What follows belongs to an exercise in optimizing a design on an open flow for small area, a short achievable clock period and few clock cycles per item; a production flow would make more cautious choices.
RTL that was checked went through simulation tests only; none was proved equivalent to the original.
Not every run is shown, and edits may drop behaviour that the tests do not exercise.
The RTL of runs 2 to 10 was laid out without a check of its function.

==> flow/config.mk <==
export PLATFORM = sky130hd
export DESIGN_NAME = fp_carpma
export DESIGN_NICKNAME = fp_carpma
export VERILOG_FILES = /design/flow/design.v
export SDC_FILE = /design/flow/constraint.sdc
export NUM_CORES = 4
export LEC_CHECK = 0
export CAP_MARGIN = 20
export CORE_MARGIN = 2
export CORE_UTILIZATION = 40
export SLEW_MARGIN = 20
==> flow/constraint.sdc <==
create_clock -name core_clock -period 10.0 [get_ports {clk_i}]
set_input_delay 2.0000 -clock core_clock [delete_from_list [all_inputs] [get_ports {clk_i}]]
set_output_delay 2.0000 -clock core_clock [all_outputs]
set_load 0.01 [all_outputs]
==> flow/design.v <==
`timescale 1ns / 1ps
module fp_carpma(
    input clk_i,rst_i,en_i,
    input [31:0] x1_i,x2_i,
    output [31:0] sonuc_o,
    output done_o
    );
    reg [31:0] say_x1,say_x2;
    reg sign_1, sign_2;
    reg sign;
    reg [7:0] exp_1,exp_2;
    reg [7:0] exp;
    reg [23:0] man_1,man_2;
    reg [22:0] man;
    reg [47:0] man_ara;
    reg [3:0] durum;
    integer sayac, say_ic;
    reg [31:0] snc;
    reg done;
    assign sonuc_o = snc;
    assign done_o = done;
    always @(posedge clk_i) begin
        if (rst_i) begin
            sign=0;
            man=0;
            exp=0;
            durum=0;
            say_ic=24;
            sayac=0;
            man_ara=0;
            done=0;
        end
        else begin 
            if(en_i==1)begin
                sayac=sayac+1;
                case (durum)
                    0:begin
                        if(sayac <=3)begin
                            if(x1_i == 0 || x2_i == 0)begin
                                durum = 5;
                            end else begin 
                                say_x1=x1_i;
                                say_x2=x2_i;
                                sign_1=say_x1[31];
                                sign_2=say_x2[31];
                                exp_1=say_x1[30:23];
                                exp_2=say_x2[30:23];
                                man_1[22:0]=say_x1[22:0];
                                man_2[22:0]=say_x2[22:0];
                                sign = sign_1  ^  sign_2;
                                exp = exp_1 + exp_2  - 8'b0111_1111;
                                man_1[23]={1'b1};
                                man_2[23]={1'b1};
                            end
                        end else begin
                            durum=1;
                        end
                    end
                    1:begin              
                        man_ara=man_ara << 1;
                        say_ic = say_ic - 1;
                        durum=2;
                    end
                    2:begin
                        if (man_2[say_ic]==1) begin
                            man_ara = man_ara +  man_1;
                            durum=3;
                        end
                        else begin
                            durum=3; 
                        end     
                    end 
                    3:begin
                        if (say_ic != 0) begin
                            durum=1;
                        end
                        else begin
                            durum=4; 
                        end
                    end  
                    4:begin
                        if(man_ara[47] == 0)begin
                            man_ara = man_ara << 2 ;
                            man = man_ara[47:25]; 
                            durum = 5;
                        end
                        else begin
                            man_ara = man_ara << 1 ;
                            man = man_ara[47:25];
                            exp = exp + 1'b1;
                            durum = 5;
                        end  
                    end
                    5:begin
                        if(x1_i == 0 || x2_i == 0)begin 
                            snc = 0;
                            durum = 6;
                        end else begin
                            snc = {sign,exp,man};
                            durum = 6;
                        end
                        done = 1;
                    end
                    6:begin
                        sign_1 = 0;
                        sign_2 = 0;
                        sign = 0 ;
                        say_x1 = 0;
                        say_x2 = 0;
                        man_1 = 0;
                        man_2 = 0;
                        man = 0;
                        man_ara = 0;
                        exp_1 = 0;
                        exp_2 = 0;
                        exp = 0;
                        say_ic=24;
                        sayac = 0;
                        durum = 0;
                    end
                endcase    
            end else begin
                sign_1 = 0;
                sign_2 = 0;
                sign = 0 ;
                say_x1 = 0;
                say_x2 = 0;
                man_1 = 0;
                man_2 = 0;
                man = 0;
                man_ara = 0;
                exp_1 = 0;
                exp_2 = 0;
                exp = 0;
                say_ic=24;
                sayac = 0;
                durum = 0;
                done = 0;
            end
        end     
    end
endmodule
==> flow/run.sh <==
#!/bin/bash
# synth_recipe.tcl (not shown) runs the flow's synth.tcl, then flattens the netlist and writes it again
# the make line also repeats each setting of config.mk as NAME=value (left out here)
make -C /OpenROAD-flow-scripts/flow DESIGN_CONFIG=/design/flow/config.mk WORK_HOME=/design/flow/orfs CLKGATE_MAP_FILE= SYNTH_SCRIPT=/design/flow/synth_recipe.tcl finish
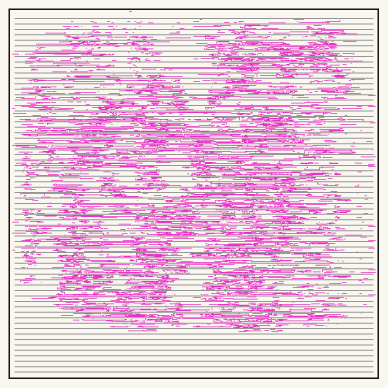
run_1/m1.png
Drawn at 2 px/um. Supply wires on this layer in grey.
nets with wire on the layer	1502
longest straight run	43.7 um
main direction	horizontal
met1 Use GR: 0.2846
Post-Route WL: 34.81 mm
DR vias: 11370

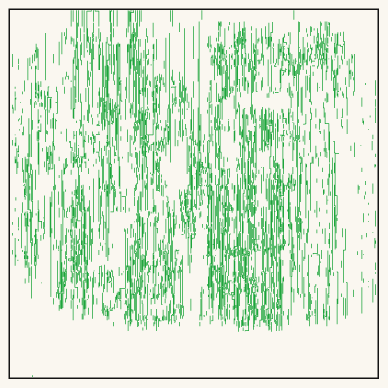
run_1/m2.png
Drawn at 2 px/um.
longest straight run	101 um
share of all routed wire	44%
nets with wire on the layer	1312
main direction	vertical
wire length on this layer	15500 um
routing usage on met2: 0.3220

==> results.txt, run 1 <==
asr flop ratio synth=0; min cycle time layout=5.038 ns; endpoint type of the worst setup path=flop; top cell family by delay on the critical path=simple AND/OR/NAND/NOR gates; Routability Congestion=0.8230; Placed Cells=1862; area grow syn2layout=16.48%; post-synth net total=1567; Max Root-Sink Buffers=3; H-tree depth=1; Hold WC Path Type=reg -> reg; Max Clock Freq=0.1985 GHz; Hold Violations, Final=0; largest net degree at the start of global routing=80; drc violations=0; first-pass GRT wire length=55.60 mm; vias in the first global route=10540; Fin Hold WS=0.4451 ns; DRT iter0 DRCs=1060; vias per cell=5.948; status=finished clean; Reg-to-Reg End=man_1[12]$_SDFFCE_PP0P_; row count=65; Horiz. Die Dim=183.8 um; worst reg-to-reg setup slack=5.58 ns; # Post-CTS Setup Buffers=0; Root Buffer=clkbuf_16; Post-CTS Hold Buffers=0; Initial DRT Pass Iterations=6; Post-DP Area=0.01416 mm2; Max Cap Viol=0; antenna violations before repair=1; Synth Register Bits=227; Clock Skews=0.02453 ns; HPWL Detailed=23.55 mm; WHS Path Cells=2; core area=0.03172 mm2; Wirelength per Cell=18.21 um; setup tns final=0 ns; RR Startpoint=sayac[2]$_SDFF_PP0_; FF-to-FF path depth=10; post-CTS sizing=0; Max Slew Vio Count=0
Testbench counts for the RTL of run 1, summed over its fixed seeds: cycles 179,484, items 2,400.
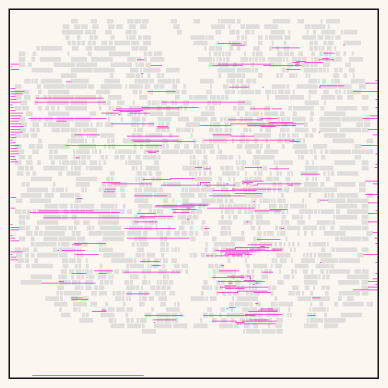
run_1/m3.png
Drawn at 2 px/um. Cells faint in the background.
longest straight run	55.4 um
nets with wire on the layer	179
share of all routed wire	6.9%
grt met3 use: 0.02833

[run 1: synth_stat cells (37+ instances only)]
cell        n  area share
nand2_1   101       0.029
nor3_1     37       0.014
ha_1       41       0.040
edfxtp_1   79        0.18
o21ai_0    63       0.024
nand3_1    42       0.016
a21oi_1   109       0.042
dfxtp_1   148        0.23
nor2_1    141       0.041
and3_1     65       0.031
clkbuf_1   96       0.028
and2_1     43       0.021
[run 1: worst max-delay path by stage]
stage	start	end	slack [ns]	cells past startpoint
detailed placement	x1_i[30]	man_1[14]$_SDFFCE_PP0P_	4.45	11
CTS	x1_i[14]	exp[0]$_SDFFE_PP0P_	4.98	10
global route	x1_i[17]	exp[0]$_SDFFE_PP0P_	4.66	10
finish	x1_i[30]	exp[0]$_SDFFE_PP0P_	4.96	10
floorplan	x2_i[28]	man_1[0]$_SDFFCE_PP0P_	4.27	9
global placement	x1_i[23]	exp[0]$_SDFFE_PP0P_	4.45	10
[run 1: stage by stage]
| step | setup WS (ns) | util |
|---|---|---|
| 6_report | 4.962 | 0.4748 |
| 5_1_grt | 4.661 | 0.4748 |
| 4_1_cts | 4.985 | 0.4747 |
| 3_5_place_dp | 4.449 | 0.4464 |
| 3_3_place_gp | 4.446 | 0.4464 |
| 2_1_floorplan | 4.265 | - |
[run 1: kinds of logic after synthesis]
group	Yosys count	synth area share
adders and majority gates	43	0.04278
DFF	227	0.4127
buffers and inverters	137	0.04104
xor gates and xnor gates	57	0.03862
AOI/OAI and AO/OA	380	0.1966
muxes	45	0.04201
and+or+nand+nor	568	0.2263
[run 1: cell type report]
class / count / area [um2]
clock buffer: 38 / 758.2
clock inverter: 12 / 138.9
fill: 2982 / 16660
inverter: 26 / 97.59
multi-input combinational: 1093 / 7122
sequential: 227 / 5335
tap: 402 / 503.0
timing repair buffer: 114 / 1104
[run 1: placed cells by master, fill, tap and decap left out, types with 17 or more instances in the layout]
cell / n
nor3_1: 36
a21oi_1: 108
clkbuf_16: 28
clkdlybuf4s50_1: 99
nor4_1: 29
nor2_1: 139
xor2_1: 22
o21ai_0: 62
nand4_1: 32
a21o_1: 17
and2_1: 43
a31oi_1: 17
inv_1: 26
or4_1: 21
ha_1: 41
and3_1: 65
xnor2_1: 35
edfxtp_1: 79
dfxtp_1: 148
nand2_1: 100
a222oi_1: 17
nand3_1: 42
a211oi_1: 17
mux2i_1: 25
[run 1: state kept, by name (all words and copies together) (netlist names)]
| name | count |
|---|---|
| done | 1 |
| durum | 3 |
| exp | 8 |
| man | 23 |
| man_1 | 23 |
| man_2 | 24 |
| man_ara | 48 |
| say_ic | 32 |
| sayac | 32 |
| sign | 1 |
| snc | 32 |
[run 1: worst min-delay path, stage by stage, from the launching register on]
cell and delay, ns:
dfxtp_1 0.30, nand2_1 0.05, a21oi_1 0.05
[run 1: layer usage]
| metal | part of all wire | GRT usage | vias to the layer above | wire, um |
|---|---|---|---|---|
| met5 | 0.00037 | 0 | - | 13 |
| met4 | 0.021 | 0.05632 | 2 | 734 |
| met3 | 0.069 | 0.02833 | 55 | 2410 |
| met2 | 0.44 | 0.3220 | 409 | 15470 |
| met1 | 0.46 | 0.2846 | 5362 | 16180 |
| li1 | - | - | 5544 | - |
run_1/critical_path.png
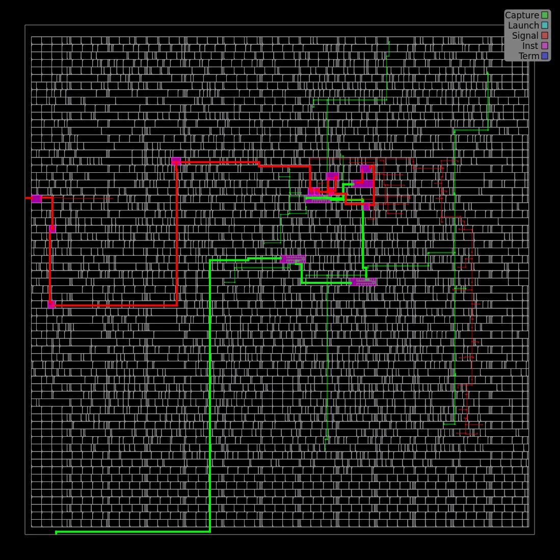

==> run 2: a larger rewrite; changed files in full <==
==> flow/design.v <==
module fp_carpma(
    input clk_i, rst_i, en_i,
    input [31:0] x1_i, x2_i,
    output [31:0] sonuc_o,
    output done_o
    );
  wire nz1 = |x1_i;
  wire nz2 = |x2_i;
  wire [23:0] ma = {nz1, x1_i[22:0]};
  wire [23:0] mb = {nz2, x2_i[22:0]};
  reg [1:0] cnt_q;
  reg [24:0] s_q, c_q;
  reg cy_q;
  reg [7:0] e_q;
  reg sg_q;
  wire run = en_i & ~rst_i;
  wire hold = (cnt_q == 2'd3);
  wire sh = run & ~hold;
  wire hd = run & hold;
  reg [7:0] dig;
  always @(*) begin
    case (cnt_q)
      2'd0: dig = mb[7:0];
      2'd1: dig = mb[15:8];
      2'd2: dig = mb[23:16];
      default: dig = 8'b0;
    endcase
  end
  wire [23:0] pp0 = ma & {24{dig[0]}};
  wire [23:0] pp1 = ma & {24{dig[1]}};
  wire [23:0] pp2 = ma & {24{dig[2]}};
  wire [23:0] pp3 = ma & {24{dig[3]}};
  wire [23:0] pp4 = ma & {24{dig[4]}};
  wire [23:0] pp5 = ma & {24{dig[5]}};
  wire [23:0] pp6 = ma & {24{dig[6]}};
  wire [23:0] pp7 = ma & {24{dig[7]}};
  wire hs0 = c_q[8] ^ s_q[8];
  wire hc0 = c_q[8] & s_q[8];
  wire fs0 = c_q[9] ^ s_q[9] ^ pp0[8];
  wire fc0 = (c_q[9] & s_q[9]) | (c_q[9] & pp0[8]) | (s_q[9] & pp0[8]);
  wire fs1 = c_q[10] ^ s_q[10] ^ pp0[9];
  wire fc1 = (c_q[10] & s_q[10]) | (c_q[10] & pp0[9]) | (s_q[10] & pp0[9]);
  wire fs2 = c_q[11] ^ s_q[11] ^ pp0[10];
  wire fc2 = (c_q[11] & s_q[11]) | (c_q[11] & pp0[10]) | (s_q[11] & pp0[10]);
  wire fs3 = c_q[12] ^ s_q[12] ^ pp0[11];
  wire fc3 = (c_q[12] & s_q[12]) | (c_q[12] & pp0[11]) | (s_q[12] & pp0[11]);
  wire fs4 = c_q[13] ^ s_q[13] ^ pp0[12];
  wire fc4 = (c_q[13] & s_q[13]) | (c_q[13] & pp0[12]) | (s_q[13] & pp0[12]);
  wire fs5 = c_q[14] ^ s_q[14] ^ pp0[13];
  wire fc5 = (c_q[14] & s_q[14]) | (c_q[14] & pp0[13]) | (s_q[14] & pp0[13]);
  wire fs6 = c_q[15] ^ s_q[15] ^ pp0[14];
  wire fc6 = (c_q[15] & s_q[15]) | (c_q[15] & pp0[14]) | (s_q[15] & pp0[14]);
  wire fs7 = c_q[16] ^ s_q[16] ^ pp0[15];
  wire fc7 = (c_q[16] & s_q[16]) | (c_q[16] & pp0[15]) | (s_q[16] & pp0[15]);
  wire fs8 = c_q[17] ^ s_q[17] ^ pp0[16];
  wire fc8 = (c_q[17] & s_q[17]) | (c_q[17] & pp0[16]) | (s_q[17] & pp0[16]);
  wire fs9 = c_q[18] ^ s_q[18] ^ pp0[17];
  wire fc9 = (c_q[18] & s_q[18]) | (c_q[18] & pp0[17]) | (s_q[18] & pp0[17]);
  wire fs10 = c_q[19] ^ s_q[19] ^ pp0[18];
  wire fc10 = (c_q[19] & s_q[19]) | (c_q[19] & pp0[18]) | (s_q[19] & pp0[18]);
  wire fs11 = c_q[20] ^ s_q[20] ^ pp0[19];
  wire fc11 = (c_q[20] & s_q[20]) | (c_q[20] & pp0[19]) | (s_q[20] & pp0[19]);
  wire fs12 = c_q[21] ^ s_q[21] ^ pp0[20];
  wire fc12 = (c_q[21] & s_q[21]) | (c_q[21] & pp0[20]) | (s_q[21] & pp0[20]);
  wire fs13 = c_q[22] ^ s_q[22] ^ pp0[21];
  wire fc13 = (c_q[22] & s_q[22]) | (c_q[22] & pp0[21]) | (s_q[22] & pp0[21]);
  wire fs14 = c_q[23] ^ s_q[23] ^ pp0[22];
  wire fc14 = (c_q[23] & s_q[23]) | (c_q[23] & pp0[22]) | (s_q[23] & pp0[22]);
  wire fs15 = c_q[24] ^ s_q[24] ^ pp0[23];
  wire fc15 = (c_q[24] & s_q[24]) | (c_q[24] & pp0[23]) | (s_q[24] & pp0[23]);
  wire hs1 = c_q[5] ^ s_q[5];
  wire hc1 = c_q[5] & s_q[5];
  wire fs16 = c_q[6] ^ s_q[6] ^ pp0[5];
  wire fc16 = (c_q[6] & s_q[6]) | (c_q[6] & pp0[5]) | (s_q[6] & pp0[5]);
  wire hs2 = pp1[4] ^ pp2[3];
  wire hc2 = pp1[4] & pp2[3];
  wire fs17 = c_q[7] ^ s_q[7] ^ pp0[6];
  wire fc17 = (c_q[7] & s_q[7]) | (c_q[7] & pp0[6]) | (s_q[7] & pp0[6]);
  wire fs18 = pp1[5] ^ pp2[4] ^ pp3[3];
  wire fc18 = (pp1[5] & pp2[4]) | (pp1[5] & pp3[3]) | (pp2[4] & pp3[3]);
  wire hs3 = pp4[2] ^ pp5[1];
  wire hc3 = pp4[2] & pp5[1];
  wire fs19 = hs0 ^ pp0[7] ^ pp1[6];
  wire fc19 = (hs0 & pp0[7]) | (hs0 & pp1[6]) | (pp0[7] & pp1[6]);
  wire fs20 = pp2[5] ^ pp3[4] ^ pp4[3];
  wire fc20 = (pp2[5] & pp3[4]) | (pp2[5] & pp4[3]) | (pp3[4] & pp4[3]);
  wire fs21 = pp5[2] ^ pp6[1] ^ pp7[0];
  wire fc21 = (pp5[2] & pp6[1]) | (pp5[2] & pp7[0]) | (pp6[1] & pp7[0]);
  wire fs22 = hc0 ^ pp1[7] ^ pp2[6];
  wire fc22 = (hc0 & pp1[7]) | (hc0 & pp2[6]) | (pp1[7] & pp2[6]);
  wire fs23 = pp3[5] ^ pp4[4] ^ pp5[3];
  wire fc23 = (pp3[5] & pp4[4]) | (pp3[5] & pp5[3]) | (pp4[4] & pp5[3]);
  wire fs24 = pp6[2] ^ pp7[1] ^ fs0;
  wire fc24 = (pp6[2] & pp7[1]) | (pp6[2] & fs0) | (pp7[1] & fs0);
  wire fs25 = pp1[8] ^ pp2[7] ^ pp3[6];
  wire fc25 = (pp1[8] & pp2[7]) | (pp1[8] & pp3[6]) | (pp2[7] & pp3[6]);
  wire fs26 = pp4[5] ^ pp5[4] ^ pp6[3];
  wire fc26 = (pp4[5] & pp5[4]) | (pp4[5] & pp6[3]) | (pp5[4] & pp6[3]);
  wire fs27 = pp7[2] ^ fc0 ^ fs1;
  wire fc27 = (pp7[2] & fc0) | (pp7[2] & fs1) | (fc0 & fs1);
  wire fs28 = pp1[9] ^ pp2[8] ^ pp3[7];
  wire fc28 = (pp1[9] & pp2[8]) | (pp1[9] & pp3[7]) | (pp2[8] & pp3[7]);
  wire fs29 = pp4[6] ^ pp5[5] ^ pp6[4];
  wire fc29 = (pp4[6] & pp5[5]) | (pp4[6] & pp6[4]) | (pp5[5] & pp6[4]);
  wire fs30 = pp7[3] ^ fc1 ^ fs2;
  wire fc30 = (pp7[3] & fc1) | (pp7[3] & fs2) | (fc1 & fs2);
  wire fs31 = pp1[10] ^ pp2[9] ^ pp3[8];
  wire fc31 = (pp1[10] & pp2[9]) | (pp1[10] & pp3[8]) | (pp2[9] & pp3[8]);
  wire fs32 = pp4[7] ^ pp5[6] ^ pp6[5];
  wire fc32 = (pp4[7] & pp5[6]) | (pp4[7] & pp6[5]) | (pp5[6] & pp6[5]);
  wire fs33 = pp7[4] ^ fc2 ^ fs3;
  wire fc33 = (pp7[4] & fc2) | (pp7[4] & fs3) | (fc2 & fs3);
  wire fs34 = pp1[11] ^ pp2[10] ^ pp3[9];
  wire fc34 = (pp1[11] & pp2[10]) | (pp1[11] & pp3[9]) | (pp2[10] & pp3[9]);
  wire fs35 = pp4[8] ^ pp5[7] ^ pp6[6];
  wire fc35 = (pp4[8] & pp5[7]) | (pp4[8] & pp6[6]) | (pp5[7] & pp6[6]);
  wire fs36 = pp7[5] ^ fc3 ^ fs4;
  wire fc36 = (pp7[5] & fc3) | (pp7[5] & fs4) | (fc3 & fs4);
  wire fs37 = pp1[12] ^ pp2[11] ^ pp3[10];
  wire fc37 = (pp1[12] & pp2[11]) | (pp1[12] & pp3[10]) | (pp2[11] & pp3[10]);
  wire fs38 = pp4[9] ^ pp5[8] ^ pp6[7];
  wire fc38 = (pp4[9] & pp5[8]) | (pp4[9] & pp6[7]) | (pp5[8] & pp6[7]);
  wire fs39 = pp7[6] ^ fc4 ^ fs5;
  wire fc39 = (pp7[6] & fc4) | (pp7[6] & fs5) | (fc4 & fs5);
  wire fs40 = pp1[13] ^ pp2[12] ^ pp3[11];
  wire fc40 = (pp1[13] & pp2[12]) | (pp1[13] & pp3[11]) | (pp2[12] & pp3[11]);
  wire fs41 = pp4[10] ^ pp5[9] ^ pp6[8];
  wire fc41 = (pp4[10] & pp5[9]) | (pp4[10] & pp6[8]) | (pp5[9] & pp6[8]);
  wire fs42 = pp7[7] ^ fc5 ^ fs6;
  wire fc42 = (pp7[7] & fc5) | (pp7[7] & fs6) | (fc5 & fs6);
  wire fs43 = pp1[14] ^ pp2[13] ^ pp3[12];
  wire fc43 = (pp1[14] & pp2[13]) | (pp1[14] & pp3[12]) | (pp2[13] & pp3[12]);
  wire fs44 = pp4[11] ^ pp5[10] ^ pp6[9];
  wire fc44 = (pp4[11] & pp5[10]) | (pp4[11] & pp6[9]) | (pp5[10] & pp6[9]);
  wire fs45 = pp7[8] ^ fc6 ^ fs7;
  wire fc45 = (pp7[8] & fc6) | (pp7[8] & fs7) | (fc6 & fs7);
  wire fs46 = pp1[15] ^ pp2[14] ^ pp3[13];
  wire fc46 = (pp1[15] & pp2[14]) | (pp1[15] & pp3[13]) | (pp2[14] & pp3[13]);
  wire fs47 = pp4[12] ^ pp5[11] ^ pp6[10];
  wire fc47 = (pp4[12] & pp5[11]) | (pp4[12] & pp6[10]) | (pp5[11] & pp6[10]);
  wire fs48 = pp7[9] ^ fc7 ^ fs8;
  wire fc48 = (pp7[9] & fc7) | (pp7[9] & fs8) | (fc7 & fs8);
  wire fs49 = pp1[16] ^ pp2[15] ^ pp3[14];
  wire fc49 = (pp1[16] & pp2[15]) | (pp1[16] & pp3[14]) | (pp2[15] & pp3[14]);
  wire fs50 = pp4[13] ^ pp5[12] ^ pp6[11];
  wire fc50 = (pp4[13] & pp5[12]) | (pp4[13] & pp6[11]) | (pp5[12] & pp6[11]);
  wire fs51 = pp7[10] ^ fc8 ^ fs9;
  wire fc51 = (pp7[10] & fc8) | (pp7[10] & fs9) | (fc8 & fs9);
  wire fs52 = pp1[17] ^ pp2[16] ^ pp3[15];
  wire fc52 = (pp1[17] & pp2[16]) | (pp1[17] & pp3[15]) | (pp2[16] & pp3[15]);
  wire fs53 = pp4[14] ^ pp5[13] ^ pp6[12];
  wire fc53 = (pp4[14] & pp5[13]) | (pp4[14] & pp6[12]) | (pp5[13] & pp6[12]);
  wire fs54 = pp7[11] ^ fc9 ^ fs10;
  wire fc54 = (pp7[11] & fc9) | (pp7[11] & fs10) | (fc9 & fs10);
  wire fs55 = pp1[18] ^ pp2[17] ^ pp3[16];
  wire fc55 = (pp1[18] & pp2[17]) | (pp1[18] & pp3[16]) | (pp2[17] & pp3[16]);
  wire fs56 = pp4[15] ^ pp5[14] ^ pp6[13];
  wire fc56 = (pp4[15] & pp5[14]) | (pp4[15] & pp6[13]) | (pp5[14] & pp6[13]);
  wire fs57 = pp7[12] ^ fc10 ^ fs11;
  wire fc57 = (pp7[12] & fc10) | (pp7[12] & fs11) | (fc10 & fs11);
  wire fs58 = pp1[19] ^ pp2[18] ^ pp3[17];
  wire fc58 = (pp1[19] & pp2[18]) | (pp1[19] & pp3[17]) | (pp2[18] & pp3[17]);
  wire fs59 = pp4[16] ^ pp5[15] ^ pp6[14];
  wire fc59 = (pp4[16] & pp5[15]) | (pp4[16] & pp6[14]) | (pp5[15] & pp6[14]);
  wire fs60 = pp7[13] ^ fc11 ^ fs12;
  wire fc60 = (pp7[13] & fc11) | (pp7[13] & fs12) | (fc11 & fs12);
  wire fs61 = pp1[20] ^ pp2[19] ^ pp3[18];
  wire fc61 = (pp1[20] & pp2[19]) | (pp1[20] & pp3[18]) | (pp2[19] & pp3[18]);
  wire fs62 = pp4[17] ^ pp5[16] ^ pp6[15];
  wire fc62 = (pp4[17] & pp5[16]) | (pp4[17] & pp6[15]) | (pp5[16] & pp6[15]);
  wire fs63 = pp7[14] ^ fc12 ^ fs13;
  wire fc63 = (pp7[14] & fc12) | (pp7[14] & fs13) | (fc12 & fs13);
  wire fs64 = pp1[21] ^ pp2[20] ^ pp3[19];
  wire fc64 = (pp1[21] & pp2[20]) | (pp1[21] & pp3[19]) | (pp2[20] & pp3[19]);
  wire fs65 = pp4[18] ^ pp5[17] ^ pp6[16];
  wire fc65 = (pp4[18] & pp5[17]) | (pp4[18] & pp6[16]) | (pp5[17] & pp6[16]);
  wire fs66 = pp7[15] ^ fc13 ^ fs14;
  wire fc66 = (pp7[15] & fc13) | (pp7[15] & fs14) | (fc13 & fs14);
  wire fs67 = pp1[22] ^ pp2[21] ^ pp3[20];
  wire fc67 = (pp1[22] & pp2[21]) | (pp1[22] & pp3[20]) | (pp2[21] & pp3[20]);
  wire fs68 = pp4[19] ^ pp5[18] ^ pp6[17];
  wire fc68 = (pp4[19] & pp5[18]) | (pp4[19] & pp6[17]) | (pp5[18] & pp6[17]);
  wire fs69 = pp7[16] ^ fc14 ^ fs15;
  wire fc69 = (pp7[16] & fc14) | (pp7[16] & fs15) | (fc14 & fs15);
  wire fs70 = pp1[23] ^ pp2[22] ^ pp3[21];
  wire fc70 = (pp1[23] & pp2[22]) | (pp1[23] & pp3[21]) | (pp2[22] & pp3[21]);
  wire fs71 = pp4[20] ^ pp5[19] ^ pp6[18];
  wire fc71 = (pp4[20] & pp5[19]) | (pp4[20] & pp6[18]) | (pp5[19] & pp6[18]);
  wire hs4 = pp7[17] ^ fc15;
  wire hc4 = pp7[17] & fc15;
  wire fs72 = pp2[23] ^ pp3[22] ^ pp4[21];
  wire fc72 = (pp2[23] & pp3[22]) | (pp2[23] & pp4[21]) | (pp3[22] & pp4[21]);
  wire hs5 = pp5[20] ^ pp6[19];
  wire hc5 = pp5[20] & pp6[19];
  wire hs6 = pp3[23] ^ pp4[22];
  wire hc6 = pp3[23] & pp4[22];
  wire hs7 = c_q[3] ^ s_q[3];
  wire hc7 = c_q[3] & s_q[3];
  wire fs73 = c_q[4] ^ s_q[4] ^ pp0[3];
  wire fc73 = (c_q[4] & s_q[4]) | (c_q[4] & pp0[3]) | (s_q[4] & pp0[3]);
  wire hs8 = pp1[2] ^ pp2[1];
  wire hc8 = pp1[2] & pp2[1];
  wire fs74 = hs1 ^ pp0[4] ^ pp1[3];
  wire fc74 = (hs1 & pp0[4]) | (hs1 & pp1[3]) | (pp0[4] & pp1[3]);
  wire fs75 = pp2[2] ^ pp3[1] ^ pp4[0];
  wire fc75 = (pp2[2] & pp3[1]) | (pp2[2] & pp4[0]) | (pp3[1] & pp4[0]);
  wire fs76 = hc1 ^ pp3[2] ^ pp4[1];
  wire fc76 = (hc1 & pp3[2]) | (hc1 & pp4[1]) | (pp3[2] & pp4[1]);
  wire fs77 = pp5[0] ^ hs2 ^ fs16;
  wire fc77 = (pp5[0] & hs2) | (pp5[0] & fs16) | (hs2 & fs16);
  wire fs78 = pp6[0] ^ hc2 ^ hs3;
  wire fc78 = (pp6[0] & hc2) | (pp6[0] & hs3) | (hc2 & hs3);
  wire fs79 = fc16 ^ fs17 ^ fs18;
  wire fc79 = (fc16 & fs17) | (fc16 & fs18) | (fs17 & fs18);
  wire fs80 = hc3 ^ fc17 ^ fc18;
  wire fc80 = (hc3 & fc17) | (hc3 & fc18) | (fc17 & fc18);
  wire fs81 = fs19 ^ fs20 ^ fs21;
  wire fc81 = (fs19 & fs20) | (fs19 & fs21) | (fs20 & fs21);
  wire fs82 = fc19 ^ fc20 ^ fc21;
  wire fc82 = (fc19 & fc20) | (fc19 & fc21) | (fc20 & fc21);
  wire fs83 = fs22 ^ fs23 ^ fs24;
  wire fc83 = (fs22 & fs23) | (fs22 & fs24) | (fs23 & fs24);
  wire fs84 = fc22 ^ fc23 ^ fs25;
  wire fc84 = (fc22 & fc23) | (fc22 & fs25) | (fc23 & fs25);
  wire fs85 = fs26 ^ fc24 ^ fs27;
  wire fc85 = (fs26 & fc24) | (fs26 & fs27) | (fc24 & fs27);
  wire fs86 = fc25 ^ fc26 ^ fs28;
  wire fc86 = (fc25 & fc26) | (fc25 & fs28) | (fc26 & fs28);
  wire fs87 = fs29 ^ fc27 ^ fs30;
  wire fc87 = (fs29 & fc27) | (fs29 & fs30) | (fc27 & fs30);
  wire fs88 = fc28 ^ fc29 ^ fs31;
  wire fc88 = (fc28 & fc29) | (fc28 & fs31) | (fc29 & fs31);
  wire fs89 = fs32 ^ fc30 ^ fs33;
  wire fc89 = (fs32 & fc30) | (fs32 & fs33) | (fc30 & fs33);
  wire fs90 = fc31 ^ fc32 ^ fs34;
  wire fc90 = (fc31 & fc32) | (fc31 & fs34) | (fc32 & fs34);
  wire fs91 = fs35 ^ fc33 ^ fs36;
  wire fc91 = (fs35 & fc33) | (fs35 & fs36) | (fc33 & fs36);
  wire fs92 = fc34 ^ fc35 ^ fs37;
  wire fc92 = (fc34 & fc35) | (fc34 & fs37) | (fc35 & fs37);
  wire fs93 = fs38 ^ fc36 ^ fs39;
  wire fc93 = (fs38 & fc36) | (fs38 & fs39) | (fc36 & fs39);
  wire fs94 = fc37 ^ fc38 ^ fs40;
  wire fc94 = (fc37 & fc38) | (fc37 & fs40) | (fc38 & fs40);
  wire fs95 = fs41 ^ fc39 ^ fs42;
  wire fc95 = (fs41 & fc39) | (fs41 & fs42) | (fc39 & fs42);
  wire fs96 = fc40 ^ fc41 ^ fs43;
  wire fc96 = (fc40 & fc41) | (fc40 & fs43) | (fc41 & fs43);
  wire fs97 = fs44 ^ fc42 ^ fs45;
  wire fc97 = (fs44 & fc42) | (fs44 & fs45) | (fc42 & fs45);
  wire fs98 = fc43 ^ fc44 ^ fs46;
  wire fc98 = (fc43 & fc44) | (fc43 & fs46) | (fc44 & fs46);
  wire fs99 = fs47 ^ fc45 ^ fs48;
  wire fc99 = (fs47 & fc45) | (fs47 & fs48) | (fc45 & fs48);
  wire fs100 = fc46 ^ fc47 ^ fs49;
  wire fc100 = (fc46 & fc47) | (fc46 & fs49) | (fc47 & fs49);
  wire fs101 = fs50 ^ fc48 ^ fs51;
  wire fc101 = (fs50 & fc48) | (fs50 & fs51) | (fc48 & fs51);
  wire fs102 = fc49 ^ fc50 ^ fs52;
  wire fc102 = (fc49 & fc50) | (fc49 & fs52) | (fc50 & fs52);
  wire fs103 = fs53 ^ fc51 ^ fs54;
  wire fc103 = (fs53 & fc51) | (fs53 & fs54) | (fc51 & fs54);
  wire fs104 = fc52 ^ fc53 ^ fs55;
  wire fc104 = (fc52 & fc53) | (fc52 & fs55) | (fc53 & fs55);
  wire fs105 = fs56 ^ fc54 ^ fs57;
  wire fc105 = (fs56 & fc54) | (fs56 & fs57) | (fc54 & fs57);
  wire fs106 = fc55 ^ fc56 ^ fs58;
  wire fc106 = (fc55 & fc56) | (fc55 & fs58) | (fc56 & fs58);
  wire fs107 = fs59 ^ fc57 ^ fs60;
  wire fc107 = (fs59 & fc57) | (fs59 & fs60) | (fc57 & fs60);
  wire fs108 = fc58 ^ fc59 ^ fs61;
  wire fc108 = (fc58 & fc59) | (fc58 & fs61) | (fc59 & fs61);
  wire fs109 = fs62 ^ fc60 ^ fs63;
  wire fc109 = (fs62 & fc60) | (fs62 & fs63) | (fc60 & fs63);
  wire fs110 = fc61 ^ fc62 ^ fs64;
  wire fc110 = (fc61 & fc62) | (fc61 & fs64) | (fc62 & fs64);
  wire fs111 = fs65 ^ fc63 ^ fs66;
  wire fc111 = (fs65 & fc63) | (fs65 & fs66) | (fc63 & fs66);
  wire fs112 = fc64 ^ fc65 ^ fs67;
  wire fc112 = (fc64 & fc65) | (fc64 & fs67) | (fc65 & fs67);
  wire fs113 = fs68 ^ fc66 ^ fs69;
  wire fc113 = (fs68 & fc66) | (fs68 & fs69) | (fc66 & fs69);
  wire fs114 = fc67 ^ fc68 ^ fs70;
  wire fc114 = (fc67 & fc68) | (fc67 & fs70) | (fc68 & fs70);
  wire fs115 = fs71 ^ hs4 ^ fc69;
  wire fc115 = (fs71 & hs4) | (fs71 & fc69) | (hs4 & fc69);
  wire fs116 = pp7[18] ^ hs5 ^ fc70;
  wire fc116 = (pp7[18] & hs5) | (pp7[18] & fc70) | (hs5 & fc70);
  wire fs117 = fc71 ^ fs72 ^ hc4;
  wire fc117 = (fc71 & fs72) | (fc71 & hc4) | (fs72 & hc4);
  wire fs118 = pp5[21] ^ pp6[20] ^ pp7[19];
  wire fc118 = (pp5[21] & pp6[20]) | (pp5[21] & pp7[19]) | (pp6[20] & pp7[19]);
  wire fs119 = hc5 ^ hs6 ^ fc72;
  wire fc119 = (hc5 & hs6) | (hc5 & fc72) | (hs6 & fc72);
  wire fs120 = pp4[23] ^ pp5[22] ^ pp6[21];
  wire fc120 = (pp4[23] & pp5[22]) | (pp4[23] & pp6[21]) | (pp5[22] & pp6[21]);
  wire hs9 = pp7[20] ^ hc6;
  wire hc9 = pp7[20] & hc6;
  wire hs10 = pp5[23] ^ pp6[22];
  wire hc10 = pp5[23] & pp6[22];
  wire hs11 = c_q[2] ^ s_q[2];
  wire hc11 = c_q[2] & s_q[2];
  wire fs121 = hs7 ^ pp0[2] ^ pp1[1];
  wire fc121 = (hs7 & pp0[2]) | (hs7 & pp1[1]) | (pp0[2] & pp1[1]);
  wire fs122 = hc7 ^ pp3[0] ^ hs8;
  wire fc122 = (hc7 & pp3[0]) | (hc7 & hs8) | (pp3[0] & hs8);
  wire fs123 = hc8 ^ fc73 ^ fs74;
  wire fc123 = (hc8 & fc73) | (hc8 & fs74) | (fc73 & fs74);
  wire fs124 = fc74 ^ fc75 ^ fs76;
  wire fc124 = (fc74 & fc75) | (fc74 & fs76) | (fc75 & fs76);
  wire fs125 = fc76 ^ fs78 ^ fc77;
  wire fc125 = (fc76 & fs78) | (fc76 & fc77) | (fs78 & fc77);
  wire fs126 = fc78 ^ fc79 ^ fs80;
  wire fc126 = (fc78 & fc79) | (fc78 & fs80) | (fc79 & fs80);
  wire fs127 = fc80 ^ fc81 ^ fs82;
  wire fc127 = (fc80 & fc81) | (fc80 & fs82) | (fc81 & fs82);
  wire fs128 = fc82 ^ fs84 ^ fc83;
  wire fc128 = (fc82 & fs84) | (fc82 & fc83) | (fs84 & fc83);
  wire fs129 = fc84 ^ fs86 ^ fc85;
  wire fc129 = (fc84 & fs86) | (fc84 & fc85) | (fs86 & fc85);
  wire fs130 = fc86 ^ fs88 ^ fc87;
  wire fc130 = (fc86 & fs88) | (fc86 & fc87) | (fs88 & fc87);
  wire fs131 = fc88 ^ fs90 ^ fc89;
  wire fc131 = (fc88 & fs90) | (fc88 & fc89) | (fs90 & fc89);
  wire fs132 = fc90 ^ fs92 ^ fc91;
  wire fc132 = (fc90 & fs92) | (fc90 & fc91) | (fs92 & fc91);
  wire fs133 = fc92 ^ fs94 ^ fc93;
  wire fc133 = (fc92 & fs94) | (fc92 & fc93) | (fs94 & fc93);
  wire fs134 = fc94 ^ fs96 ^ fc95;
  wire fc134 = (fc94 & fs96) | (fc94 & fc95) | (fs96 & fc95);
  wire fs135 = fc96 ^ fs98 ^ fc97;
  wire fc135 = (fc96 & fs98) | (fc96 & fc97) | (fs98 & fc97);
  wire fs136 = fc98 ^ fs100 ^ fc99;
  wire fc136 = (fc98 & fs100) | (fc98 & fc99) | (fs100 & fc99);
  wire fs137 = fc100 ^ fs102 ^ fc101;
  wire fc137 = (fc100 & fs102) | (fc100 & fc101) | (fs102 & fc101);
  wire fs138 = fc102 ^ fs104 ^ fc103;
  wire fc138 = (fc102 & fs104) | (fc102 & fc103) | (fs104 & fc103);
  wire fs139 = fc104 ^ fs106 ^ fc105;
  wire fc139 = (fc104 & fs106) | (fc104 & fc105) | (fs106 & fc105);
  wire fs140 = fc106 ^ fs108 ^ fc107;
  wire fc140 = (fc106 & fs108) | (fc106 & fc107) | (fs108 & fc107);
  wire fs141 = fc108 ^ fs110 ^ fc109;
  wire fc141 = (fc108 & fs110) | (fc108 & fc109) | (fs110 & fc109);
  wire fs142 = fc110 ^ fs112 ^ fc111;
  wire fc142 = (fc110 & fs112) | (fc110 & fc111) | (fs112 & fc111);
  wire fs143 = fc112 ^ fs114 ^ fc113;
  wire fc143 = (fc112 & fs114) | (fc112 & fc113) | (fs114 & fc113);
  wire fs144 = fc114 ^ fs116 ^ fs117;
  wire fc144 = (fc114 & fs116) | (fc114 & fs117) | (fs116 & fs117);
  wire fs145 = fs118 ^ fc116 ^ fs119;
  wire fc145 = (fs118 & fc116) | (fs118 & fs119) | (fc116 & fs119);
  wire fs146 = fc118 ^ fs120 ^ hs9;
  wire fc146 = (fc118 & fs120) | (fc118 & hs9) | (fs120 & hs9);
  wire fs147 = pp7[21] ^ hs10 ^ fc120;
  wire fc147 = (pp7[21] & hs10) | (pp7[21] & fc120) | (hs10 & fc120);
  wire hs12 = pp6[23] ^ pp7[22];
  wire hc12 = pp6[23] & pp7[22];
  wire hs13 = c_q[0] ^ cy_q;
  wire hc13 = c_q[0] & cy_q;
  wire fs148 = c_q[1] ^ s_q[1] ^ pp0[0];
  wire fc148 = (c_q[1] & s_q[1]) | (c_q[1] & pp0[0]) | (s_q[1] & pp0[0]);
  wire fs149 = hs11 ^ pp0[1] ^ pp1[0];
  wire fc149 = (hs11 & pp0[1]) | (hs11 & pp1[0]) | (pp0[1] & pp1[0]);
  wire fs150 = hc11 ^ pp2[0] ^ fs121;
  wire fc150 = (hc11 & pp2[0]) | (hc11 & fs121) | (pp2[0] & fs121);
  wire fs151 = fc121 ^ fs73 ^ fs122;
  wire fc151 = (fc121 & fs73) | (fc121 & fs122) | (fs73 & fs122);
  wire fs152 = fs75 ^ fc122 ^ fs123;
  wire fc152 = (fs75 & fc122) | (fs75 & fs123) | (fc122 & fs123);
  wire fs153 = fc123 ^ fs124 ^ fs77;
  wire fc153 = (fc123 & fs124) | (fc123 & fs77) | (fs124 & fs77);
  wire fs154 = fc124 ^ fs79 ^ fs125;
  wire fc154 = (fc124 & fs79) | (fc124 & fs125) | (fs79 & fs125);
  wire fs155 = fs81 ^ fc125 ^ fs126;
  wire fc155 = (fs81 & fc125) | (fs81 & fs126) | (fc125 & fs126);
  wire fs156 = fc126 ^ fs127 ^ fs83;
  wire fc156 = (fc126 & fs127) | (fc126 & fs83) | (fs127 & fs83);
  wire fs157 = fc127 ^ fs85 ^ fs128;
  wire fc157 = (fc127 & fs85) | (fc127 & fs128) | (fs85 & fs128);
  wire fs158 = fs87 ^ fc128 ^ fs129;
  wire fc158 = (fs87 & fc128) | (fs87 & fs129) | (fc128 & fs129);
  wire fs159 = fs89 ^ fc129 ^ fs130;
  wire fc159 = (fs89 & fc129) | (fs89 & fs130) | (fc129 & fs130);
  wire fs160 = fs91 ^ fc130 ^ fs131;
  wire fc160 = (fs91 & fc130) | (fs91 & fs131) | (fc130 & fs131);
  wire fs161 = fs93 ^ fc131 ^ fs132;
  wire fc161 = (fs93 & fc131) | (fs93 & fs132) | (fc131 & fs132);
  wire fs162 = fs95 ^ fc132 ^ fs133;
  wire fc162 = (fs95 & fc132) | (fs95 & fs133) | (fc132 & fs133);
  wire fs163 = fs97 ^ fc133 ^ fs134;
  wire fc163 = (fs97 & fc133) | (fs97 & fs134) | (fc133 & fs134);
  wire fs164 = fs99 ^ fc134 ^ fs135;
  wire fc164 = (fs99 & fc134) | (fs99 & fs135) | (fc134 & fs135);
  wire fs165 = fs101 ^ fc135 ^ fs136;
  wire fc165 = (fs101 & fc135) | (fs101 & fs136) | (fc135 & fs136);
  wire fs166 = fs103 ^ fc136 ^ fs137;
  wire fc166 = (fs103 & fc136) | (fs103 & fs137) | (fc136 & fs137);
  wire fs167 = fs105 ^ fc137 ^ fs138;
  wire fc167 = (fs105 & fc137) | (fs105 & fs138) | (fc137 & fs138);
  wire fs168 = fs107 ^ fc138 ^ fs139;
  wire fc168 = (fs107 & fc138) | (fs107 & fs139) | (fc138 & fs139);
  wire fs169 = fs109 ^ fc139 ^ fs140;
  wire fc169 = (fs109 & fc139) | (fs109 & fs140) | (fc139 & fs140);
  wire fs170 = fs111 ^ fc140 ^ fs141;
  wire fc170 = (fs111 & fc140) | (fs111 & fs141) | (fc140 & fs141);
  wire fs171 = fs113 ^ fc141 ^ fs142;
  wire fc171 = (fs113 & fc141) | (fs113 & fs142) | (fc141 & fs142);
  wire fs172 = fs115 ^ fc142 ^ fs143;
  wire fc172 = (fs115 & fc142) | (fs115 & fs143) | (fc142 & fs143);
  wire fs173 = fc115 ^ fs144 ^ fc143;
  wire fc173 = (fc115 & fs144) | (fc115 & fc143) | (fs144 & fc143);
  wire fs174 = fc117 ^ fs145 ^ fc144;
  wire fc174 = (fc117 & fs145) | (fc117 & fc144) | (fs145 & fc144);
  wire fs175 = fc119 ^ fs146 ^ fc145;
  wire fc175 = (fc119 & fs146) | (fc119 & fc145) | (fs146 & fc145);
  wire fs176 = hc9 ^ fs147 ^ fc146;
  wire fc176 = (hc9 & fs147) | (hc9 & fc146) | (fs147 & fc146);
  wire fs177 = hc10 ^ hs12 ^ fc147;
  wire fc177 = (hc10 & hs12) | (hc10 & fc147) | (hs12 & fc147);
  wire hs14 = pp7[23] ^ hc12;
  wire hc14 = pp7[23] & hc12;
  wire [32:0] ts = {hc14, hs14, fs177, fs176, fs175, fs174, fc172, fc171, fc170, fc169, fc168, fc167, fc166, fc165, fc164, fc163, fc162, fc161, fc160, fc159, fc158, fc157, fc156, fc155, fc154, fc153, fc152, fc151, fc150, fc149, fc148, hc13, s_q[0]};
  wire [32:0] tc = {1'b0, fc177, fc176, fc175, fc174, fc173, fs173, fs172, fs171, fs170, fs169, fs168, fs167, fs166, fs165, fs164, fs163, fs162, fs161, fs160, fs159, fs158, fs157, fs156, fs155, fs154, fs153, fs152, fs151, fs150, fs149, fs148, hs13};
  wire [8:0] lo_sum = {1'b0, ts[7:0]} + {1'b0, tc[7:0]};
  wire cy_d = lo_sum[8];
  always @(posedge clk_i) begin
    cnt_q <= run ? (hold ? cnt_q : cnt_q + 2'd1) : 2'd0;
    s_q <= (ts[32:8] & {25{sh}}) | (s_q & {25{hd}});
    c_q <= (tc[32:8] & {25{sh}}) | (c_q & {25{hd}});
    cy_q <= (cy_d & sh) | (cy_q & hd);
    e_q <= (nz1 & nz2) ? (x1_i[30:23] + x2_i[30:23] + 8'd129) : 8'd0;
    sg_q <= nz1 & nz2 & (x1_i[31] ^ x2_i[31]);
  end
  wire [24:0] r = s_q + c_q + {24'd0, cy_q};
  wire [22:0] man = r[24] ? r[23:1] : r[22:0];
  wire [7:0] e = e_q + {7'd0, r[24]};
  assign sonuc_o = {sg_q, e, man};
  assign done_o = hold;
endmodule
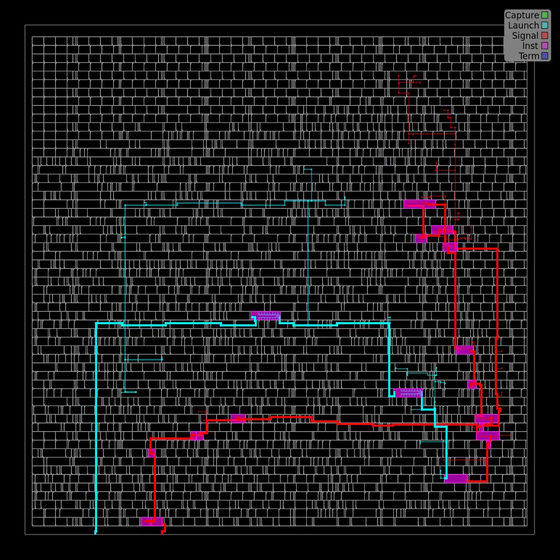
run_2/critical_path.png
min cycle time layout: 6.694 ns
setup tns final: 0 ns
Final Non-Filler Cells: 1504
final setup margin: 3.306 ns

==> run 2 against run 1 <==
  * Register-to-register slack got worse by 0.11 ns
  * Setup slack worse by 1.7 ns
  * Clock skew decreased by 0.018 ns
  * Core utilization about the same
  * Die area decreased by 23%
  * Fmax down 25%
  * Wire length shrank 23%
  * Via count fell by 33%
  * First-iteration DRC count is 55% lower
==> results.txt, run 2 <==
status=finished clean (unchanged); Clock Skews=0.006309 ns (was 0.02453 ns); DRT iter0 DRCs=477 (was 1060); Max Slew Vio Count=0 (unchanged); Hold WC Path Type=reg -> reg (unchanged); first-pass GRT wire length=43.80 mm (was 55.60 mm); antenna violations before repair=1 (unchanged); Routability Congestion=0.9012 (was 0.8230); Max Cap Viol=0 (unchanged); area grow syn2layout=16.33% (was 16.48%); worst reg-to-reg setup slack=5.47 ns (was 5.58 ns); Initial DRT Pass Iterations=6 (unchanged); core area=0.02432 mm2 (was 0.03172 mm2); Root Buffer=clkbuf_16 (unchanged); Regs by FF count=c_q (25), s_q (25), e_q (8); Hold Violations, Final=0 (unchanged); Commonest cells post-synth=202 x inv_1, 181 x fa_1, 148 x nand2_1 (was 148 x dfxtp_1, 141 x nor2_1, 109 x a21oi_1); Synth top area share=0.3651 (was 0.2292); WHS Path Cells=2 (unchanged); FF-to-FF path depth=13 (was 10); Worst-Margin Slew=0.9986 ns (was 0.9876 ns); Synth Register Bits=62 (was 227); drc violations=0 (unchanged); largest net degree at the start of global routing=53 (was 80); CTS Sinks=62 (was 227); cell taking the most area after synthesis=fa_1 (was dfxtp_1); Wirelength per Cell=17.71 um (was 18.21 um); Max Root-Sink Buffers=2 (was 3); RR Startpoint=cnt_q[0]$_SDFFE_PN0N_ (was sayac[2]$_SDFF_PP0_); cell with the most instances after synthesis=inv_1 (was dfxtp_1); Horiz. Die Dim=161.5 um (was 183.8 um); # Post-CTS Setup Buffers=0 (unchanged); Max Clock Freq=0.1494 GHz (was 0.1985 GHz); asr flop ratio synth=0 (unchanged); commonest non-fill, non-tap cell in the layout=inv_1 (was dfxtp_1); most frequent cells in the layout=202 x inv_1, 181 x fa_1, 148 x nand2_1 (was 148 x dfxtp_1, 139 x nor2_1, 108 x a21oi_1); endpoint type of the worst setup path=primary output (was flop); H-tree depth=3 (was 1); post-synth net total=1421 (was 1567); Fillers=2386 (was 2982); vias per cell=5.088 (was 5.948); Mapped Area=0.009923 mm2 (was 0.01293 mm2); Post-CTS Hold Buffers=0 (unchanged); HPWL Detailed=22.46 mm (was 23.55 mm); row count=57 (was 65); Reg-to-Reg End=c_q[14]$_DFF_P_ (was man_1[12]$_SDFFCE_PP0P_)
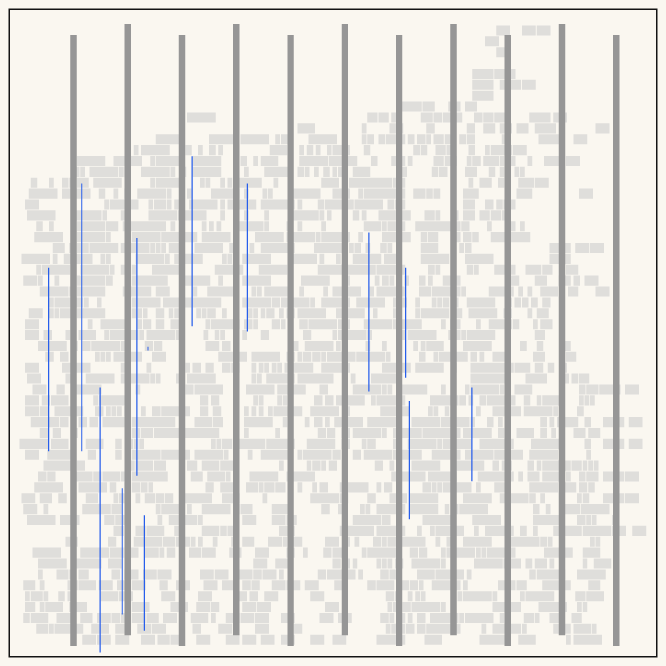
run_2/m4.png
Drawn at 4 px/um. Supply wires on this layer in grey. Cells faint in the background.
wire length on this layer	496 um
nets with wire on the layer	11
share of all routed wire	1.9%
DR vias: 7653
Post-Route WL: 26.63 mm

==> run 2: changes by cell type in the layout (fill, tap and decap cells not counted), moves of 48 or more <==
cell      previous run  this run
a21oi_1            108        25
dfxtp_1            148        62
and3_1              65         5
edfxtp_1            79         0
and2_1              43        93
nand2_1            100       148
fa_1                 2       181
nor2_1             139        33
inv_1               26       202
==> run 2: area by class of cell <==
cell class / count / area, um2 / share of cell area
multi-input cells: 791 / 7702 / 0.6672
flip-flops and latches: 62 / 1241 / 0.1075
clock inverters: 7 / 145.1 / 0.01257
well taps: 324 / 405.4 / 0.03512
clock buffers: 9 / 225.2 / 0.01951
inverters: 202 / 758.2 / 0.06568
repair buffers: 109 / 1066 / 0.09235
==> run 2: worst max-delay path by stage <==
stage              startpoint               to  cells past startpoint
3_3_place_gp          x1_i[6]  c_q[17]$_DFF_P_                     12
6_report       s_q[0]$_DFF_P_      sonuc_o[30]                     17
5_1_grt        s_q[0]$_DFF_P_      sonuc_o[30]                     17
2_1_floorplan        x1_i[16]  c_q[17]$_DFF_P_                     12
3_5_place_dp          x1_i[6]  c_q[17]$_DFF_P_                     12
4_1_cts        s_q[0]$_DFF_P_      sonuc_o[30]                     17
==> run 2: cells by family after synthesis <==
logic type               count (synthesis)  synth area share
flip-flops                              62            0.1251
XOR/XNOR                                32           0.02824
buffers and inverters                  259           0.09999
adder cells (fa/ha/maj)                242            0.4421
AND/OR/NAND/NOR                        346            0.1724
multiplexers                            21           0.03013
AO/OA/AOI/OAI                          150            0.1021
==> run 2: worst max-delay path, delay by kind of cell (launching register included) <==
kind                     cells  cell delay, ns
buffers and inverters        4            1.08
AND/OR/NAND/NOR              6            1.06
adder cells (fa/ha/maj)      3            0.93
AO/OA/AOI/OAI                3            0.79
flip-flops                   1            0.37
XOR/XNOR                     1            0.13
==> run 2: per-stage QoR <==
step                instance area, um2  setup WS [ns]  hold slack (ns)  instances    util
finish                           11540          3.306           0.4525       1504  0.4747
global route                     11540          3.022           0.4744       1504  0.4747
detailed placement               11170          3.319           0.4471       1488  0.4594
CTS                              11540          3.278           0.4594       1504  0.4747
global placement                 11170          3.315           0.4424       1488  0.4594
floorplan                         9923          4.313           0.4291       1112       -
==> run 2: layer usage <==
layer,GRT usage,share of wire,vias up
met5,0,0.00041,-
met4,0.05519,0.019,2
met3,0.03364,0.048,28
met2,0.3642,0.48,171
met1,0.2965,0.45,3836
li1,-,-,3616
run_2/m3.png
Drawn at 3 px/um. Cells faint in the background.
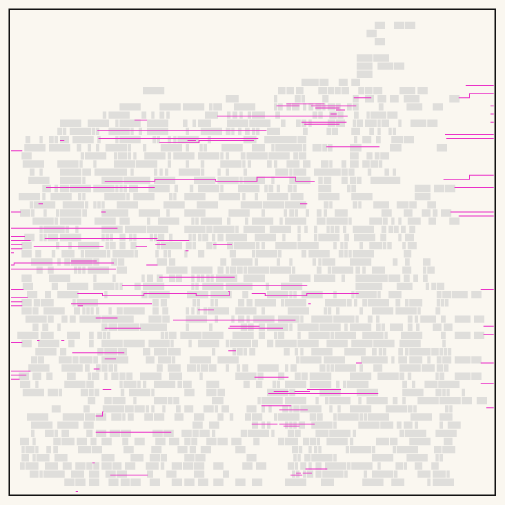

--- run 3: outline of the changes from run 2 ---
flow/design.v: 440 -> 650 lines; modules unchanged: 0
  fp_carpma: edited, 440 -> 650 lines
--- a/flow/config.mk
+++ b/flow/config.mk
@@ -6,6 +6,8 @@
 export NUM_CORES = 4
 export LEC_CHECK = 0
+export ABC_AREA = 1
 export CAP_MARGIN = 20
 export CORE_MARGIN = 2
 export CORE_UTILIZATION = 40
+export SETUP_SLACK_MARGIN = 5
 export SLEW_MARGIN = 20
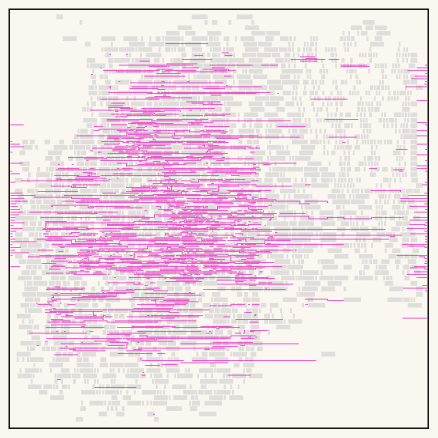
run_3/m3.png
Drawn at 2 px/um. Cells faint in the background.
nets with wire on the layer	436
main direction	horizontal
longest straight run	132 um
share of all routed wire	14%
Post-Route WL: 69.52 mm
grt met3 use: 0.1078
DR vias: 17090

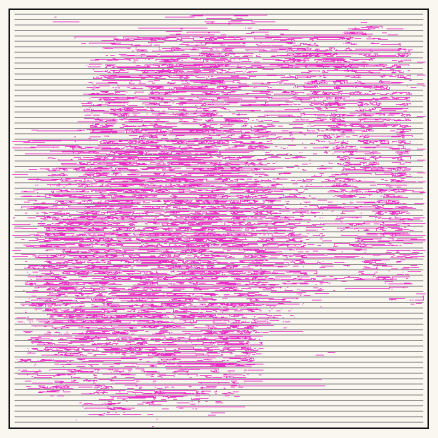
run_3/m1.png
Drawn at 2 px/um. Supply wires on this layer in grey.
wire length on this layer	25.7 mm
share of all routed wire	37%
nets with wire on the layer	2569
longest straight run	93.6 um
met1 Use GR: 0.3871

==> run 3 against run 2 <==
  * Area after synthesis up 69%
  * Flip-flop and latch count down 1
  * Fmax up 10%
  * Core utilization up 6.1 points
==> results.txt, run 3 <==
endpoint type of the worst setup path=flop (was primary output); Regs by FF count=c_q (25), s_q (25), e_q (8) (unchanged); row count=75 (was 57); WP buf/inv=5 (was 4); vias per cell=5.866 (was 5.088); core area=0.04167 mm2 (was 0.02432 mm2); H-tree depth=3 (unchanged); die area=0.04360 mm2 (was 0.02608 mm2); commonest non-fill, non-tap cell in the layout=inv_1 (unchanged); GR Overflow Total=0 (unchanged); setup tns final=0 ns (unchanged); Hold WC Path Type=in -> reg (was reg -> reg); Worst-Margin Slew=0.9106 ns (was 0.9986 ns); cell with the most instances after synthesis=inv_1 (unchanged); Most used DFF post-synth=dfxtp_1 (unchanged); period utilization=0.6067 (was 0.6694); largest net degree at the start of global routing=32 (was 53); Placed Cells=2695 (was 1488); Die Ht=208.8 um (was 161.5 um); Initial DRT Pass Iterations=10 (was 6); top post-synthesis cells by area=fa_1 31%, xor2_1 14%, inv_1 9.4% (was fa_1 37%, dfxtp_1 13%, ha_1 7.7%); Commonest cells post-synth=422 x inv_1, 333 x nand2_1, 274 x xor2_1 (was 202 x inv_1, 181 x fa_1, 148 x nand2_1); Syn Area/Cell=7.774 um2 (was 8.924 um2); Synth Register Bits=61 (was 62); DRT iter0 DRCs=2234 (was 477); Wirelength per Cell=23.87 um (was 17.71 um); Routability Congestion=0.9643 (was 0.9012); Root Buffer=clkbuf_16 (unchanged); min cycle time layout=6.067 ns (was 6.694 ns); drc violations=0 (unchanged); Synth top area share=0.3079 (was 0.3651); initial core utilization=0.4027 (was 0.4080); Max Root-Sink Buffers=2 (unchanged); Max Clock Freq=0.1648 GHz (was 0.1494 GHz); Horiz. Die Dim=208.8 um (was 161.5 um); Mapped Area=0.01678 mm2 (was 0.009923 mm2); CTS Sinks=61 (was 62); most used cell, CP=fa_1; Final Non-Filler Cells=2913 (was 1504); most frequent cells in the layout=328 x inv_1, 312 x nand2_1, 268 x xor2_1 (was 202 x inv_1, 181 x fa_1, 148 x nand2_1); antenna violations before repair=2 (was 1); first-pass GRT wire length=102.3 mm (was 43.80 mm); cell taking the most area after synthesis=fa_1 (unchanged); Hold Violations, Final=0 (unchanged); Crit Path Category=in -> reg (was reg -> out); Max Slew Vio Count=0 (unchanged); asr flop ratio synth=0 (unchanged); HPWL Detailed=43.30 mm (was 22.46 mm); Max Cap Viol=0 (unchanged); top cell family by delay on the critical path=adder cells (was buffers and inverters); status=finished clean (unchanged); post-synth net total=2576 (was 1421); area grow syn2layout=32.93% (was 16.33%); vias in the first global route=17610 (was 8099)
## run 3: changes by cell type in the layout (fill, tap and decap cells not counted), moves of 34 or more
cell / change
inv_1: +126
and2_1: -91
o22ai_2: +34
o22ai_1: +203
clkdlybuf4s50_1: -55
fa_2: +84
buf_4: +118
nand2_1: +164
buf_6: +49
inv_2: +84
xor2_1: +261
o21ai_0: -46
## run 3: tightest hold or removal path, delay by kind of cell
family	cells	cell delay, ns
XOR/XNOR	1	0.07
AND/OR/NAND/NOR	1	0.09
buffers and inverters	1	0.12
## run 3: final timing paths
path | from | end | cells after the start
max | x1_i[1] | cy_q$_DFF_P_ | 18
min | x1_i[31] | sg_q$_DFF_P_ | 3
## run 3: stage by stage
step | cell area [um2] | utilization | worst slack (ns) | hold WS (ns)
2_1_floorplan | 17520 | - | 4.119 | 2.071
3_3_place_gp | 18520 | 0.4446 | 1.965 | 2.528
3_5_place_dp | 18530 | 0.4447 | 1.994 | 2.523
4_1_cts | 21630 | 0.5191 | 4.039 | 1.970
5_1_grt | 22300 | 0.5352 | 3.847 | 2.011
6_report | 22300 | 0.5353 | 3.933 | 1.985
## run 3: cells by family (layout without fill, tap and decap cells)
logic type / Yosys count / count (layout) / share of synthesized area
adders and majority gates: 351 / 351 / 0.3772
DFF: 61 / 61 / 0.07279
and+or+nand+nor: 541 / 548 / 0.1345
xor gates and xnor gates: 284 / 284 / 0.1483
buffers and inverters: 583 / 790 / 0.1407
other: 0 / 1 / 0
AOI/OAI and AO/OA: 338 / 339 / 0.1266
## run 3: layout make-up
class / instances / area, um2
antenna: 1 / 2.502
fill: 3766 / 19360
inverter: 443 / 1842
multi-input combinational: 1522 / 14860
sequential: 61 / 1221
timing repair inverter: 20 / 112.6
timing repair buffer: 311 / 3271
tap: 539 / 674.4
clock inverter: 7 / 98.84
clock buffer: 9 / 225.2
## run 3: layer usage
layer,GRT usage,vias up,part of all wire
met5,0,-,0.0027
met4,0.1938,6,0.080
met3,0.1078,450,0.14
met2,0.4577,1378,0.41
met1,0.3871,8045,0.37
li1,-,7209,-
## run 3: what timing repair did
action | 4_1_cts | 5_1_grt
buffers inserted | 145 | 21
setup endpoints to repair | 57 | 78
gates resized for setup | 540 | 132
pin swaps | 129 | 92
hold buffers | 0 | 0
cloned | 30 | 5
run_3/critical_path.png
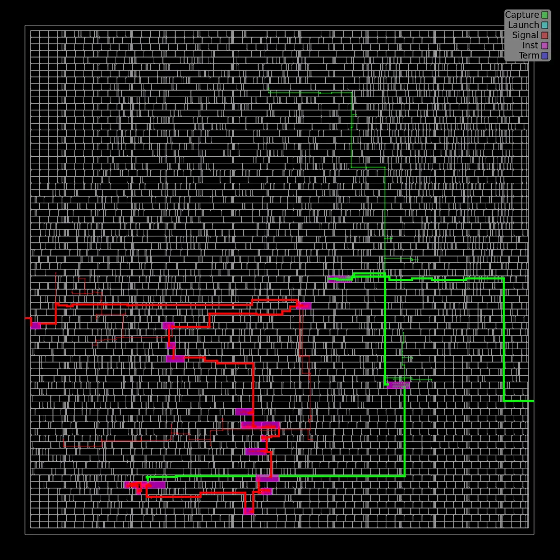

--- run 4: outline of the changes from run 3 ---
flow/design.v: 650 -> 652 lines; modules unchanged: 0
  fp_carpma: edited, 650 -> 652 lines
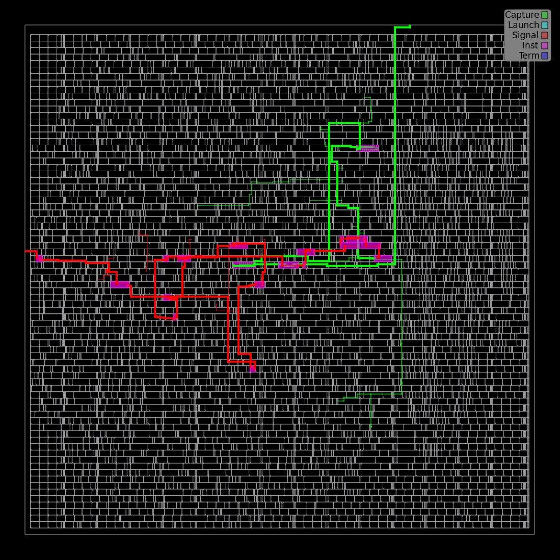
run_4/critical_path.png
min cycle time layout: 5.787 ns
final setup margin: 4.213 ns
Final Non-Filler Cells: 3144
fin util: 0.5608

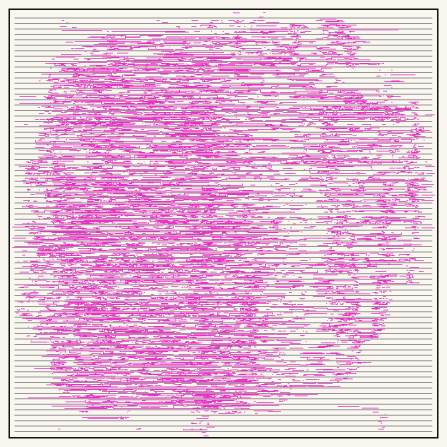
run_4/m1.png
Drawn at 2 px/um. Supply wires on this layer in grey.
longest straight run	59.3 um
wire length on this layer	28.9 mm
main direction	horizontal
share of all routed wire	38%
Post-Route WL: 76.77 mm
met1 Use GR: 0.4276
DR vias: 18070

==> run 4 against run 3 <==
  * Synthesized cell count up 7.0%
  * Still clean
  * Flip-flop and latch count is 22 higher
  * Sequential share of layout area grew 1.4 points
  * Via count rose by 5.8%
  * Final area up 8.6%
  * Critical endpoint is now c_q[16]$_DFF_P_
  * Global-route usage is 1.9 points higher
  * Cell count grew 7.9%
  * Fmax grew 4.8%
  * Setup slack gained 0.28 ns
  * Hold slack lost 0.034 ns
==> results.txt, run 4 <==
HPWL Detailed=47.94 mm (was 43.30 mm); Placed Cells=2889 (was 2695); Max Cap Viol=0 (unchanged); Hold Violations, Final=0 (unchanged); post-synth net total=2721 (was 2576); WP buf/inv=6 (was 5); Horiz. Die Dim=213.5 um (was 208.8 um); top cell family by delay on the critical path=adder cells (unchanged); first-pass GRT wire length=110.0 mm (was 102.3 mm); Post-DP Area=0.01934 mm2 (was 0.01853 mm2); antenna violations before repair=5 (was 2); multi-input combinational cell area=0.01564 mm2 (was 0.01486 mm2); status=finished clean (unchanged); initial core utilization=0.4066 (was 0.4027); H-tree depth=3 (unchanged); Setup WS pre-CTS=2.068 ns (was 1.994 ns); asr flop ratio synth=0 (unchanged); Worst-Margin Slew=0.9566 ns (was 0.9106 ns); vias per cell=5.748 (was 5.866); Most used DFF post-synth=dfxtp_1 (unchanged); largest net degree at the start of global routing=26 (was 32); most frequent cells in the layout=373 x nand2_1, 348 x inv_1, 253 x xor2_1 (was 328 x inv_1, 312 x nand2_1, 268 x xor2_1); Die Ht=213.5 um (was 208.8 um); Max Clock Freq=0.1728 GHz (was 0.1648 GHz)
-- run 4: changes by cell type in the layout (fill, tap and decap cells not counted), moves of 15 or more --
cell             before  now
nand2_1             312  373
inv_1               328  348
nor2_1               52   87
dfxtp_1              61   82
xor2_1              268  253
ha_1                 82   60
dlymetal6s2s_1        0   23
buf_4               128  159
clkdlybuf4s50_1      44   11
-- run 4: timing repair --
| item | in CTS | in global routing |
|---|---|---|
| setup endpoints to repair | 113 | 95 |
| cloned | 34 | 6 |
| pin swaps | 171 | 141 |
| endpoints found under the hold margin | 0 | 0 |
| gates resized for setup | 622 | 233 |
| setup buffers | 128 | 70 |
-- run 4: layout make-up --
cell class / count / share of cell area
timing repair buffer: 350 / 0.1567
tap: 585 / 0.03023
timing repair inverter: 13 / 0.005065
inverter: 461 / 0.07969
clock buffer: 9 / 0.009302
antenna: 1 / 0.0001034
clock inverter: 7 / 0.004238
sequential: 83 / 0.06868
multi-input combinational: 1635 / 0.6459
-- run 4: metal layers --
layer	track usage	routed length [um]	vias to the layer above
met4	0.1952	6070	0
met5	0	0	-
met1	0.4276	28910	8576
met2	0.4962	32540	1358
met3	0.08114	9249	406
li1	-	-	7733
-- run 4: kinds of logic (layout without fill, tap and decap cells) --
| family | after synthesis | in the layout | share of synthesized area |
|---|---|---|---|
| buf+inv | 603 | 840 | 0.1341 |
| other cells | 0 | 1 | 0 |
| xor+xnor | 274 | 274 | 0.1367 |
| compound gates | 350 | 354 | 0.1249 |
| flops | 83 | 83 | 0.09467 |
| fa+ha+maj | 345 | 345 | 0.3576 |
| simple gates | 654 | 662 | 0.1521 |
-- run 4: worst paths after layout --
path / to / depth (start not counted) / slack, ns
setup / recovery: c_q[16]$_DFF_P_ / 17 / 4.21
hold / removal: s_q[35]$_DFF_P_ / 2 / 1.95
run_4/m4.png
Drawn at 4 px/um. Supply wires on this layer in grey. Cells faint in the background.
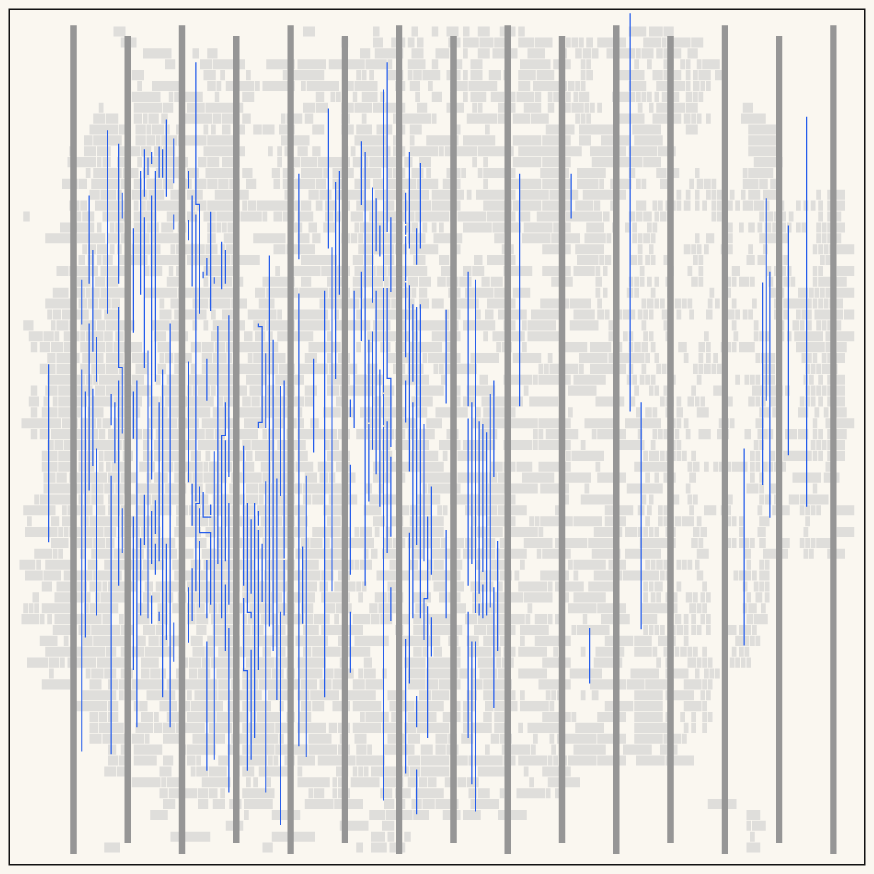

--- run 5 (diff from run 4) ---
--- a/flow/config.mk
+++ b/flow/config.mk
@@ -11,3 +11,3 @@
 export CORE_UTILIZATION = 40
-export SETUP_SLACK_MARGIN = 5
+export SETUP_SLACK_MARGIN = 0
 export SLEW_MARGIN = 20
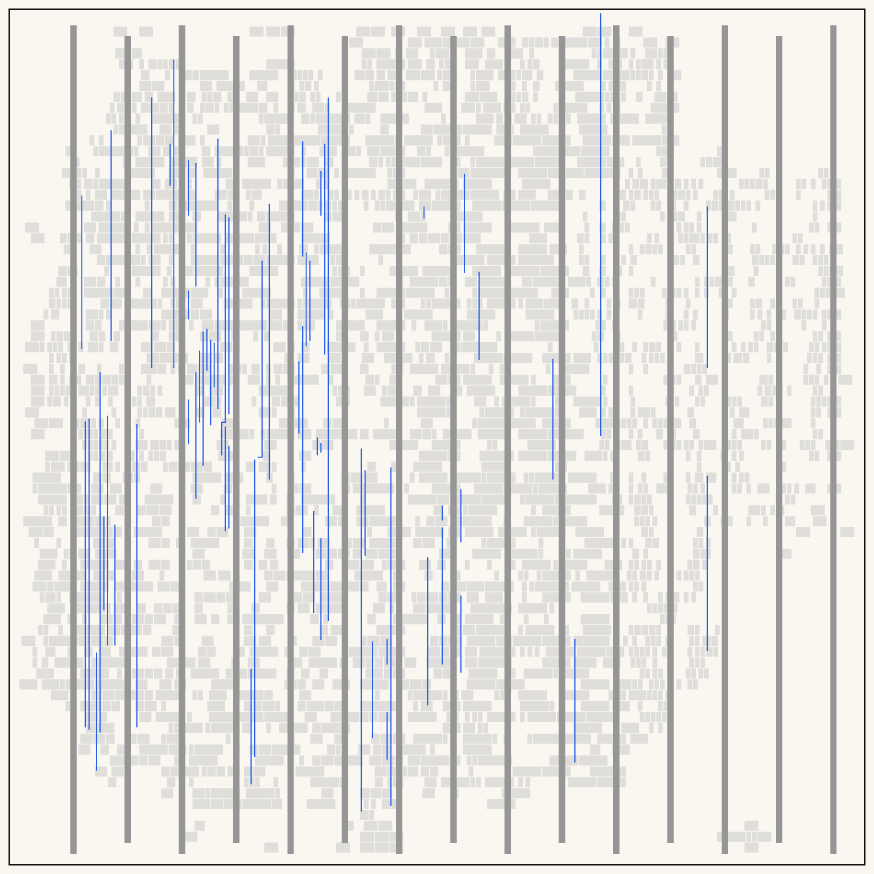
run_5/m4.png
Drawn at 4 px/um. Supply wires on this layer in grey. Cells faint in the background.
main direction	vertical
wire length on this layer	2370 um
share of all routed wire	3.9%
DR vias: 16000
Post-Route WL: 61.68 mm

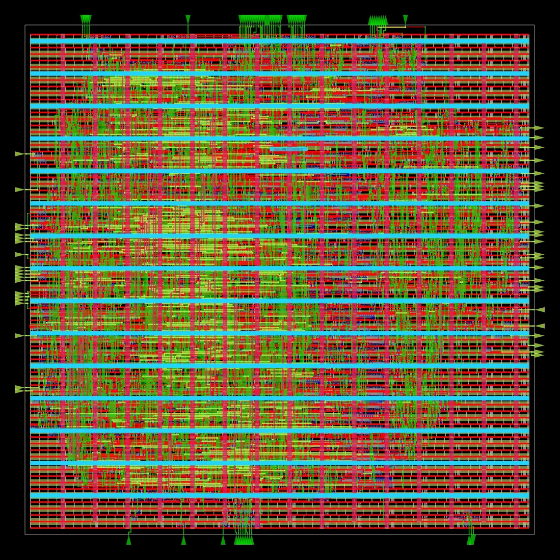
run_5/top_view.png
number of placed I/O pins: 100
row count: 76

==> run 5 against run 4 <==
  * Area after synthesis did not move
  * Flip-flop and latch count did not move
  * Critical endpoint is now c_q[20]$_DFF_P_
  * Synthesized cell count did not move
  * Still clean on timing, DRC and antenna
  * Global-route usage fell by 5.2 points
  * Final area fell by 20%
  * Highest routed layer is now met5
  * Sequential share of layout area rose by 1.8 points
  * Non-clock buffer count fell by 208
==> results.txt, run 5 <==
Worst-Margin Slew=1.196 ns (was 0.9566 ns); area grow syn2layout=9.795% (was 37.94%); antenna violations before repair=2 (was 5); most frequent cells in the layout=442 x inv_1, 419 x nand2_1, 268 x xor2_1 (was 373 x nand2_1, 348 x inv_1, 253 x xor2_1); period utilization=0.7850 (was 0.5787); Wirelength per Cell=21.19 um (was 24.42 um); Critical Path Source=x2_i[5] (was x1_i[6]); vias per cell=5.496 (was 5.748); status=finished clean (unchanged); Regs by FF count=c_q (36), s_q (36), e_q (8) (unchanged); min cycle time layout=7.850 ns (was 5.787 ns); largest net degree at the start of global routing=35 (was 26); Most used DFF post-synth=dfxtp_1 (unchanged); post-CTS sizing=0 (was 622); commonest non-fill, non-tap cell in the layout=inv_1 (was nand2_1); Die Ht=213.5 um (unchanged); final setup margin=2.150 ns (was 4.213 ns); Setup WS pre-CTS=1.863 ns (was 2.068 ns); worst hold endpoint=done_q$_DFF_P_ (was s_q[35]$_DFF_P_); first-pass GRT wire length=95.12 mm (was 110.0 mm); Horiz. Die Dim=213.5 um (unchanged); drc violations=0 (unchanged); Initial DRT Pass Iterations=6 (unchanged); top post-synthesis cells by area=fa_1 30%, xor2_1 13%, dfxtp_1 9.5% (unchanged); setup tns final=0 ns (unchanged); Crit Path Category=in -> reg (unchanged); Commonest cells post-synth=442 x inv_1, 419 x nand2_1, 268 x xor2_1 (unchanged); Max Cap Viol=0 (unchanged); asr flop ratio synth=0 (unchanged); H-tree depth=3 (unchanged); HPWL Detailed=46.85 mm (was 47.94 mm); Synth top area share=0.2977 (unchanged); endpoint type of the worst setup path=flop (unchanged); Max Clock Freq=0.1274 GHz (was 0.1728 GHz); post-synth net total=2721 (unchanged); Synth Register Bits=83 (unchanged); vias in the first global route=16050 (was 17610); Post-CTS Hold Buffers=0 (unchanged); GR Overflow Total=0 (unchanged); Max Slew Vio Count=0 (unchanged); die area=0.04557 mm2 (unchanged); core area=0.04317 mm2 (unchanged); initial core utilization=0.4066 (unchanged); Mapped Area=0.01755 mm2 (unchanged); cell with the most instances after synthesis=inv_1 (unchanged); WHS Path Cells=3 (was 2)
## run 5: cells by family after synthesis
group | count (synthesis) | share of synthesized area
adders and majority gates | 345 | 0.3576
xor gates and xnor gates | 274 | 0.1367
and+or+nand+nor | 654 | 0.1521
AOI/OAI and AO/OA | 350 | 0.1249
DFF | 83 | 0.09467
buffers and inverters | 603 | 0.1341
## run 5: critical path, cell delays in order
cell	delay (ns)
clkdlybuf4s50_1	0.78
inv_1	0.90
nand2_1	0.18
nor4_1	0.35
nand2_1	0.14
nor2_4	0.46
inv_2	0.47
o221ai_1	0.23
fa_1	0.48
fa_1	0.52
fa_1	0.47
fa_1	0.54
inv_1	0.06
fa_1	0.47
## run 5: through the flow
stage | instance area [um2] | std cells | hold slack, ns | util
floorplan | 17550 | 2309 | 2.071 | -
global placement | 18970 | 2894 | 2.530 | 0.4395
detailed placement | 18970 | 2894 | 2.525 | 0.4395
CTS | 19270 | 2910 | 2.156 | 0.4463
global route | 19270 | 2910 | 2.205 | 0.4463
finish | 19270 | 2911 | 2.163 | 0.4464
## run 5: area by class of cell
type | instances | area [um2]
fill | 4432 | 23900
multi-input combinational | 1623 | 13540
inverter | 461 | 1730
sequential | 83 | 1662
timing repair buffer | 142 | 1314
tap | 585 | 732.0
clock buffer | 9 | 225.2
clock inverter | 7 | 68.82
antenna | 1 | 2.502
## run 5: metal layers
layer	global-route usage	vias to the layer above	part of all wire
li1	-	7244	-
met1	0.3803	7716	0.42
met2	0.4320	897	0.44
met3	0.05697	141	0.11
met4	0.1015	2	0.038
met5	0	-	0.00021
## run 5: worst max-delay path by stage
stage	slack [ns]	end
finish	2.15	c_q[20]$_DFF_P_
global route	1.95	c_q[20]$_DFF_P_
CTS	2.24	c_q[20]$_DFF_P_
detailed placement	1.86	c_q[20]$_DFF_P_
global placement	2.10	c_q[20]$_DFF_P_
floorplan	4.06	c_q[19]$_DFF_P_
run_5/m3.png
Drawn at 2 px/um. Cells faint in the background.
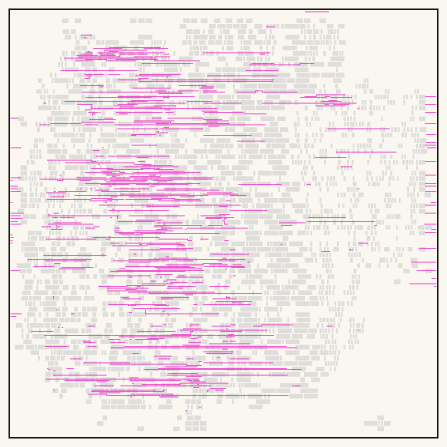

--- run 6 (diff from run 5) ---
--- a/flow/config.mk
+++ b/flow/config.mk
@@ -11,3 +11,3 @@
 export CORE_UTILIZATION = 40
-export SETUP_SLACK_MARGIN = 0
+export SETUP_SLACK_MARGIN = 3.5
 export SLEW_MARGIN = 20
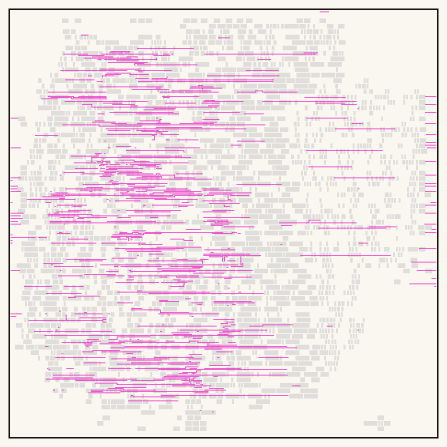
run_6/m3.png
Drawn at 2 px/um. Cells faint in the background.
wire length on this layer	6860 um
nets with wire on the layer	262
longest straight run	115 um
share of all routed wire	11%
DR vias: 16340
grt met3 use: 0.05492
Post-Route WL: 63.70 mm

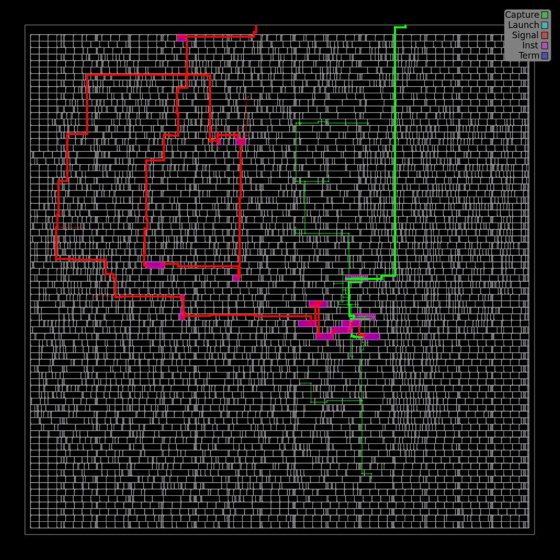
run_6/critical_path.png
Final Non-Filler Cells: 2964
fin util: 0.4615
final setup margin: 3.610 ns
min cycle time layout: 6.390 ns

==> run 6 against run 5 <==
  * Via count up 2.1%
  * Synthesized cell count unchanged
==> results.txt, run 6 <==
status=finished clean (unchanged); endpoint type of the worst setup path=flop (unchanged); Synth Area in Adders=0.3576 (unchanged); WHS Path Cells=3 (unchanged); vias per cell=5.512 (was 5.496); Max Slew Vio Count=0 (unchanged); Root Buffer=clkbuf_16 (unchanged); die area=0.04557 mm2 (unchanged); most used cell, CP=fa_1 (unchanged); cell with the most instances after synthesis=inv_1 (unchanged); area grow syn2layout=13.51% (was 9.795%); CP Cell Sequence=clkdlybuf4s50_1, nor4_4, nand4_1, nor2_4, inv_2, nand2_1, nand2_1, o21ai_0, fa_1, fa_1, fa_1, fa_1, inv_1, fa_1 (was clkdlybuf4s50_1, inv_1, nand2_1, nor4_1, nand2_1, nor2_4, inv_2, o221ai_1, fa_1, fa_1, fa_1, fa_1, inv_1, fa_1); Regs by FF count=c_q (36), s_q (36), e_q (8) (unchanged); vias in the first global route=16300 (was 16050); largest net degree at the start of global routing=35 (unchanged); top post-synthesis cells by area=fa_1 30%, xor2_1 13%, dfxtp_1 9.5% (unchanged); metal2 WL=27.91 mm (was 27.12 mm); ant diodes=0 (was 1); number of placed I/O pins=100 (unchanged); Synth Register Bits=83 (unchanged); Max Clock Freq=0.1565 GHz (was 0.1274 GHz); Routability Congestion=0.9322 (unchanged); H-tree depth=3 (unchanged); Crit Path Category=in -> reg (unchanged); DRT iter0 DRCs=1726 (was 1649); setup tns final=0 ns (unchanged); Max Cap Viol=0 (unchanged); asr flop ratio synth=0 (unchanged); HPWL Detailed=46.85 mm (unchanged); Initial DRT Pass Iterations=6 (unchanged); Hold Crit Start=en_i (unchanged); Syn Area/Cell=7.601 um2 (unchanged); first-pass GRT wire length=96.87 mm (was 95.12 mm); cell taking the most area after synthesis=fa_1 (unchanged); most frequent cells in the layout=433 x inv_1, 417 x nand2_1, 268 x xor2_1 (was 442 x inv_1, 419 x nand2_1, 268 x xor2_1); post-synth net total=2721 (unchanged); met3 WL post-DR=6.859 mm (was 6.550 mm); commonest non-fill, non-tap cell in the layout=inv_1 (unchanged)
run 6: cell counts after synthesis:
Identical to the previous run, type by type.
run 6: kinds of logic (layout without fill, tap and decap cells):
| kind of cell | after synthesis | count (layout) |
|---|---|---|
| buffers and inverters | 603 | 673 |
| AO/OA/AOI/OAI | 350 | 350 |
| AND/OR/NAND/NOR | 654 | 654 |
| flip-flops | 83 | 83 |
| adder cells (fa/ha/maj) | 345 | 345 |
| XOR/XNOR | 274 | 274 |
run 6: final cells by class:
| cell class | count | area [um2] |
|---|---|---|
| Inverter | 461 | 1787 |
| Multi-Input combinational cell | 1623 | 13680 |
| Sequential cell | 83 | 1662 |
| Tap cell | 585 | 732.0 |
| Clock inverter | 7 | 68.82 |
| Timing Repair Buffer | 187 | 1710 |
| Timing Repair inverter | 9 | 62.56 |
| Clock buffer | 9 | 225.2 |
| Fill cell | 4389 | 23250 |
run 6: worst max path at each step:
stage	from	end
CTS	x2_i[17]	c_q[20]$_DFF_P_
detailed placement	x2_i[5]	c_q[20]$_DFF_P_
global route	x2_i[3]	cy_q$_DFF_P_
global placement	x2_i[5]	c_q[20]$_DFF_P_
floorplan	x2_i[7]	c_q[19]$_DFF_P_
finish	x1_i[14]	c_q[12]$_DFF_P_
run 6: repair_timing:
action,4_1_cts,5_1_grt
buffers inserted,18,27
endpoints found under the hold margin,0,0
gates cloned,7,2
resized for setup,47,30
setup endpoints to repair,65,32
pin swaps,2,7
run 6: routing by layer:
| layer | up-vias | track usage |
|---|---|---|
| li1 | 7345 | - |
| met1 | 7855 | 0.3879 |
| met2 | 943 | 0.4418 |
| met3 | 192 | 0.05492 |
| met4 | 2 | 0.1097 |
| met5 | - | 0 |
run 6: per-stage QoR:
stage,util,hold WS [ns],cell area [um2]
global route,0.4615,2.205,19920
floorplan,-,2.071,17550
finish,0.4615,2.163,19920
detailed placement,0.4395,2.525,18970
CTS,0.4540,2.156,19600
global placement,0.4395,2.530,18970
run_6/m1.png
Drawn at 2 px/um. Supply wires on this layer in grey.
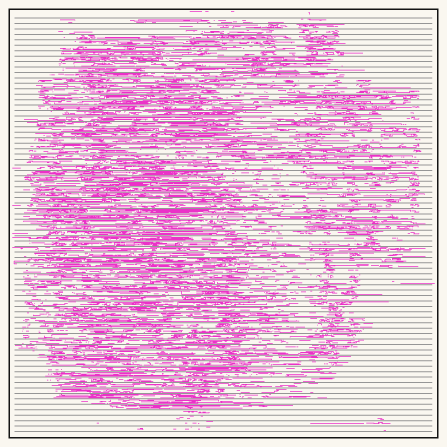

--- run 7 (diff from run 6) ---
--- a/flow/design.v
+++ b/flow/design.v
@@ -6,6 +6,5 @@
     );
-  wire nz1 = |x1_i;
-  wire nz2 = |x2_i;
-  wire [23:0] ma = {nz1, x1_i[22:0]};
-  wire [23:0] mb = {nz2, x2_i[22:0]};
+  wire zero = ~|x1_i | ~|x2_i;
+  wire [23:0] ma = {1'b1, x1_i[22:0]};
+  wire [23:0] mb = {1'b1, x2_i[22:0]};
   wire [25:0] bx = {2'b00, mb};
@@ -635,2 +634,3 @@
   reg sg_q;
+  reg z_q;
   reg done_q;
@@ -640,4 +640,5 @@
     cy_q <= lo_sum[12];
-    e_q <= (nz1 & nz2) ? (x1_i[30:23] + x2_i[30:23] + 8'd129) : 8'd0;
-    sg_q <= nz1 & nz2 & (x1_i[31] ^ x2_i[31]);
+    e_q <= x1_i[30:23] + x2_i[30:23] + 8'd129;
+    sg_q <= x1_i[31] ^ x2_i[31];
+    z_q <= zero;
     done_q <= en_i & ~rst_i;
@@ -649,3 +650,3 @@
   wire [7:0] e = r[24] ? e_inc : e_q;
-  assign sonuc_o = {sg_q, e, man};
+  assign sonuc_o = {sg_q, e, man} & {32{~z_q}};
   assign done_o = done_q;
==> flow/flow/run.sh (new file) <==
#!/bin/bash
set -uo pipefail
export BUFFER_PORTS_ARGS="-buffer_cell sky130_fd_sc_hd__buf_4"
export SYNTH_ARGS="-noabc"
bash standard.sh > flow.log 2>&1
==> flow/standard.sh (new file) <==
#!/bin/bash
# synth_recipe.tcl (not shown) runs the flow's synth.tcl, then flattens the netlist and writes it again
# the make line also repeats each setting of config.mk as NAME=value (left out here)
make -C /OpenROAD-flow-scripts/flow DESIGN_CONFIG=/design/flow/config.mk WORK_HOME=/design/flow/orfs CLKGATE_MAP_FILE= SYNTH_SCRIPT=/design/flow/synth_recipe.tcl "${@:-finish}"
--- a/flow/config.mk
+++ b/flow/config.mk
@@ -11,3 +11,3 @@
 export CORE_UTILIZATION = 40
-export SETUP_SLACK_MARGIN = 3.5
+export SETUP_SLACK_MARGIN = 4.75
 export SLEW_MARGIN = 20
removed: flow/run.sh
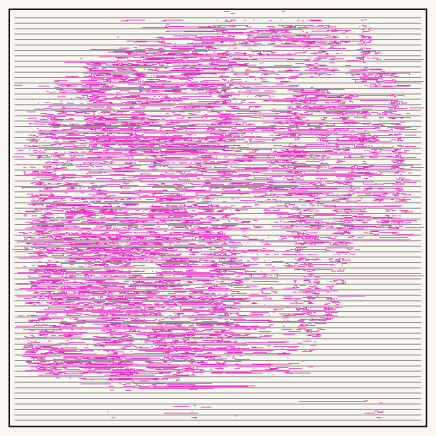
run_7/m1.png
Drawn at 2 px/um. Supply wires on this layer in grey.
wire length on this layer	24.1 mm
longest straight run	63.0 um
share of all routed wire	39%
nets with wire on the layer	2307
main direction	horizontal
DR vias: 15170
met1 Use GR: 0.3533
Post-Route WL: 62.24 mm

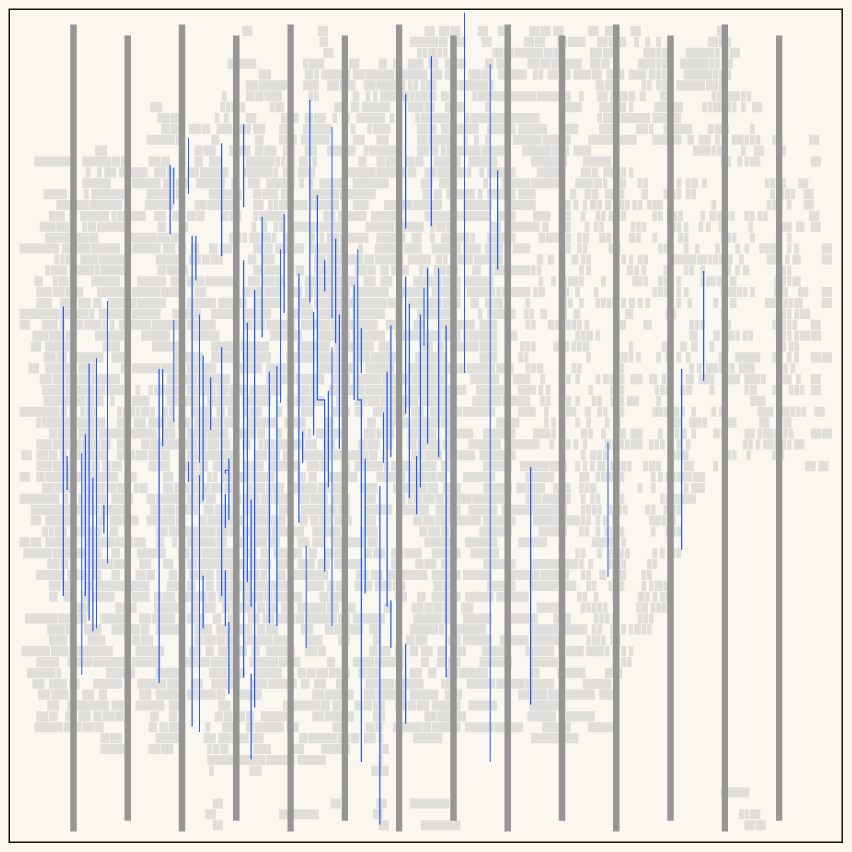
run_7/m4.png
Drawn at 4 px/um. Supply wires on this layer in grey. Cells faint in the background.
longest straight run	174 um
main direction	vertical
share of all routed wire	5.4%
nets with wire on the layer	65

==> run 7 against run 6 <==
  * Global-route usage down 1.4 points
  * Critical path type unchanged
  * Die area down 5.2%
  * Core utilization up 2.8 points
  * Largest cell class unchanged
  * Count of clock-buffer cells in the layout unchanged
  * Setup slack better by 1.0 ns
  * Synthesized cell count down 12%
  * Non-clock buffer count down 21
  * Via count down 7.1%
==> results.txt, run 7 <==
Mapped Area=0.01663 mm2 (was 0.01755 mm2); min cycle time layout=5.357 ns (was 6.390 ns); Post-DP Area=0.01792 mm2 (was 0.01897 mm2); Wirelength per Cell=23.76 um (was 21.49 um); number of placed I/O pins=100 (unchanged); GR Overflow Total=0 (unchanged); HPWL Detailed=40.97 mm (was 46.85 mm); Crit Path Category=in -> reg (unchanged); Max Root-Sink Buffers=2 (unchanged); status=finished clean (unchanged); Synth Register Bits=84 (was 83); period utilization=0.5357 (was 0.6390); Worst-Margin Slew=0.8806 ns (was 1.150 ns); cell with the most instances after synthesis=nand2_1 (was inv_1); Most used DFF post-synth=dfxtp_1 (unchanged); Die Ht=207.9 um (was 213.5 um); multi-input combinational cell area=0.01443 mm2 (was 0.01368 mm2); Initial DRT Pass Iterations=6 (unchanged); ant diodes=0 (unchanged); endpoint type of the worst setup path=flop (unchanged); Hold WC Path Type=in -> reg (unchanged); H-tree depth=3 (unchanged); first-pass GRT wire length=89.35 mm (was 96.87 mm); Root Buffer=clkbuf_16 (unchanged); Fillers=3838 (was 4389); drc violations=0 (unchanged); cell taking the most area after synthesis=fa_1 (unchanged); WHS Path Cells=2 (was 3); Max Cap Viol=0 (unchanged); Hold Violations, Final=0 (unchanged); design area=0.02002 mm2 (was 0.01992 mm2); Commonest cells post-synth=331 x nand2_1, 270 x xor2_1, 264 x o22ai_1 (was 442 x inv_1, 419 x nand2_1, 268 x xor2_1); Critical Path Max Stage Delay=0.45 ns (was 0.58 ns); Syn Area/Cell=8.215 um2 (was 7.601 um2); core area=0.04092 mm2 (was 0.04317 mm2); DRT iter0 DRCs=1722 (was 1726); asr flop ratio synth=0 (unchanged); Critical Path Source=x2_i[1] (was x1_i[14]); vias in the first global route=14910 (was 16300); fin util=0.4892 (was 0.4615); CP Cell Sequence=buf_16, nand2_4, inv_4, nor2_4, clkinvlp_4, buf_8, buf_4, o22ai_1, xor2_1, fa_1, fa_2, fa_1, ha_1, ha_1, a21oi_1, nor2_1, a211oi_2, o21a_1, o41ai_2 (was clkdlybuf4s50_1, nor4_4, nand4_1, nor2_4, inv_2, nand2_1, nand2_1, o21ai_0, fa_1, fa_1, fa_1, fa_1, inv_1, fa_1); Max Slew Vio Count=0 (unchanged); largest net degree at the start of global routing=32 (was 35); post-synth net total=2443 (was 2721); Routability Congestion=0.9083 (was 0.9322); die area=0.04321 mm2 (was 0.04557 mm2); Horiz. Die Dim=207.9 um (was 213.5 um); vias per cell=5.793 (was 5.512); antenna violations before repair=0 (was 3)
-- run 7: cell count changes after synthesis, moves of 14 or more --
cell / before / now
clkbuf_1: 74 / 94
inv_1: 442 / 223
nand2_1: 419 / 331
nand3_1: 59 / 35
nor2_1: 123 / 137
o221ai_1: 17 / 0
o22ai_1: 241 / 264
-- run 7: through the flow --
step | hold slack [ns] | setup slack [ns] | cells
floorplan | 2.071 | 4.610 | 2024
global placement | 2.159 | 3.724 | 2530
detailed placement | 2.164 | 3.505 | 2530
CTS | 1.780 | 4.704 | 2593
global route | 1.794 | 4.594 | 2619
finish | 1.797 | 4.643 | 2619
-- run 7: critical path: cells and delay by family --
| family | cells | cell delay [ns] |
|---|---|---|
| adder cells (fa/ha/maj) | 5 | 1.90 |
| AO/OA/AOI/OAI | 5 | 0.72 |
| buffers and inverters | 5 | 0.59 |
| XOR/XNOR | 1 | 0.13 |
| AND/OR/NAND/NOR | 3 | 0.27 |
-- run 7: area by class of cell --
cell class | instances | share of cell area
clock inverter | 7 | 0.004749
multi-input combinational | 1564 | 0.7205
tap | 532 | 0.03325
sequential | 84 | 0.08399
timing repair inverter | 8 | 0.002562
inverter | 249 | 0.05199
clock buffer | 9 | 0.01125
timing repair buffer | 166 | 0.09168
-- run 7: cells by family after synthesis --
| group | synth area share |
|---|---|
| and+or+nand+nor | 0.1455 |
| buffers and inverters | 0.09045 |
| adders and majority gates | 0.3832 |
| AOI/OAI and AO/OA | 0.1301 |
| xor gates and xnor gates | 0.1496 |
| DFF | 0.1011 |
-- run 7: worst min path at each step --
stage	start	end
after CTS	rst_i	done_q$_DFF_P_
after floorplan	rst_i	done_q$_DFF_P_
final	rst_i	done_q$_DFF_P_
after global placement	rst_i	done_q$_DFF_P_
after detailed placement	rst_i	done_q$_DFF_P_
after global routing	rst_i	done_q$_DFF_P_
-- run 7: timing repair --
action | 4_1_cts | 5_1_grt
pin swaps | 19 | 44
setup endpoints to repair | 63 | 38
buffers inserted | 32 | 14
gates cloned | 15 | 12
gates resized for setup | 120 | 97
-- run 7: layer usage --
layer	vias to the layer above	global-route usage	share of wire
met2	893	0.4243	0.45
met5	-	0	0
met1	7424	0.3533	0.39
met3	173	0.05446	0.11
met4	0	0.1267	0.054
li1	6683	-	-
run_7/critical_path.png
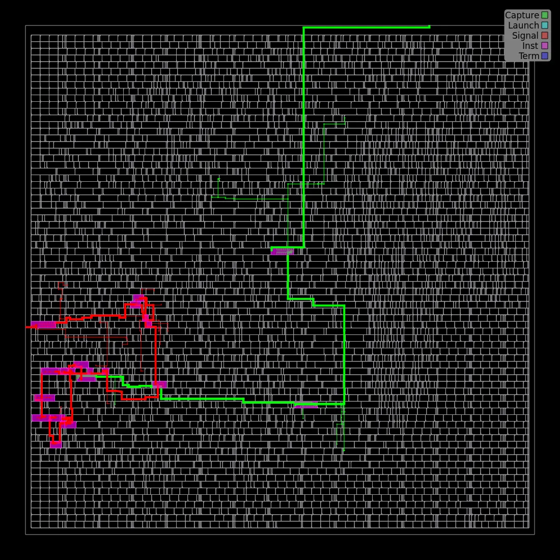

--- run 8 (diff from run 7) ---
==> flow/flow/run.sh (replaced) <==
#!/bin/bash
set -uo pipefail
export BUFFER_PORTS_ARGS="-buffer_cell sky130_fd_sc_hd__buf_1"
export SYNTH_ARGS="-noabc"
bash standard.sh > flow.log 2>&1
--- a/flow/config.mk
+++ b/flow/config.mk
@@ -11,3 +11,3 @@
 export CORE_UTILIZATION = 40
-export SETUP_SLACK_MARGIN = 4.75
+export SETUP_SLACK_MARGIN = 4.5
 export SLEW_MARGIN = 20
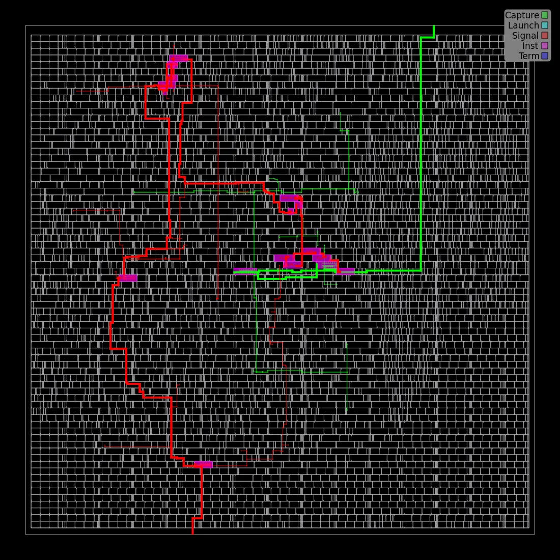
run_8/critical_path.png
fin util: 0.4687
Final Non-Filler Cells: 2641
min cycle time layout: 5.439 ns
final setup margin: 4.561 ns

==> run 8 against run 7 <==
  * Wire length shrank 1.7%
  * Sequential share of layout area grew 0.37 points
  * Hold slack lost 0.017 ns
==> results.txt, run 8 <==
status=finished clean (unchanged); Worst-Margin Slew=0.9264 ns (was 0.8806 ns); initial core utilization=0.4063 (unchanged); Horiz. Die Dim=207.9 um (unchanged); Post-CTS Hold Buffers=0 (unchanged); post-synth net total=2443 (unchanged); Max Slew Vio Count=0 (unchanged); Mapped Area=0.01663 mm2 (unchanged); Crit Path Category=in -> reg (unchanged); CTS Sinks=84 (unchanged); first-pass GRT wire length=90.24 mm (was 89.35 mm); largest net degree at the start of global routing=32 (unchanged); cell taking the most area after synthesis=fa_1 (unchanged); Most used DFF post-synth=dfxtp_1 (unchanged); setup tns final=0 ns (unchanged); multi-input combinational cell area=0.01396 mm2 (was 0.01443 mm2); die area=0.04321 mm2 (unchanged); ant diodes=0 (unchanged); core area=0.04092 mm2 (unchanged); Synth top area share=0.3154 (unchanged); area grow syn2layout=15.37% (was 20.42%); Routability Congestion=0.9156 (was 0.9083); number of placed I/O pins=100 (unchanged); vias per cell=5.818 (was 5.793); Initial DRT Pass Iterations=6 (unchanged); Max Clock Freq=0.1839 GHz (was 0.1867 GHz); cell with the most instances after synthesis=nand2_1 (unchanged); HPWL Detailed=40.99 mm (was 40.97 mm); asr flop ratio synth=0 (unchanged)
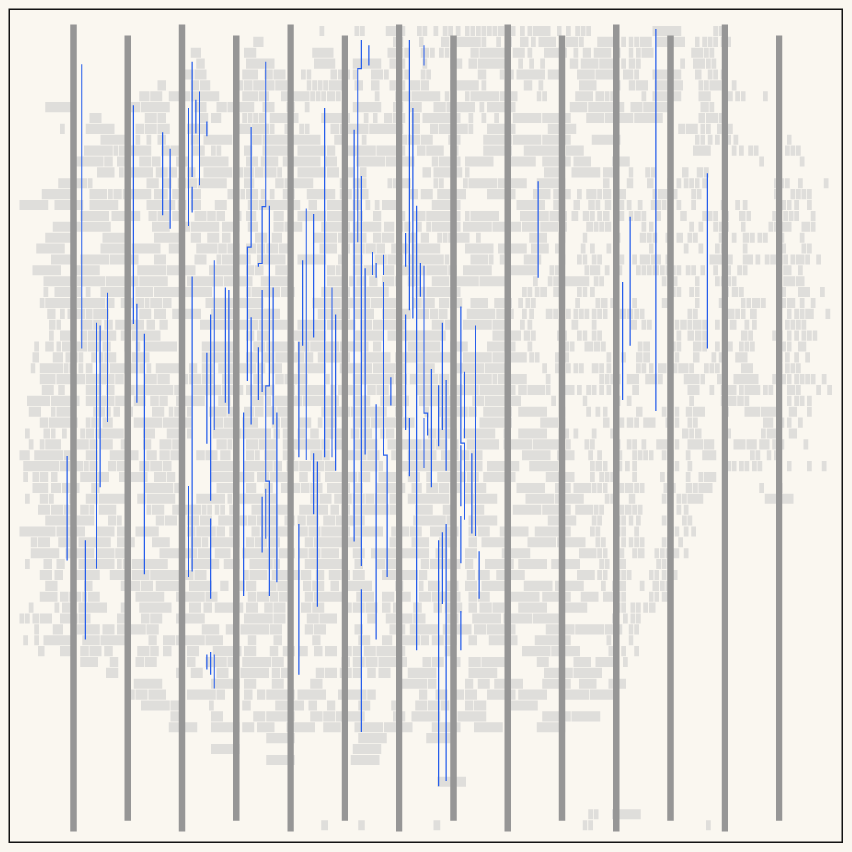
run_8/m4.png
Drawn at 4 px/um. Supply wires on this layer in grey. Cells faint in the background.
nets with wire on the layer	75
share of all routed wire	5.1%
wire length on this layer	3150 um
main direction	vertical
Post-Route WL: 61.15 mm
DR vias: 15370

[run 8: cell count changes in the layout (fill, tap and decap cells not counted), sizes merged]
cell	previous run	this run
buf	154	176
clkbuf	19	23
nand2	341	338
bufinv	2	0
clkinv	5	7
bufbuf	2	1
clkdlybuf4s15	0	1
inv	239	240
o21ai	26	25
o21bai	12	11
[run 8: layout make-up]
type	instances	share of cell area
multi-input combinational	1559	0.7277
sequential	84	0.08767
timing repair buffer	192	0.07977
inverter	249	0.05159
tap	532	0.03470
clock buffer	9	0.01174
clock inverter	7	0.003848
timing repair inverter	9	0.002935
[run 8: cell families after synthesis]
group / Yosys count / share of synthesized area
AND/OR/NAND/NOR: 570 / 0.1455
buffers and inverters: 383 / 0.09045
adder cells (fa/ha/maj): 352 / 0.3832
AO/OA/AOI/OAI: 351 / 0.1301
XOR/XNOR: 284 / 0.1496
flip-flops: 84 / 0.1011
[run 8: final timing paths]
| check | cells past startpoint | to | startpoint | slack (ns) |
|---|---|---|---|---|
| max | 14 | c_q[13]$_DFF_P_ | x2_i[11] | 4.56 |
| min | 2 | done_q$_DFF_P_ | rst_i | 1.78 |
[run 8: repair_timing]
| item | in CTS | in global routing |
|---|---|---|
| gates cloned | 15 | 8 |
| resized for setup | 94 | 102 |
| endpoints found under the setup margin | 64 | 37 |
| pin swaps | 7 | 41 |
| buffers inserted | 25 | 38 |
[run 8: routing by layer]
metal	wire, um	vias up	GRT usage	part of all wire
li1	-	6702	-	-
met1	24330	7467	0.3647	0.40
met2	26470	997	0.4219	0.43
met3	7187	197	0.06278	0.12
met4	3151	2	0.1169	0.052
met5	13	-	0	0.00021
[run 8: through the flow]
step / worst slack (ns) / hold slack, ns / util / std cells
2_1_floorplan: 4.505 / 2.071 / - / 2024
3_3_place_gp: 3.148 / 2.155 / 0.4226 / 2539
3_5_place_dp: 3.058 / 2.160 / 0.4227 / 2539
4_1_cts: 4.498 / 1.767 / 0.4474 / 2595
5_1_grt: 4.410 / 1.800 / 0.4687 / 2641
6_report: 4.561 / 1.780 / 0.4687 / 2641
run_8/top_view.png
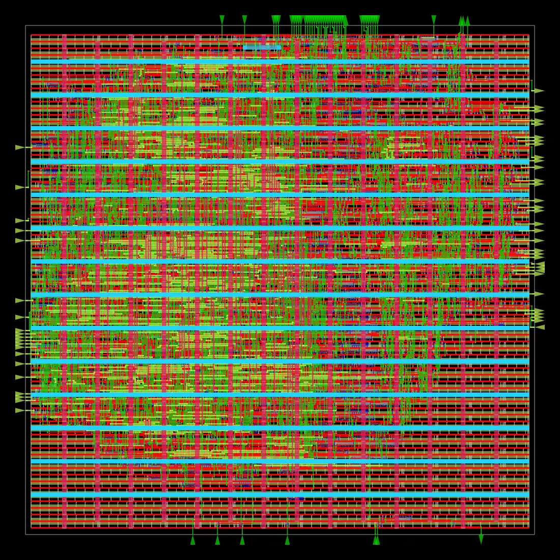

--- run 9 (diff from run 8) ---
==> flow/flow/run.sh (replaced) <==
#!/bin/bash
# The standard layout (standard.sh, unchanged synthesis and steps), except
# that the port buffers use sky130_fd_sc_hd__buf_4 instead of the cell that
# buffer_ports picks by default (a slow delay buffer), and Yosys maps the
# logic without its early ABC pass (SYNTH_ARGS=-noabc), so that the full adders
# are found in the equations as written.
set -uo pipefail
export BUFFER_PORTS_ARGS="-buffer_cell sky130_fd_sc_hd__buf_4"
export SYNTH_ARGS="-noabc"
bash standard.sh > flow.log 2>&1
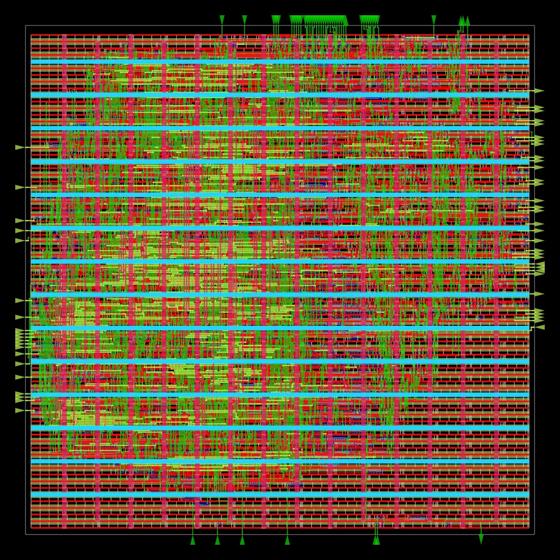
run_9/top_view.png
Horiz. Die Dim: 207.9 um
row count: 74

==> run 9 against run 8 <==
  * Non-clock buffer count fell by 49
  * Critical path type unchanged
  * Flip-flop and latch count did not move
  * Global-route usage fell by 0.61 points
  * Area after synthesis did not move
  * Sequential share of layout area rose by 0.22 points
  * Via count fell by 2.7%
==> results.txt, run 9 <==
status=finished clean (unchanged); Initial DRT Pass Iterations=6 (unchanged); WP buf/inv=2 (was 4); min cycle time layout=5.443 ns (was 5.439 ns); area grow syn2layout=12.55% (was 15.37%); Hold Violations, Final=0 (unchanged); Fillers=4001 (was 4055); commonest non-fill, non-tap cell in the layout=nand2_1 (unchanged); Critical Path Max Stage Delay=0.64 ns (was 0.55 ns); Wirelength per Cell=22.88 um (was 23.15 um); Commonest cells post-synth=331 x nand2_1, 270 x xor2_1, 264 x o22ai_1 (unchanged); Max Root-Sink Buffers=2 (unchanged); endpoint type of the worst setup path=flop (unchanged); largest net degree at the start of global routing=33 (was 32); most frequent cells in the layout=321 x nand2_1, 270 x xor2_1, 257 x o22ai_1 (was 317 x nand2_1, 265 x xor2_1, 246 x o22ai_1); Syn Area/Cell=8.215 um2 (unchanged); Register Area=0.001682 mm2 (unchanged); core area=0.04092 mm2 (unchanged); antenna violations before repair=0 (was 1); slowest stage cell, crit path=fa_1 (was fa_2); Max Slew Vio Count=0 (unchanged); Post-CTS Hold Buffers=0 (unchanged); Hold WC Path Type=in -> reg (unchanged); Worst-Margin Slew=0.8759 ns (was 0.9264 ns); vias in the first global route=14980 (was 15360); cell with the most instances after synthesis=nand2_1 (unchanged); HPWL Detailed=40.84 mm (was 40.99 mm); Max Cap Viol=0 (unchanged); cell taking the most area after synthesis=fa_1 (unchanged); Mapped Area=0.01663 mm2 (unchanged); die area=0.04321 mm2 (unchanged); final setup margin=4.557 ns (was 4.561 ns); Fin Hold WS=1.778 ns (was 1.780 ns); period utilization=0.5443 (was 0.5439); Routability Congestion=0.9425 (was 0.9156); Final Non-Filler Cells=2591 (was 2641); Setup WS pre-CTS=3.378 ns (was 3.058 ns); post-synth net total=2443 (unchanged); top post-synthesis cells by area=fa_1 32%, xor2_1 14%, dfxtp_1 10% (unchanged); top cell family by delay on the critical path=adder cells (unchanged); vias per cell=5.769 (was 5.818); number of placed I/O pins=100 (unchanged); DRT iter0 DRCs=1653 (was 1561); Max Clock Freq=0.1837 GHz (was 0.1839 GHz); Most used DFF post-synth=dfxtp_1 (unchanged); asr flop ratio synth=0 (unchanged); initial core utilization=0.4063 (unchanged); multi-input combinational cell area=0.01375 mm2 (was 0.01396 mm2); CP Cell Sequence=buf_8, or2_4, nand2_1, o21ai_4, buf_4, o22ai_1, xor2_1, fa_1, fa_2, fa_2, fa_1, fa_1 (was buf_12, buf_12, nor2_4, nor2_1, o21bai_4, buf_6, buf_12, o22ai_1, xor2_1, fa_1, fa_1, fa_2, fa_1, fa_1); first-pass GRT wire length=88.30 mm (was 90.24 mm)
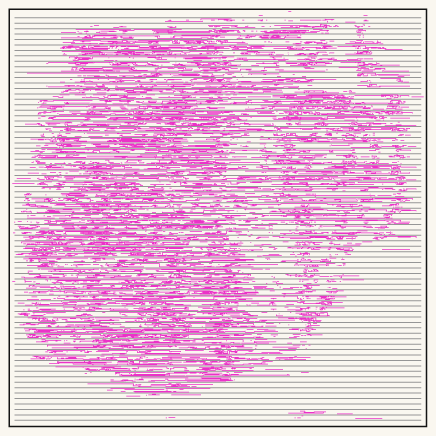
run_9/m1.png
Drawn at 2 px/um. Supply wires on this layer in grey.
nets with wire on the layer	2283
share of all routed wire	41%
DR vias: 14950
Post-Route WL: 59.29 mm
met1 Use GR: 0.3594

run 9: worst paths after layout:
check / start / to / slack [ns] / depth (start not counted)
hold / removal: rst_i / done_q$_DFF_P_ / 1.78 / 2
setup / recovery: x2_i[19] / c_q[14]$_DFF_P_ / 4.56 / 12
run 9: layout make-up:
cell class,count,share of cell area
repair inverters,8,0.002541
repair buffers,143,0.06860
flip-flops and latches,84,0.08986
multi-input cells,1559,0.7345
inverters,249,0.05282
clock buffers,9,0.01203
clock inverters,7,0.004078
well taps,532,0.03557
run 9: layer usage:
metal,wire length (um),GRT usage,up-vias
met3,6319,0.05688,175
met2,26050,0.4139,898
li1,-,-,6615
met5,0,0,-
met1,24460,0.3594,7260
met4,2461,0.1110,0
run 9: per-stage QoR:
step / instance area, um2 / util
global route: 18710 / 0.4573
CTS: 18300 / 0.4472
global placement: 17610 / 0.4302
finish: 18710 / 0.4573
floorplan: 16760 / -
detailed placement: 17610 / 0.4304
run 9: cells by family after synthesis:
kind of cell | share of synthesized area
adder cells (fa/ha/maj) | 0.3832
AND/OR/NAND/NOR | 0.1455
buffers and inverters | 0.09045
XOR/XNOR | 0.1496
AO/OA/AOI/OAI | 0.1301
flip-flops | 0.1011
run 9: repair_timing:
item	CTS	global route
pin swaps	2	16
gates cloned	8	6
buffers inserted	12	16
gates resized for setup	61	58
endpoints found under the setup margin	53	34
run_9/m4.png
Drawn at 4 px/um. Supply wires on this layer in grey. Cells faint in the background.
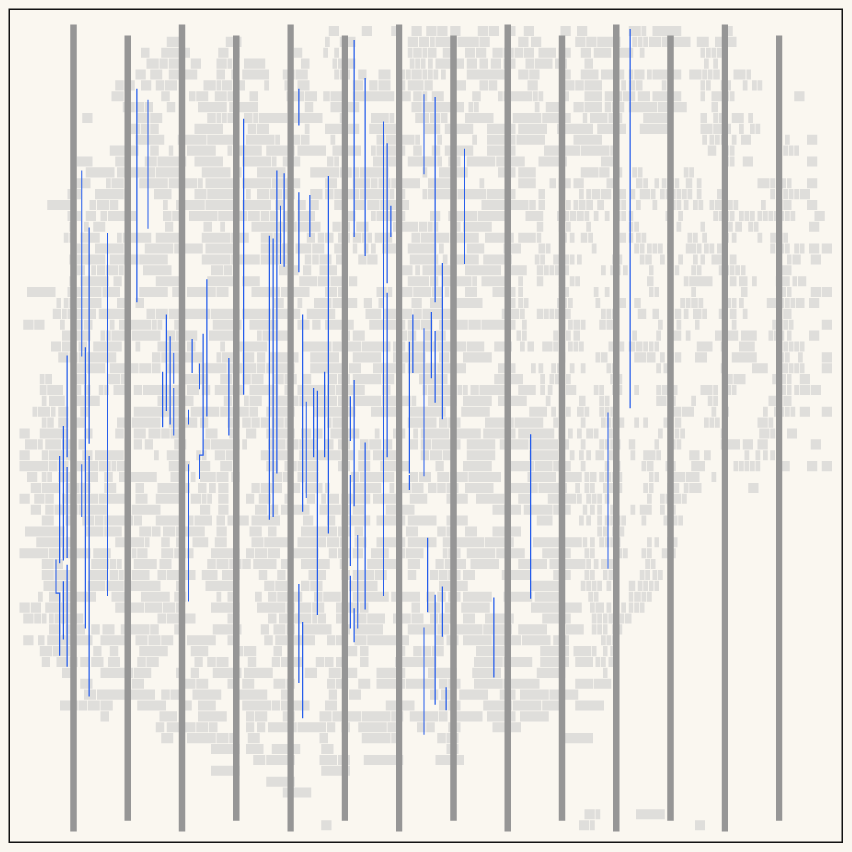

--- run 10: outline of the changes from run 9 ---
flow/design.v: 653 -> 379 lines; modules unchanged: 0
  fp_carpma: edited, 653 -> 379 lines
==> flow/run.sh (new file) <==
#!/bin/bash
# synth_recipe.tcl (not shown) runs the flow's synth.tcl, then flattens the netlist and writes it again
# the make line also repeats each setting of config.mk as NAME=value (left out here)
make -C /OpenROAD-flow-scripts/flow DESIGN_CONFIG=/design/flow/config.mk WORK_HOME=/design/flow/orfs CLKGATE_MAP_FILE= SYNTH_SCRIPT=/design/flow/synth_recipe.tcl finish
--- a/flow/config.mk
+++ b/flow/config.mk
@@ -10,4 +10,4 @@
 export CORE_MARGIN = 2
 export CORE_UTILIZATION = 40
-export SETUP_SLACK_MARGIN = 4.5
+export SETUP_SLACK_MARGIN = 3.5
 export SLEW_MARGIN = 20
removed: flow/flow/run.sh
removed: flow/standard.sh
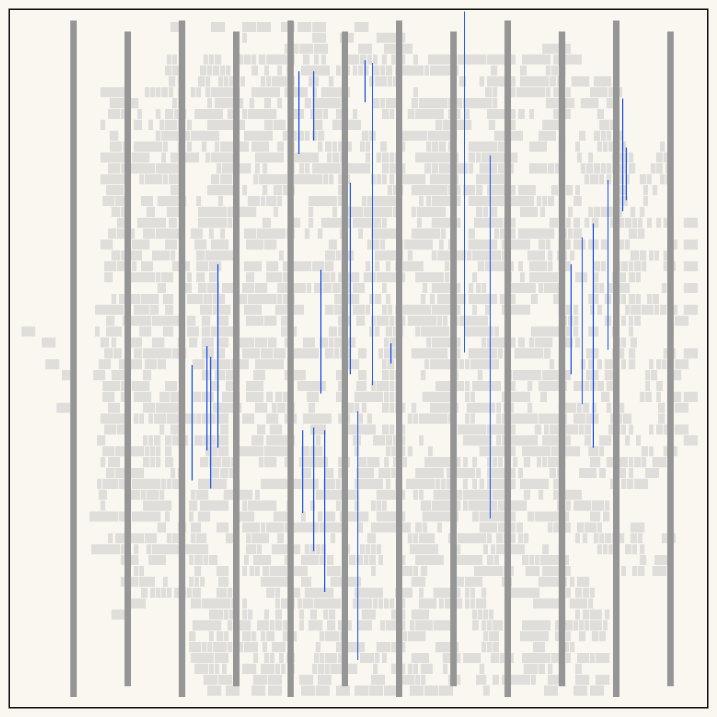
run_10/m4.png
Drawn at 4 px/um. Supply wires on this layer in grey. Cells faint in the background.
share of all routed wire	2.4%
main direction	vertical
DR vias: 10670
Post-Route WL: 37.20 mm

==> run 10 against run 9 <==
  * Still clean
  * Cell count fell by 21%
  * Final area fell by 29%
  * Flip-flop and latch count fell by 22
  * Synthesized cell count fell by 21%
  * Largest cell class unchanged
==> results.txt, run 10 <==
status=finished clean (unchanged); asr flop ratio synth=0 (unchanged); first-pass GRT wire length=57.99 mm (was 88.30 mm); multi-input combinational cell area=0.008984 mm2 (was 0.01375 mm2); min cycle time layout=6.417 ns (was 5.443 ns); CP Cell Sequence=clkdlybuf4s50_1, inv_1, nand3_1, nor3_1, nand4_1, inv_1, o22ai_1, xor2_1, fa_1, fa_1, fa_1, inv_1, fa_1, o21ai_0 (was buf_8, or2_4, nand2_1, o21ai_4, buf_4, o22ai_1, xor2_1, fa_1, fa_2, fa_2, fa_1, fa_1); HPWL Detailed=29.30 mm (was 40.84 mm); row count=62 (was 74); antenna violations before repair=0 (unchanged); Critical Path Source=x1_i[2] (was x2_i[19]); Commonest cells post-synth=352 x nand2_1, 277 x inv_1, 143 x xor2_1 (was 331 x nand2_1, 270 x xor2_1, 264 x o22ai_1); endpoint type of the worst setup path=flop (unchanged); Max Clock Freq=0.1558 GHz (was 0.1837 GHz); H-tree depth=3 (unchanged); worst reg-to-reg setup slack=4.67 ns; Fillers=2859 (was 4001); Horiz. Die Dim=174.2 um (was 207.9 um); Critical Path Max Stage Delay=0.56 ns (was 0.64 ns); largest net degree at the start of global routing=51 (was 33); cell with the most instances after synthesis=nand2_1 (unchanged); Regs by FF count=c_q (25), s_q (25), e_q (8) (was c_q (36), s_q (36), e_q (8)); setup tns final=0 ns (unchanged); Worst-Margin Slew=0.8663 ns (was 0.8759 ns); most used cell, CP=fa_1 (unchanged); CTS Sinks=62 (was 84); slowest stage cell, crit path=clkdlybuf4s50_1 (was fa_1); DRT iter0 DRCs=900 (was 1653); Reg-to-Reg End=cy_q$_DFF_P_; Wirelength per Cell=18.23 um (was 22.88 um); Max Cap Viol=0 (unchanged); drc violations=0 (unchanged); Max Slew Vio Count=0 (unchanged); Routability Congestion=0.9154 (was 0.9425); Register Area=0.001241 mm2 (was 0.001682 mm2)
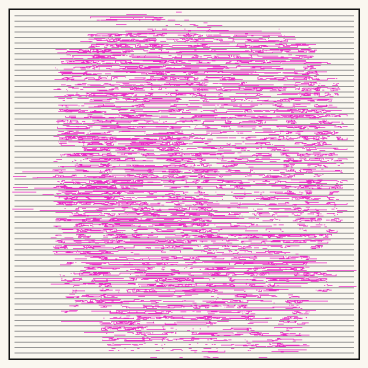
run_10/m1.png
Drawn at 2 px/um. Supply wires on this layer in grey.
longest straight run	99.8 um
main direction	horizontal
wire length on this layer	17600 um
share of all routed wire	47%
nets with wire on the layer	1804
met1 Use GR: 0.3596

## run 10: cell count changes after synthesis, sizes merged, moves of 41 or more
| cell | change |
|---|---|
| clkbuf | -56 |
| fa | -122 |
| inv | +41 |
| nor2 | -71 |
| o21ai | +74 |
| o22ai | -150 |
| xor2 | -127 |
## run 10: metal layers
layer	track usage	routed length, um	vias to the layer above
li1	-	-	5165
met5	0	0	-
met3	0.02997	2598	54
met2	0.3742	16150	415
met1	0.3596	17570	5031
met4	0.06057	879	0
## run 10: cell type report
cell class,instances,area share
inverter,287,0.08295
timing repair buffer,121,0.08990
tap,384,0.03607
clock inverter,7,0.005449
clock buffer,9,0.01691
timing repair inverter,2,0.001033
sequential,62,0.09319
multi-input combinational,1169,0.6745
## run 10: how the worst min path moves through the flow
stage	from	end	slack, ns	cells past startpoint
2_1_floorplan	c_q[10]$_DFF_P_	c_q[10]$_DFF_P_	0.43	2
3_3_place_gp	s_q[9]$_DFF_P_	s_q[9]$_DFF_P_	0.44	2
6_report	c_q[6]$_DFF_P_	c_q[6]$_DFF_P_	0.46	2
3_5_place_dp	s_q[8]$_DFF_P_	s_q[8]$_DFF_P_	0.45	2
4_1_cts	c_q[6]$_DFF_P_	c_q[6]$_DFF_P_	0.47	2
5_1_grt	s_q[15]$_DFF_P_	s_q[15]$_DFF_P_	0.48	2
## run 10: timing repair
item	in CTS	in global routing
resized for setup	11	31
pin swaps	0	4
setup buffers	0	15
cloned	0	4
endpoints found under the setup margin	31	39
hold buffers	0	0
## run 10: through the flow
| step | area, um2 | std cells | setup slack (ns) | utilization |
|---|---|---|---|---|
| CTS | 13030 | 2021 | 3.394 | 0.4550 |
| detailed placement | 12690 | 2005 | 2.708 | 0.4432 |
| global placement | 12690 | 2005 | 2.772 | 0.4432 |
| finish | 13320 | 2041 | 3.583 | 0.4653 |
| global route | 13320 | 2041 | 3.458 | 0.4653 |
| floorplan | 11590 | 1600 | 4.090 | - |
## run 10: kinds of logic (layout without fill, tap and decap cells)
group / count (synthesis) / count (layout) / share of synthesized area
compound gates: 264 / 264 / 0.1431
xor+xnor: 151 / 151 / 0.1141
fa+ha+maj: 199 / 199 / 0.3055
buf+inv: 371 / 426 / 0.1309
flops: 62 / 62 / 0.1071
mux: 2 / 2 / 0.001727
simple gates: 551 / 553 / 0.1976
## run 10: worst max-delay path: cells and delay by family
family	cells	cell delay, ns
fa+ha+maj	4	2.04
buf+inv	4	1.41
simple gates	3	0.53
compound gates	2	0.37
xor+xnor	1	0.31

==> gallery <==
Final layout.
shot_01.png
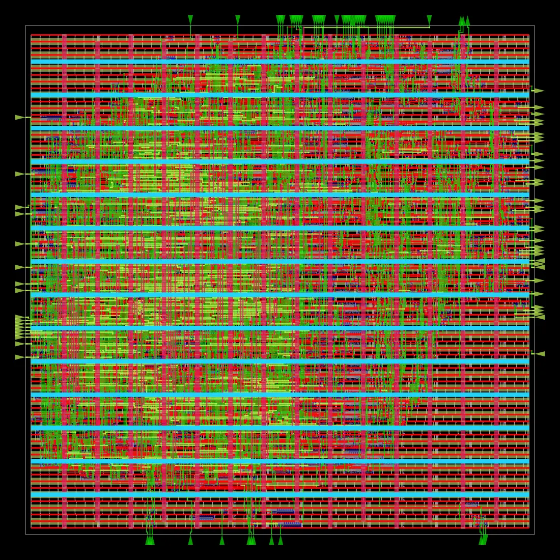
shot_02.png
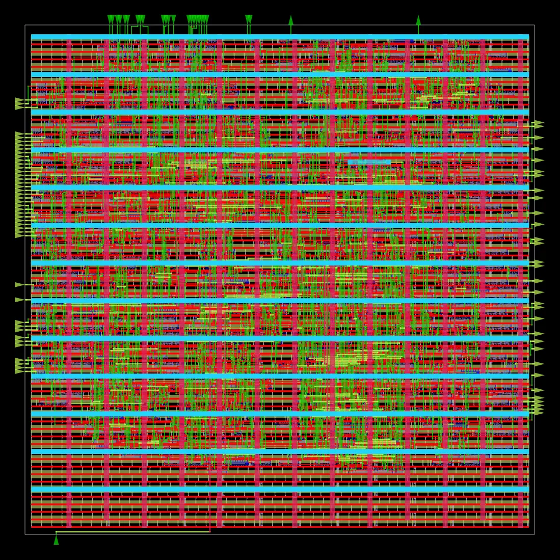
shot_03.png
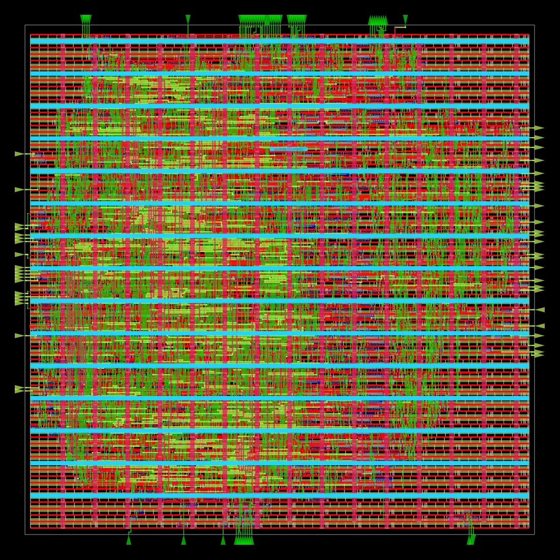
shot_04.png
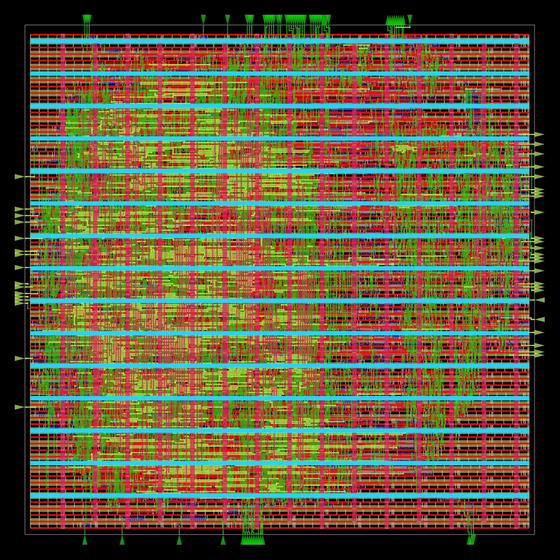
shot_05.png
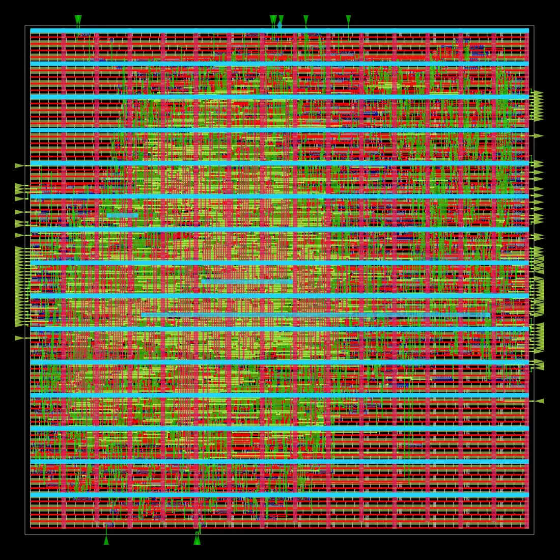
shot_06.png
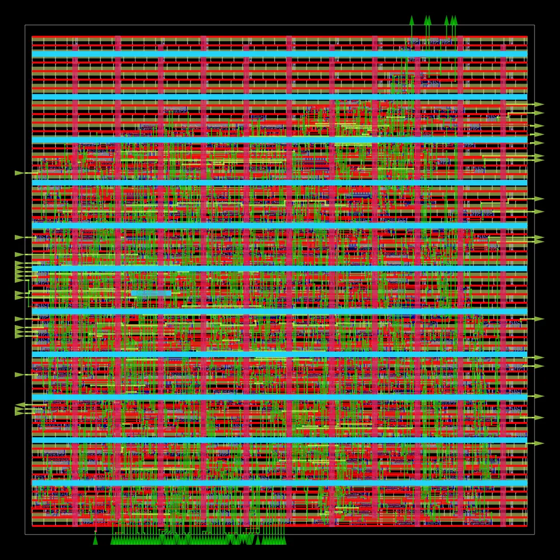
| picture | from |
|---|---|
| shot_02.png | run 1 |
| shot_01.png | run 7 |
| shot_03.png | run 6 |
| shot_04.png | run 4 |
| shot_05.png | run 3 |
| shot_06.png | run 2 |
Of these, least wire: shot_06.png
Of these, smallest die: shot_06.png

==> afterwards: timing with drivers on the ports <==
The results above use ideal ports. As a check the final layouts listed here were re-extracted and re-timed, cells and wires unchanged. Step 1 sets driving cells, clkbuf_16 on the clock port and buf_2 on the other inputs (assumed; they add their load-dependent delay and slew). Step 2, shift: input delay + t, output delay - t, t = (earliest + latest rising clock arrival at the registers) / 2. This alone moves slack from input paths to output paths. a / b / c = ideal ports / drivers / drivers and shift; a / b = the first two.
run | t, ns | setup WS [ns] | worst data-port slew with drivers (ns)
run 1 | 0.585 | 4.962 / 4.992 / 4.407 | 0.04
run 2 | 0.388 | 3.306 / 3.264 / 3.336 | 0.06
run 3 | 0.386 | 3.933 / 3.958 / 3.573 | 0.08
run 4 | 0.415 | 4.213 / 4.217 / 3.802 | 0.08
run 5 | 0.395 | 2.150 / 2.171 / 1.776 | 0.05
run 6 | 0.397 | 3.610 / 3.620 / 3.223 | 0.05
run 7 | 0.403 | 4.643 / 4.604 / 4.201 | 0.23
run 8 | 0.418 | 4.561 / 4.555 / 4.137 | 0.11
run 9 | 0.419 | 4.557 / 4.484 / 4.065 | 0.18
run 10 | 0.365 | 3.583 / 3.588 / 3.223 | 0.06
After both steps every run listed still meets setup and hold. The setup slack of run 1, which loses most, moves by +0.030 ns with the drivers and by -0.555 ns with both steps.
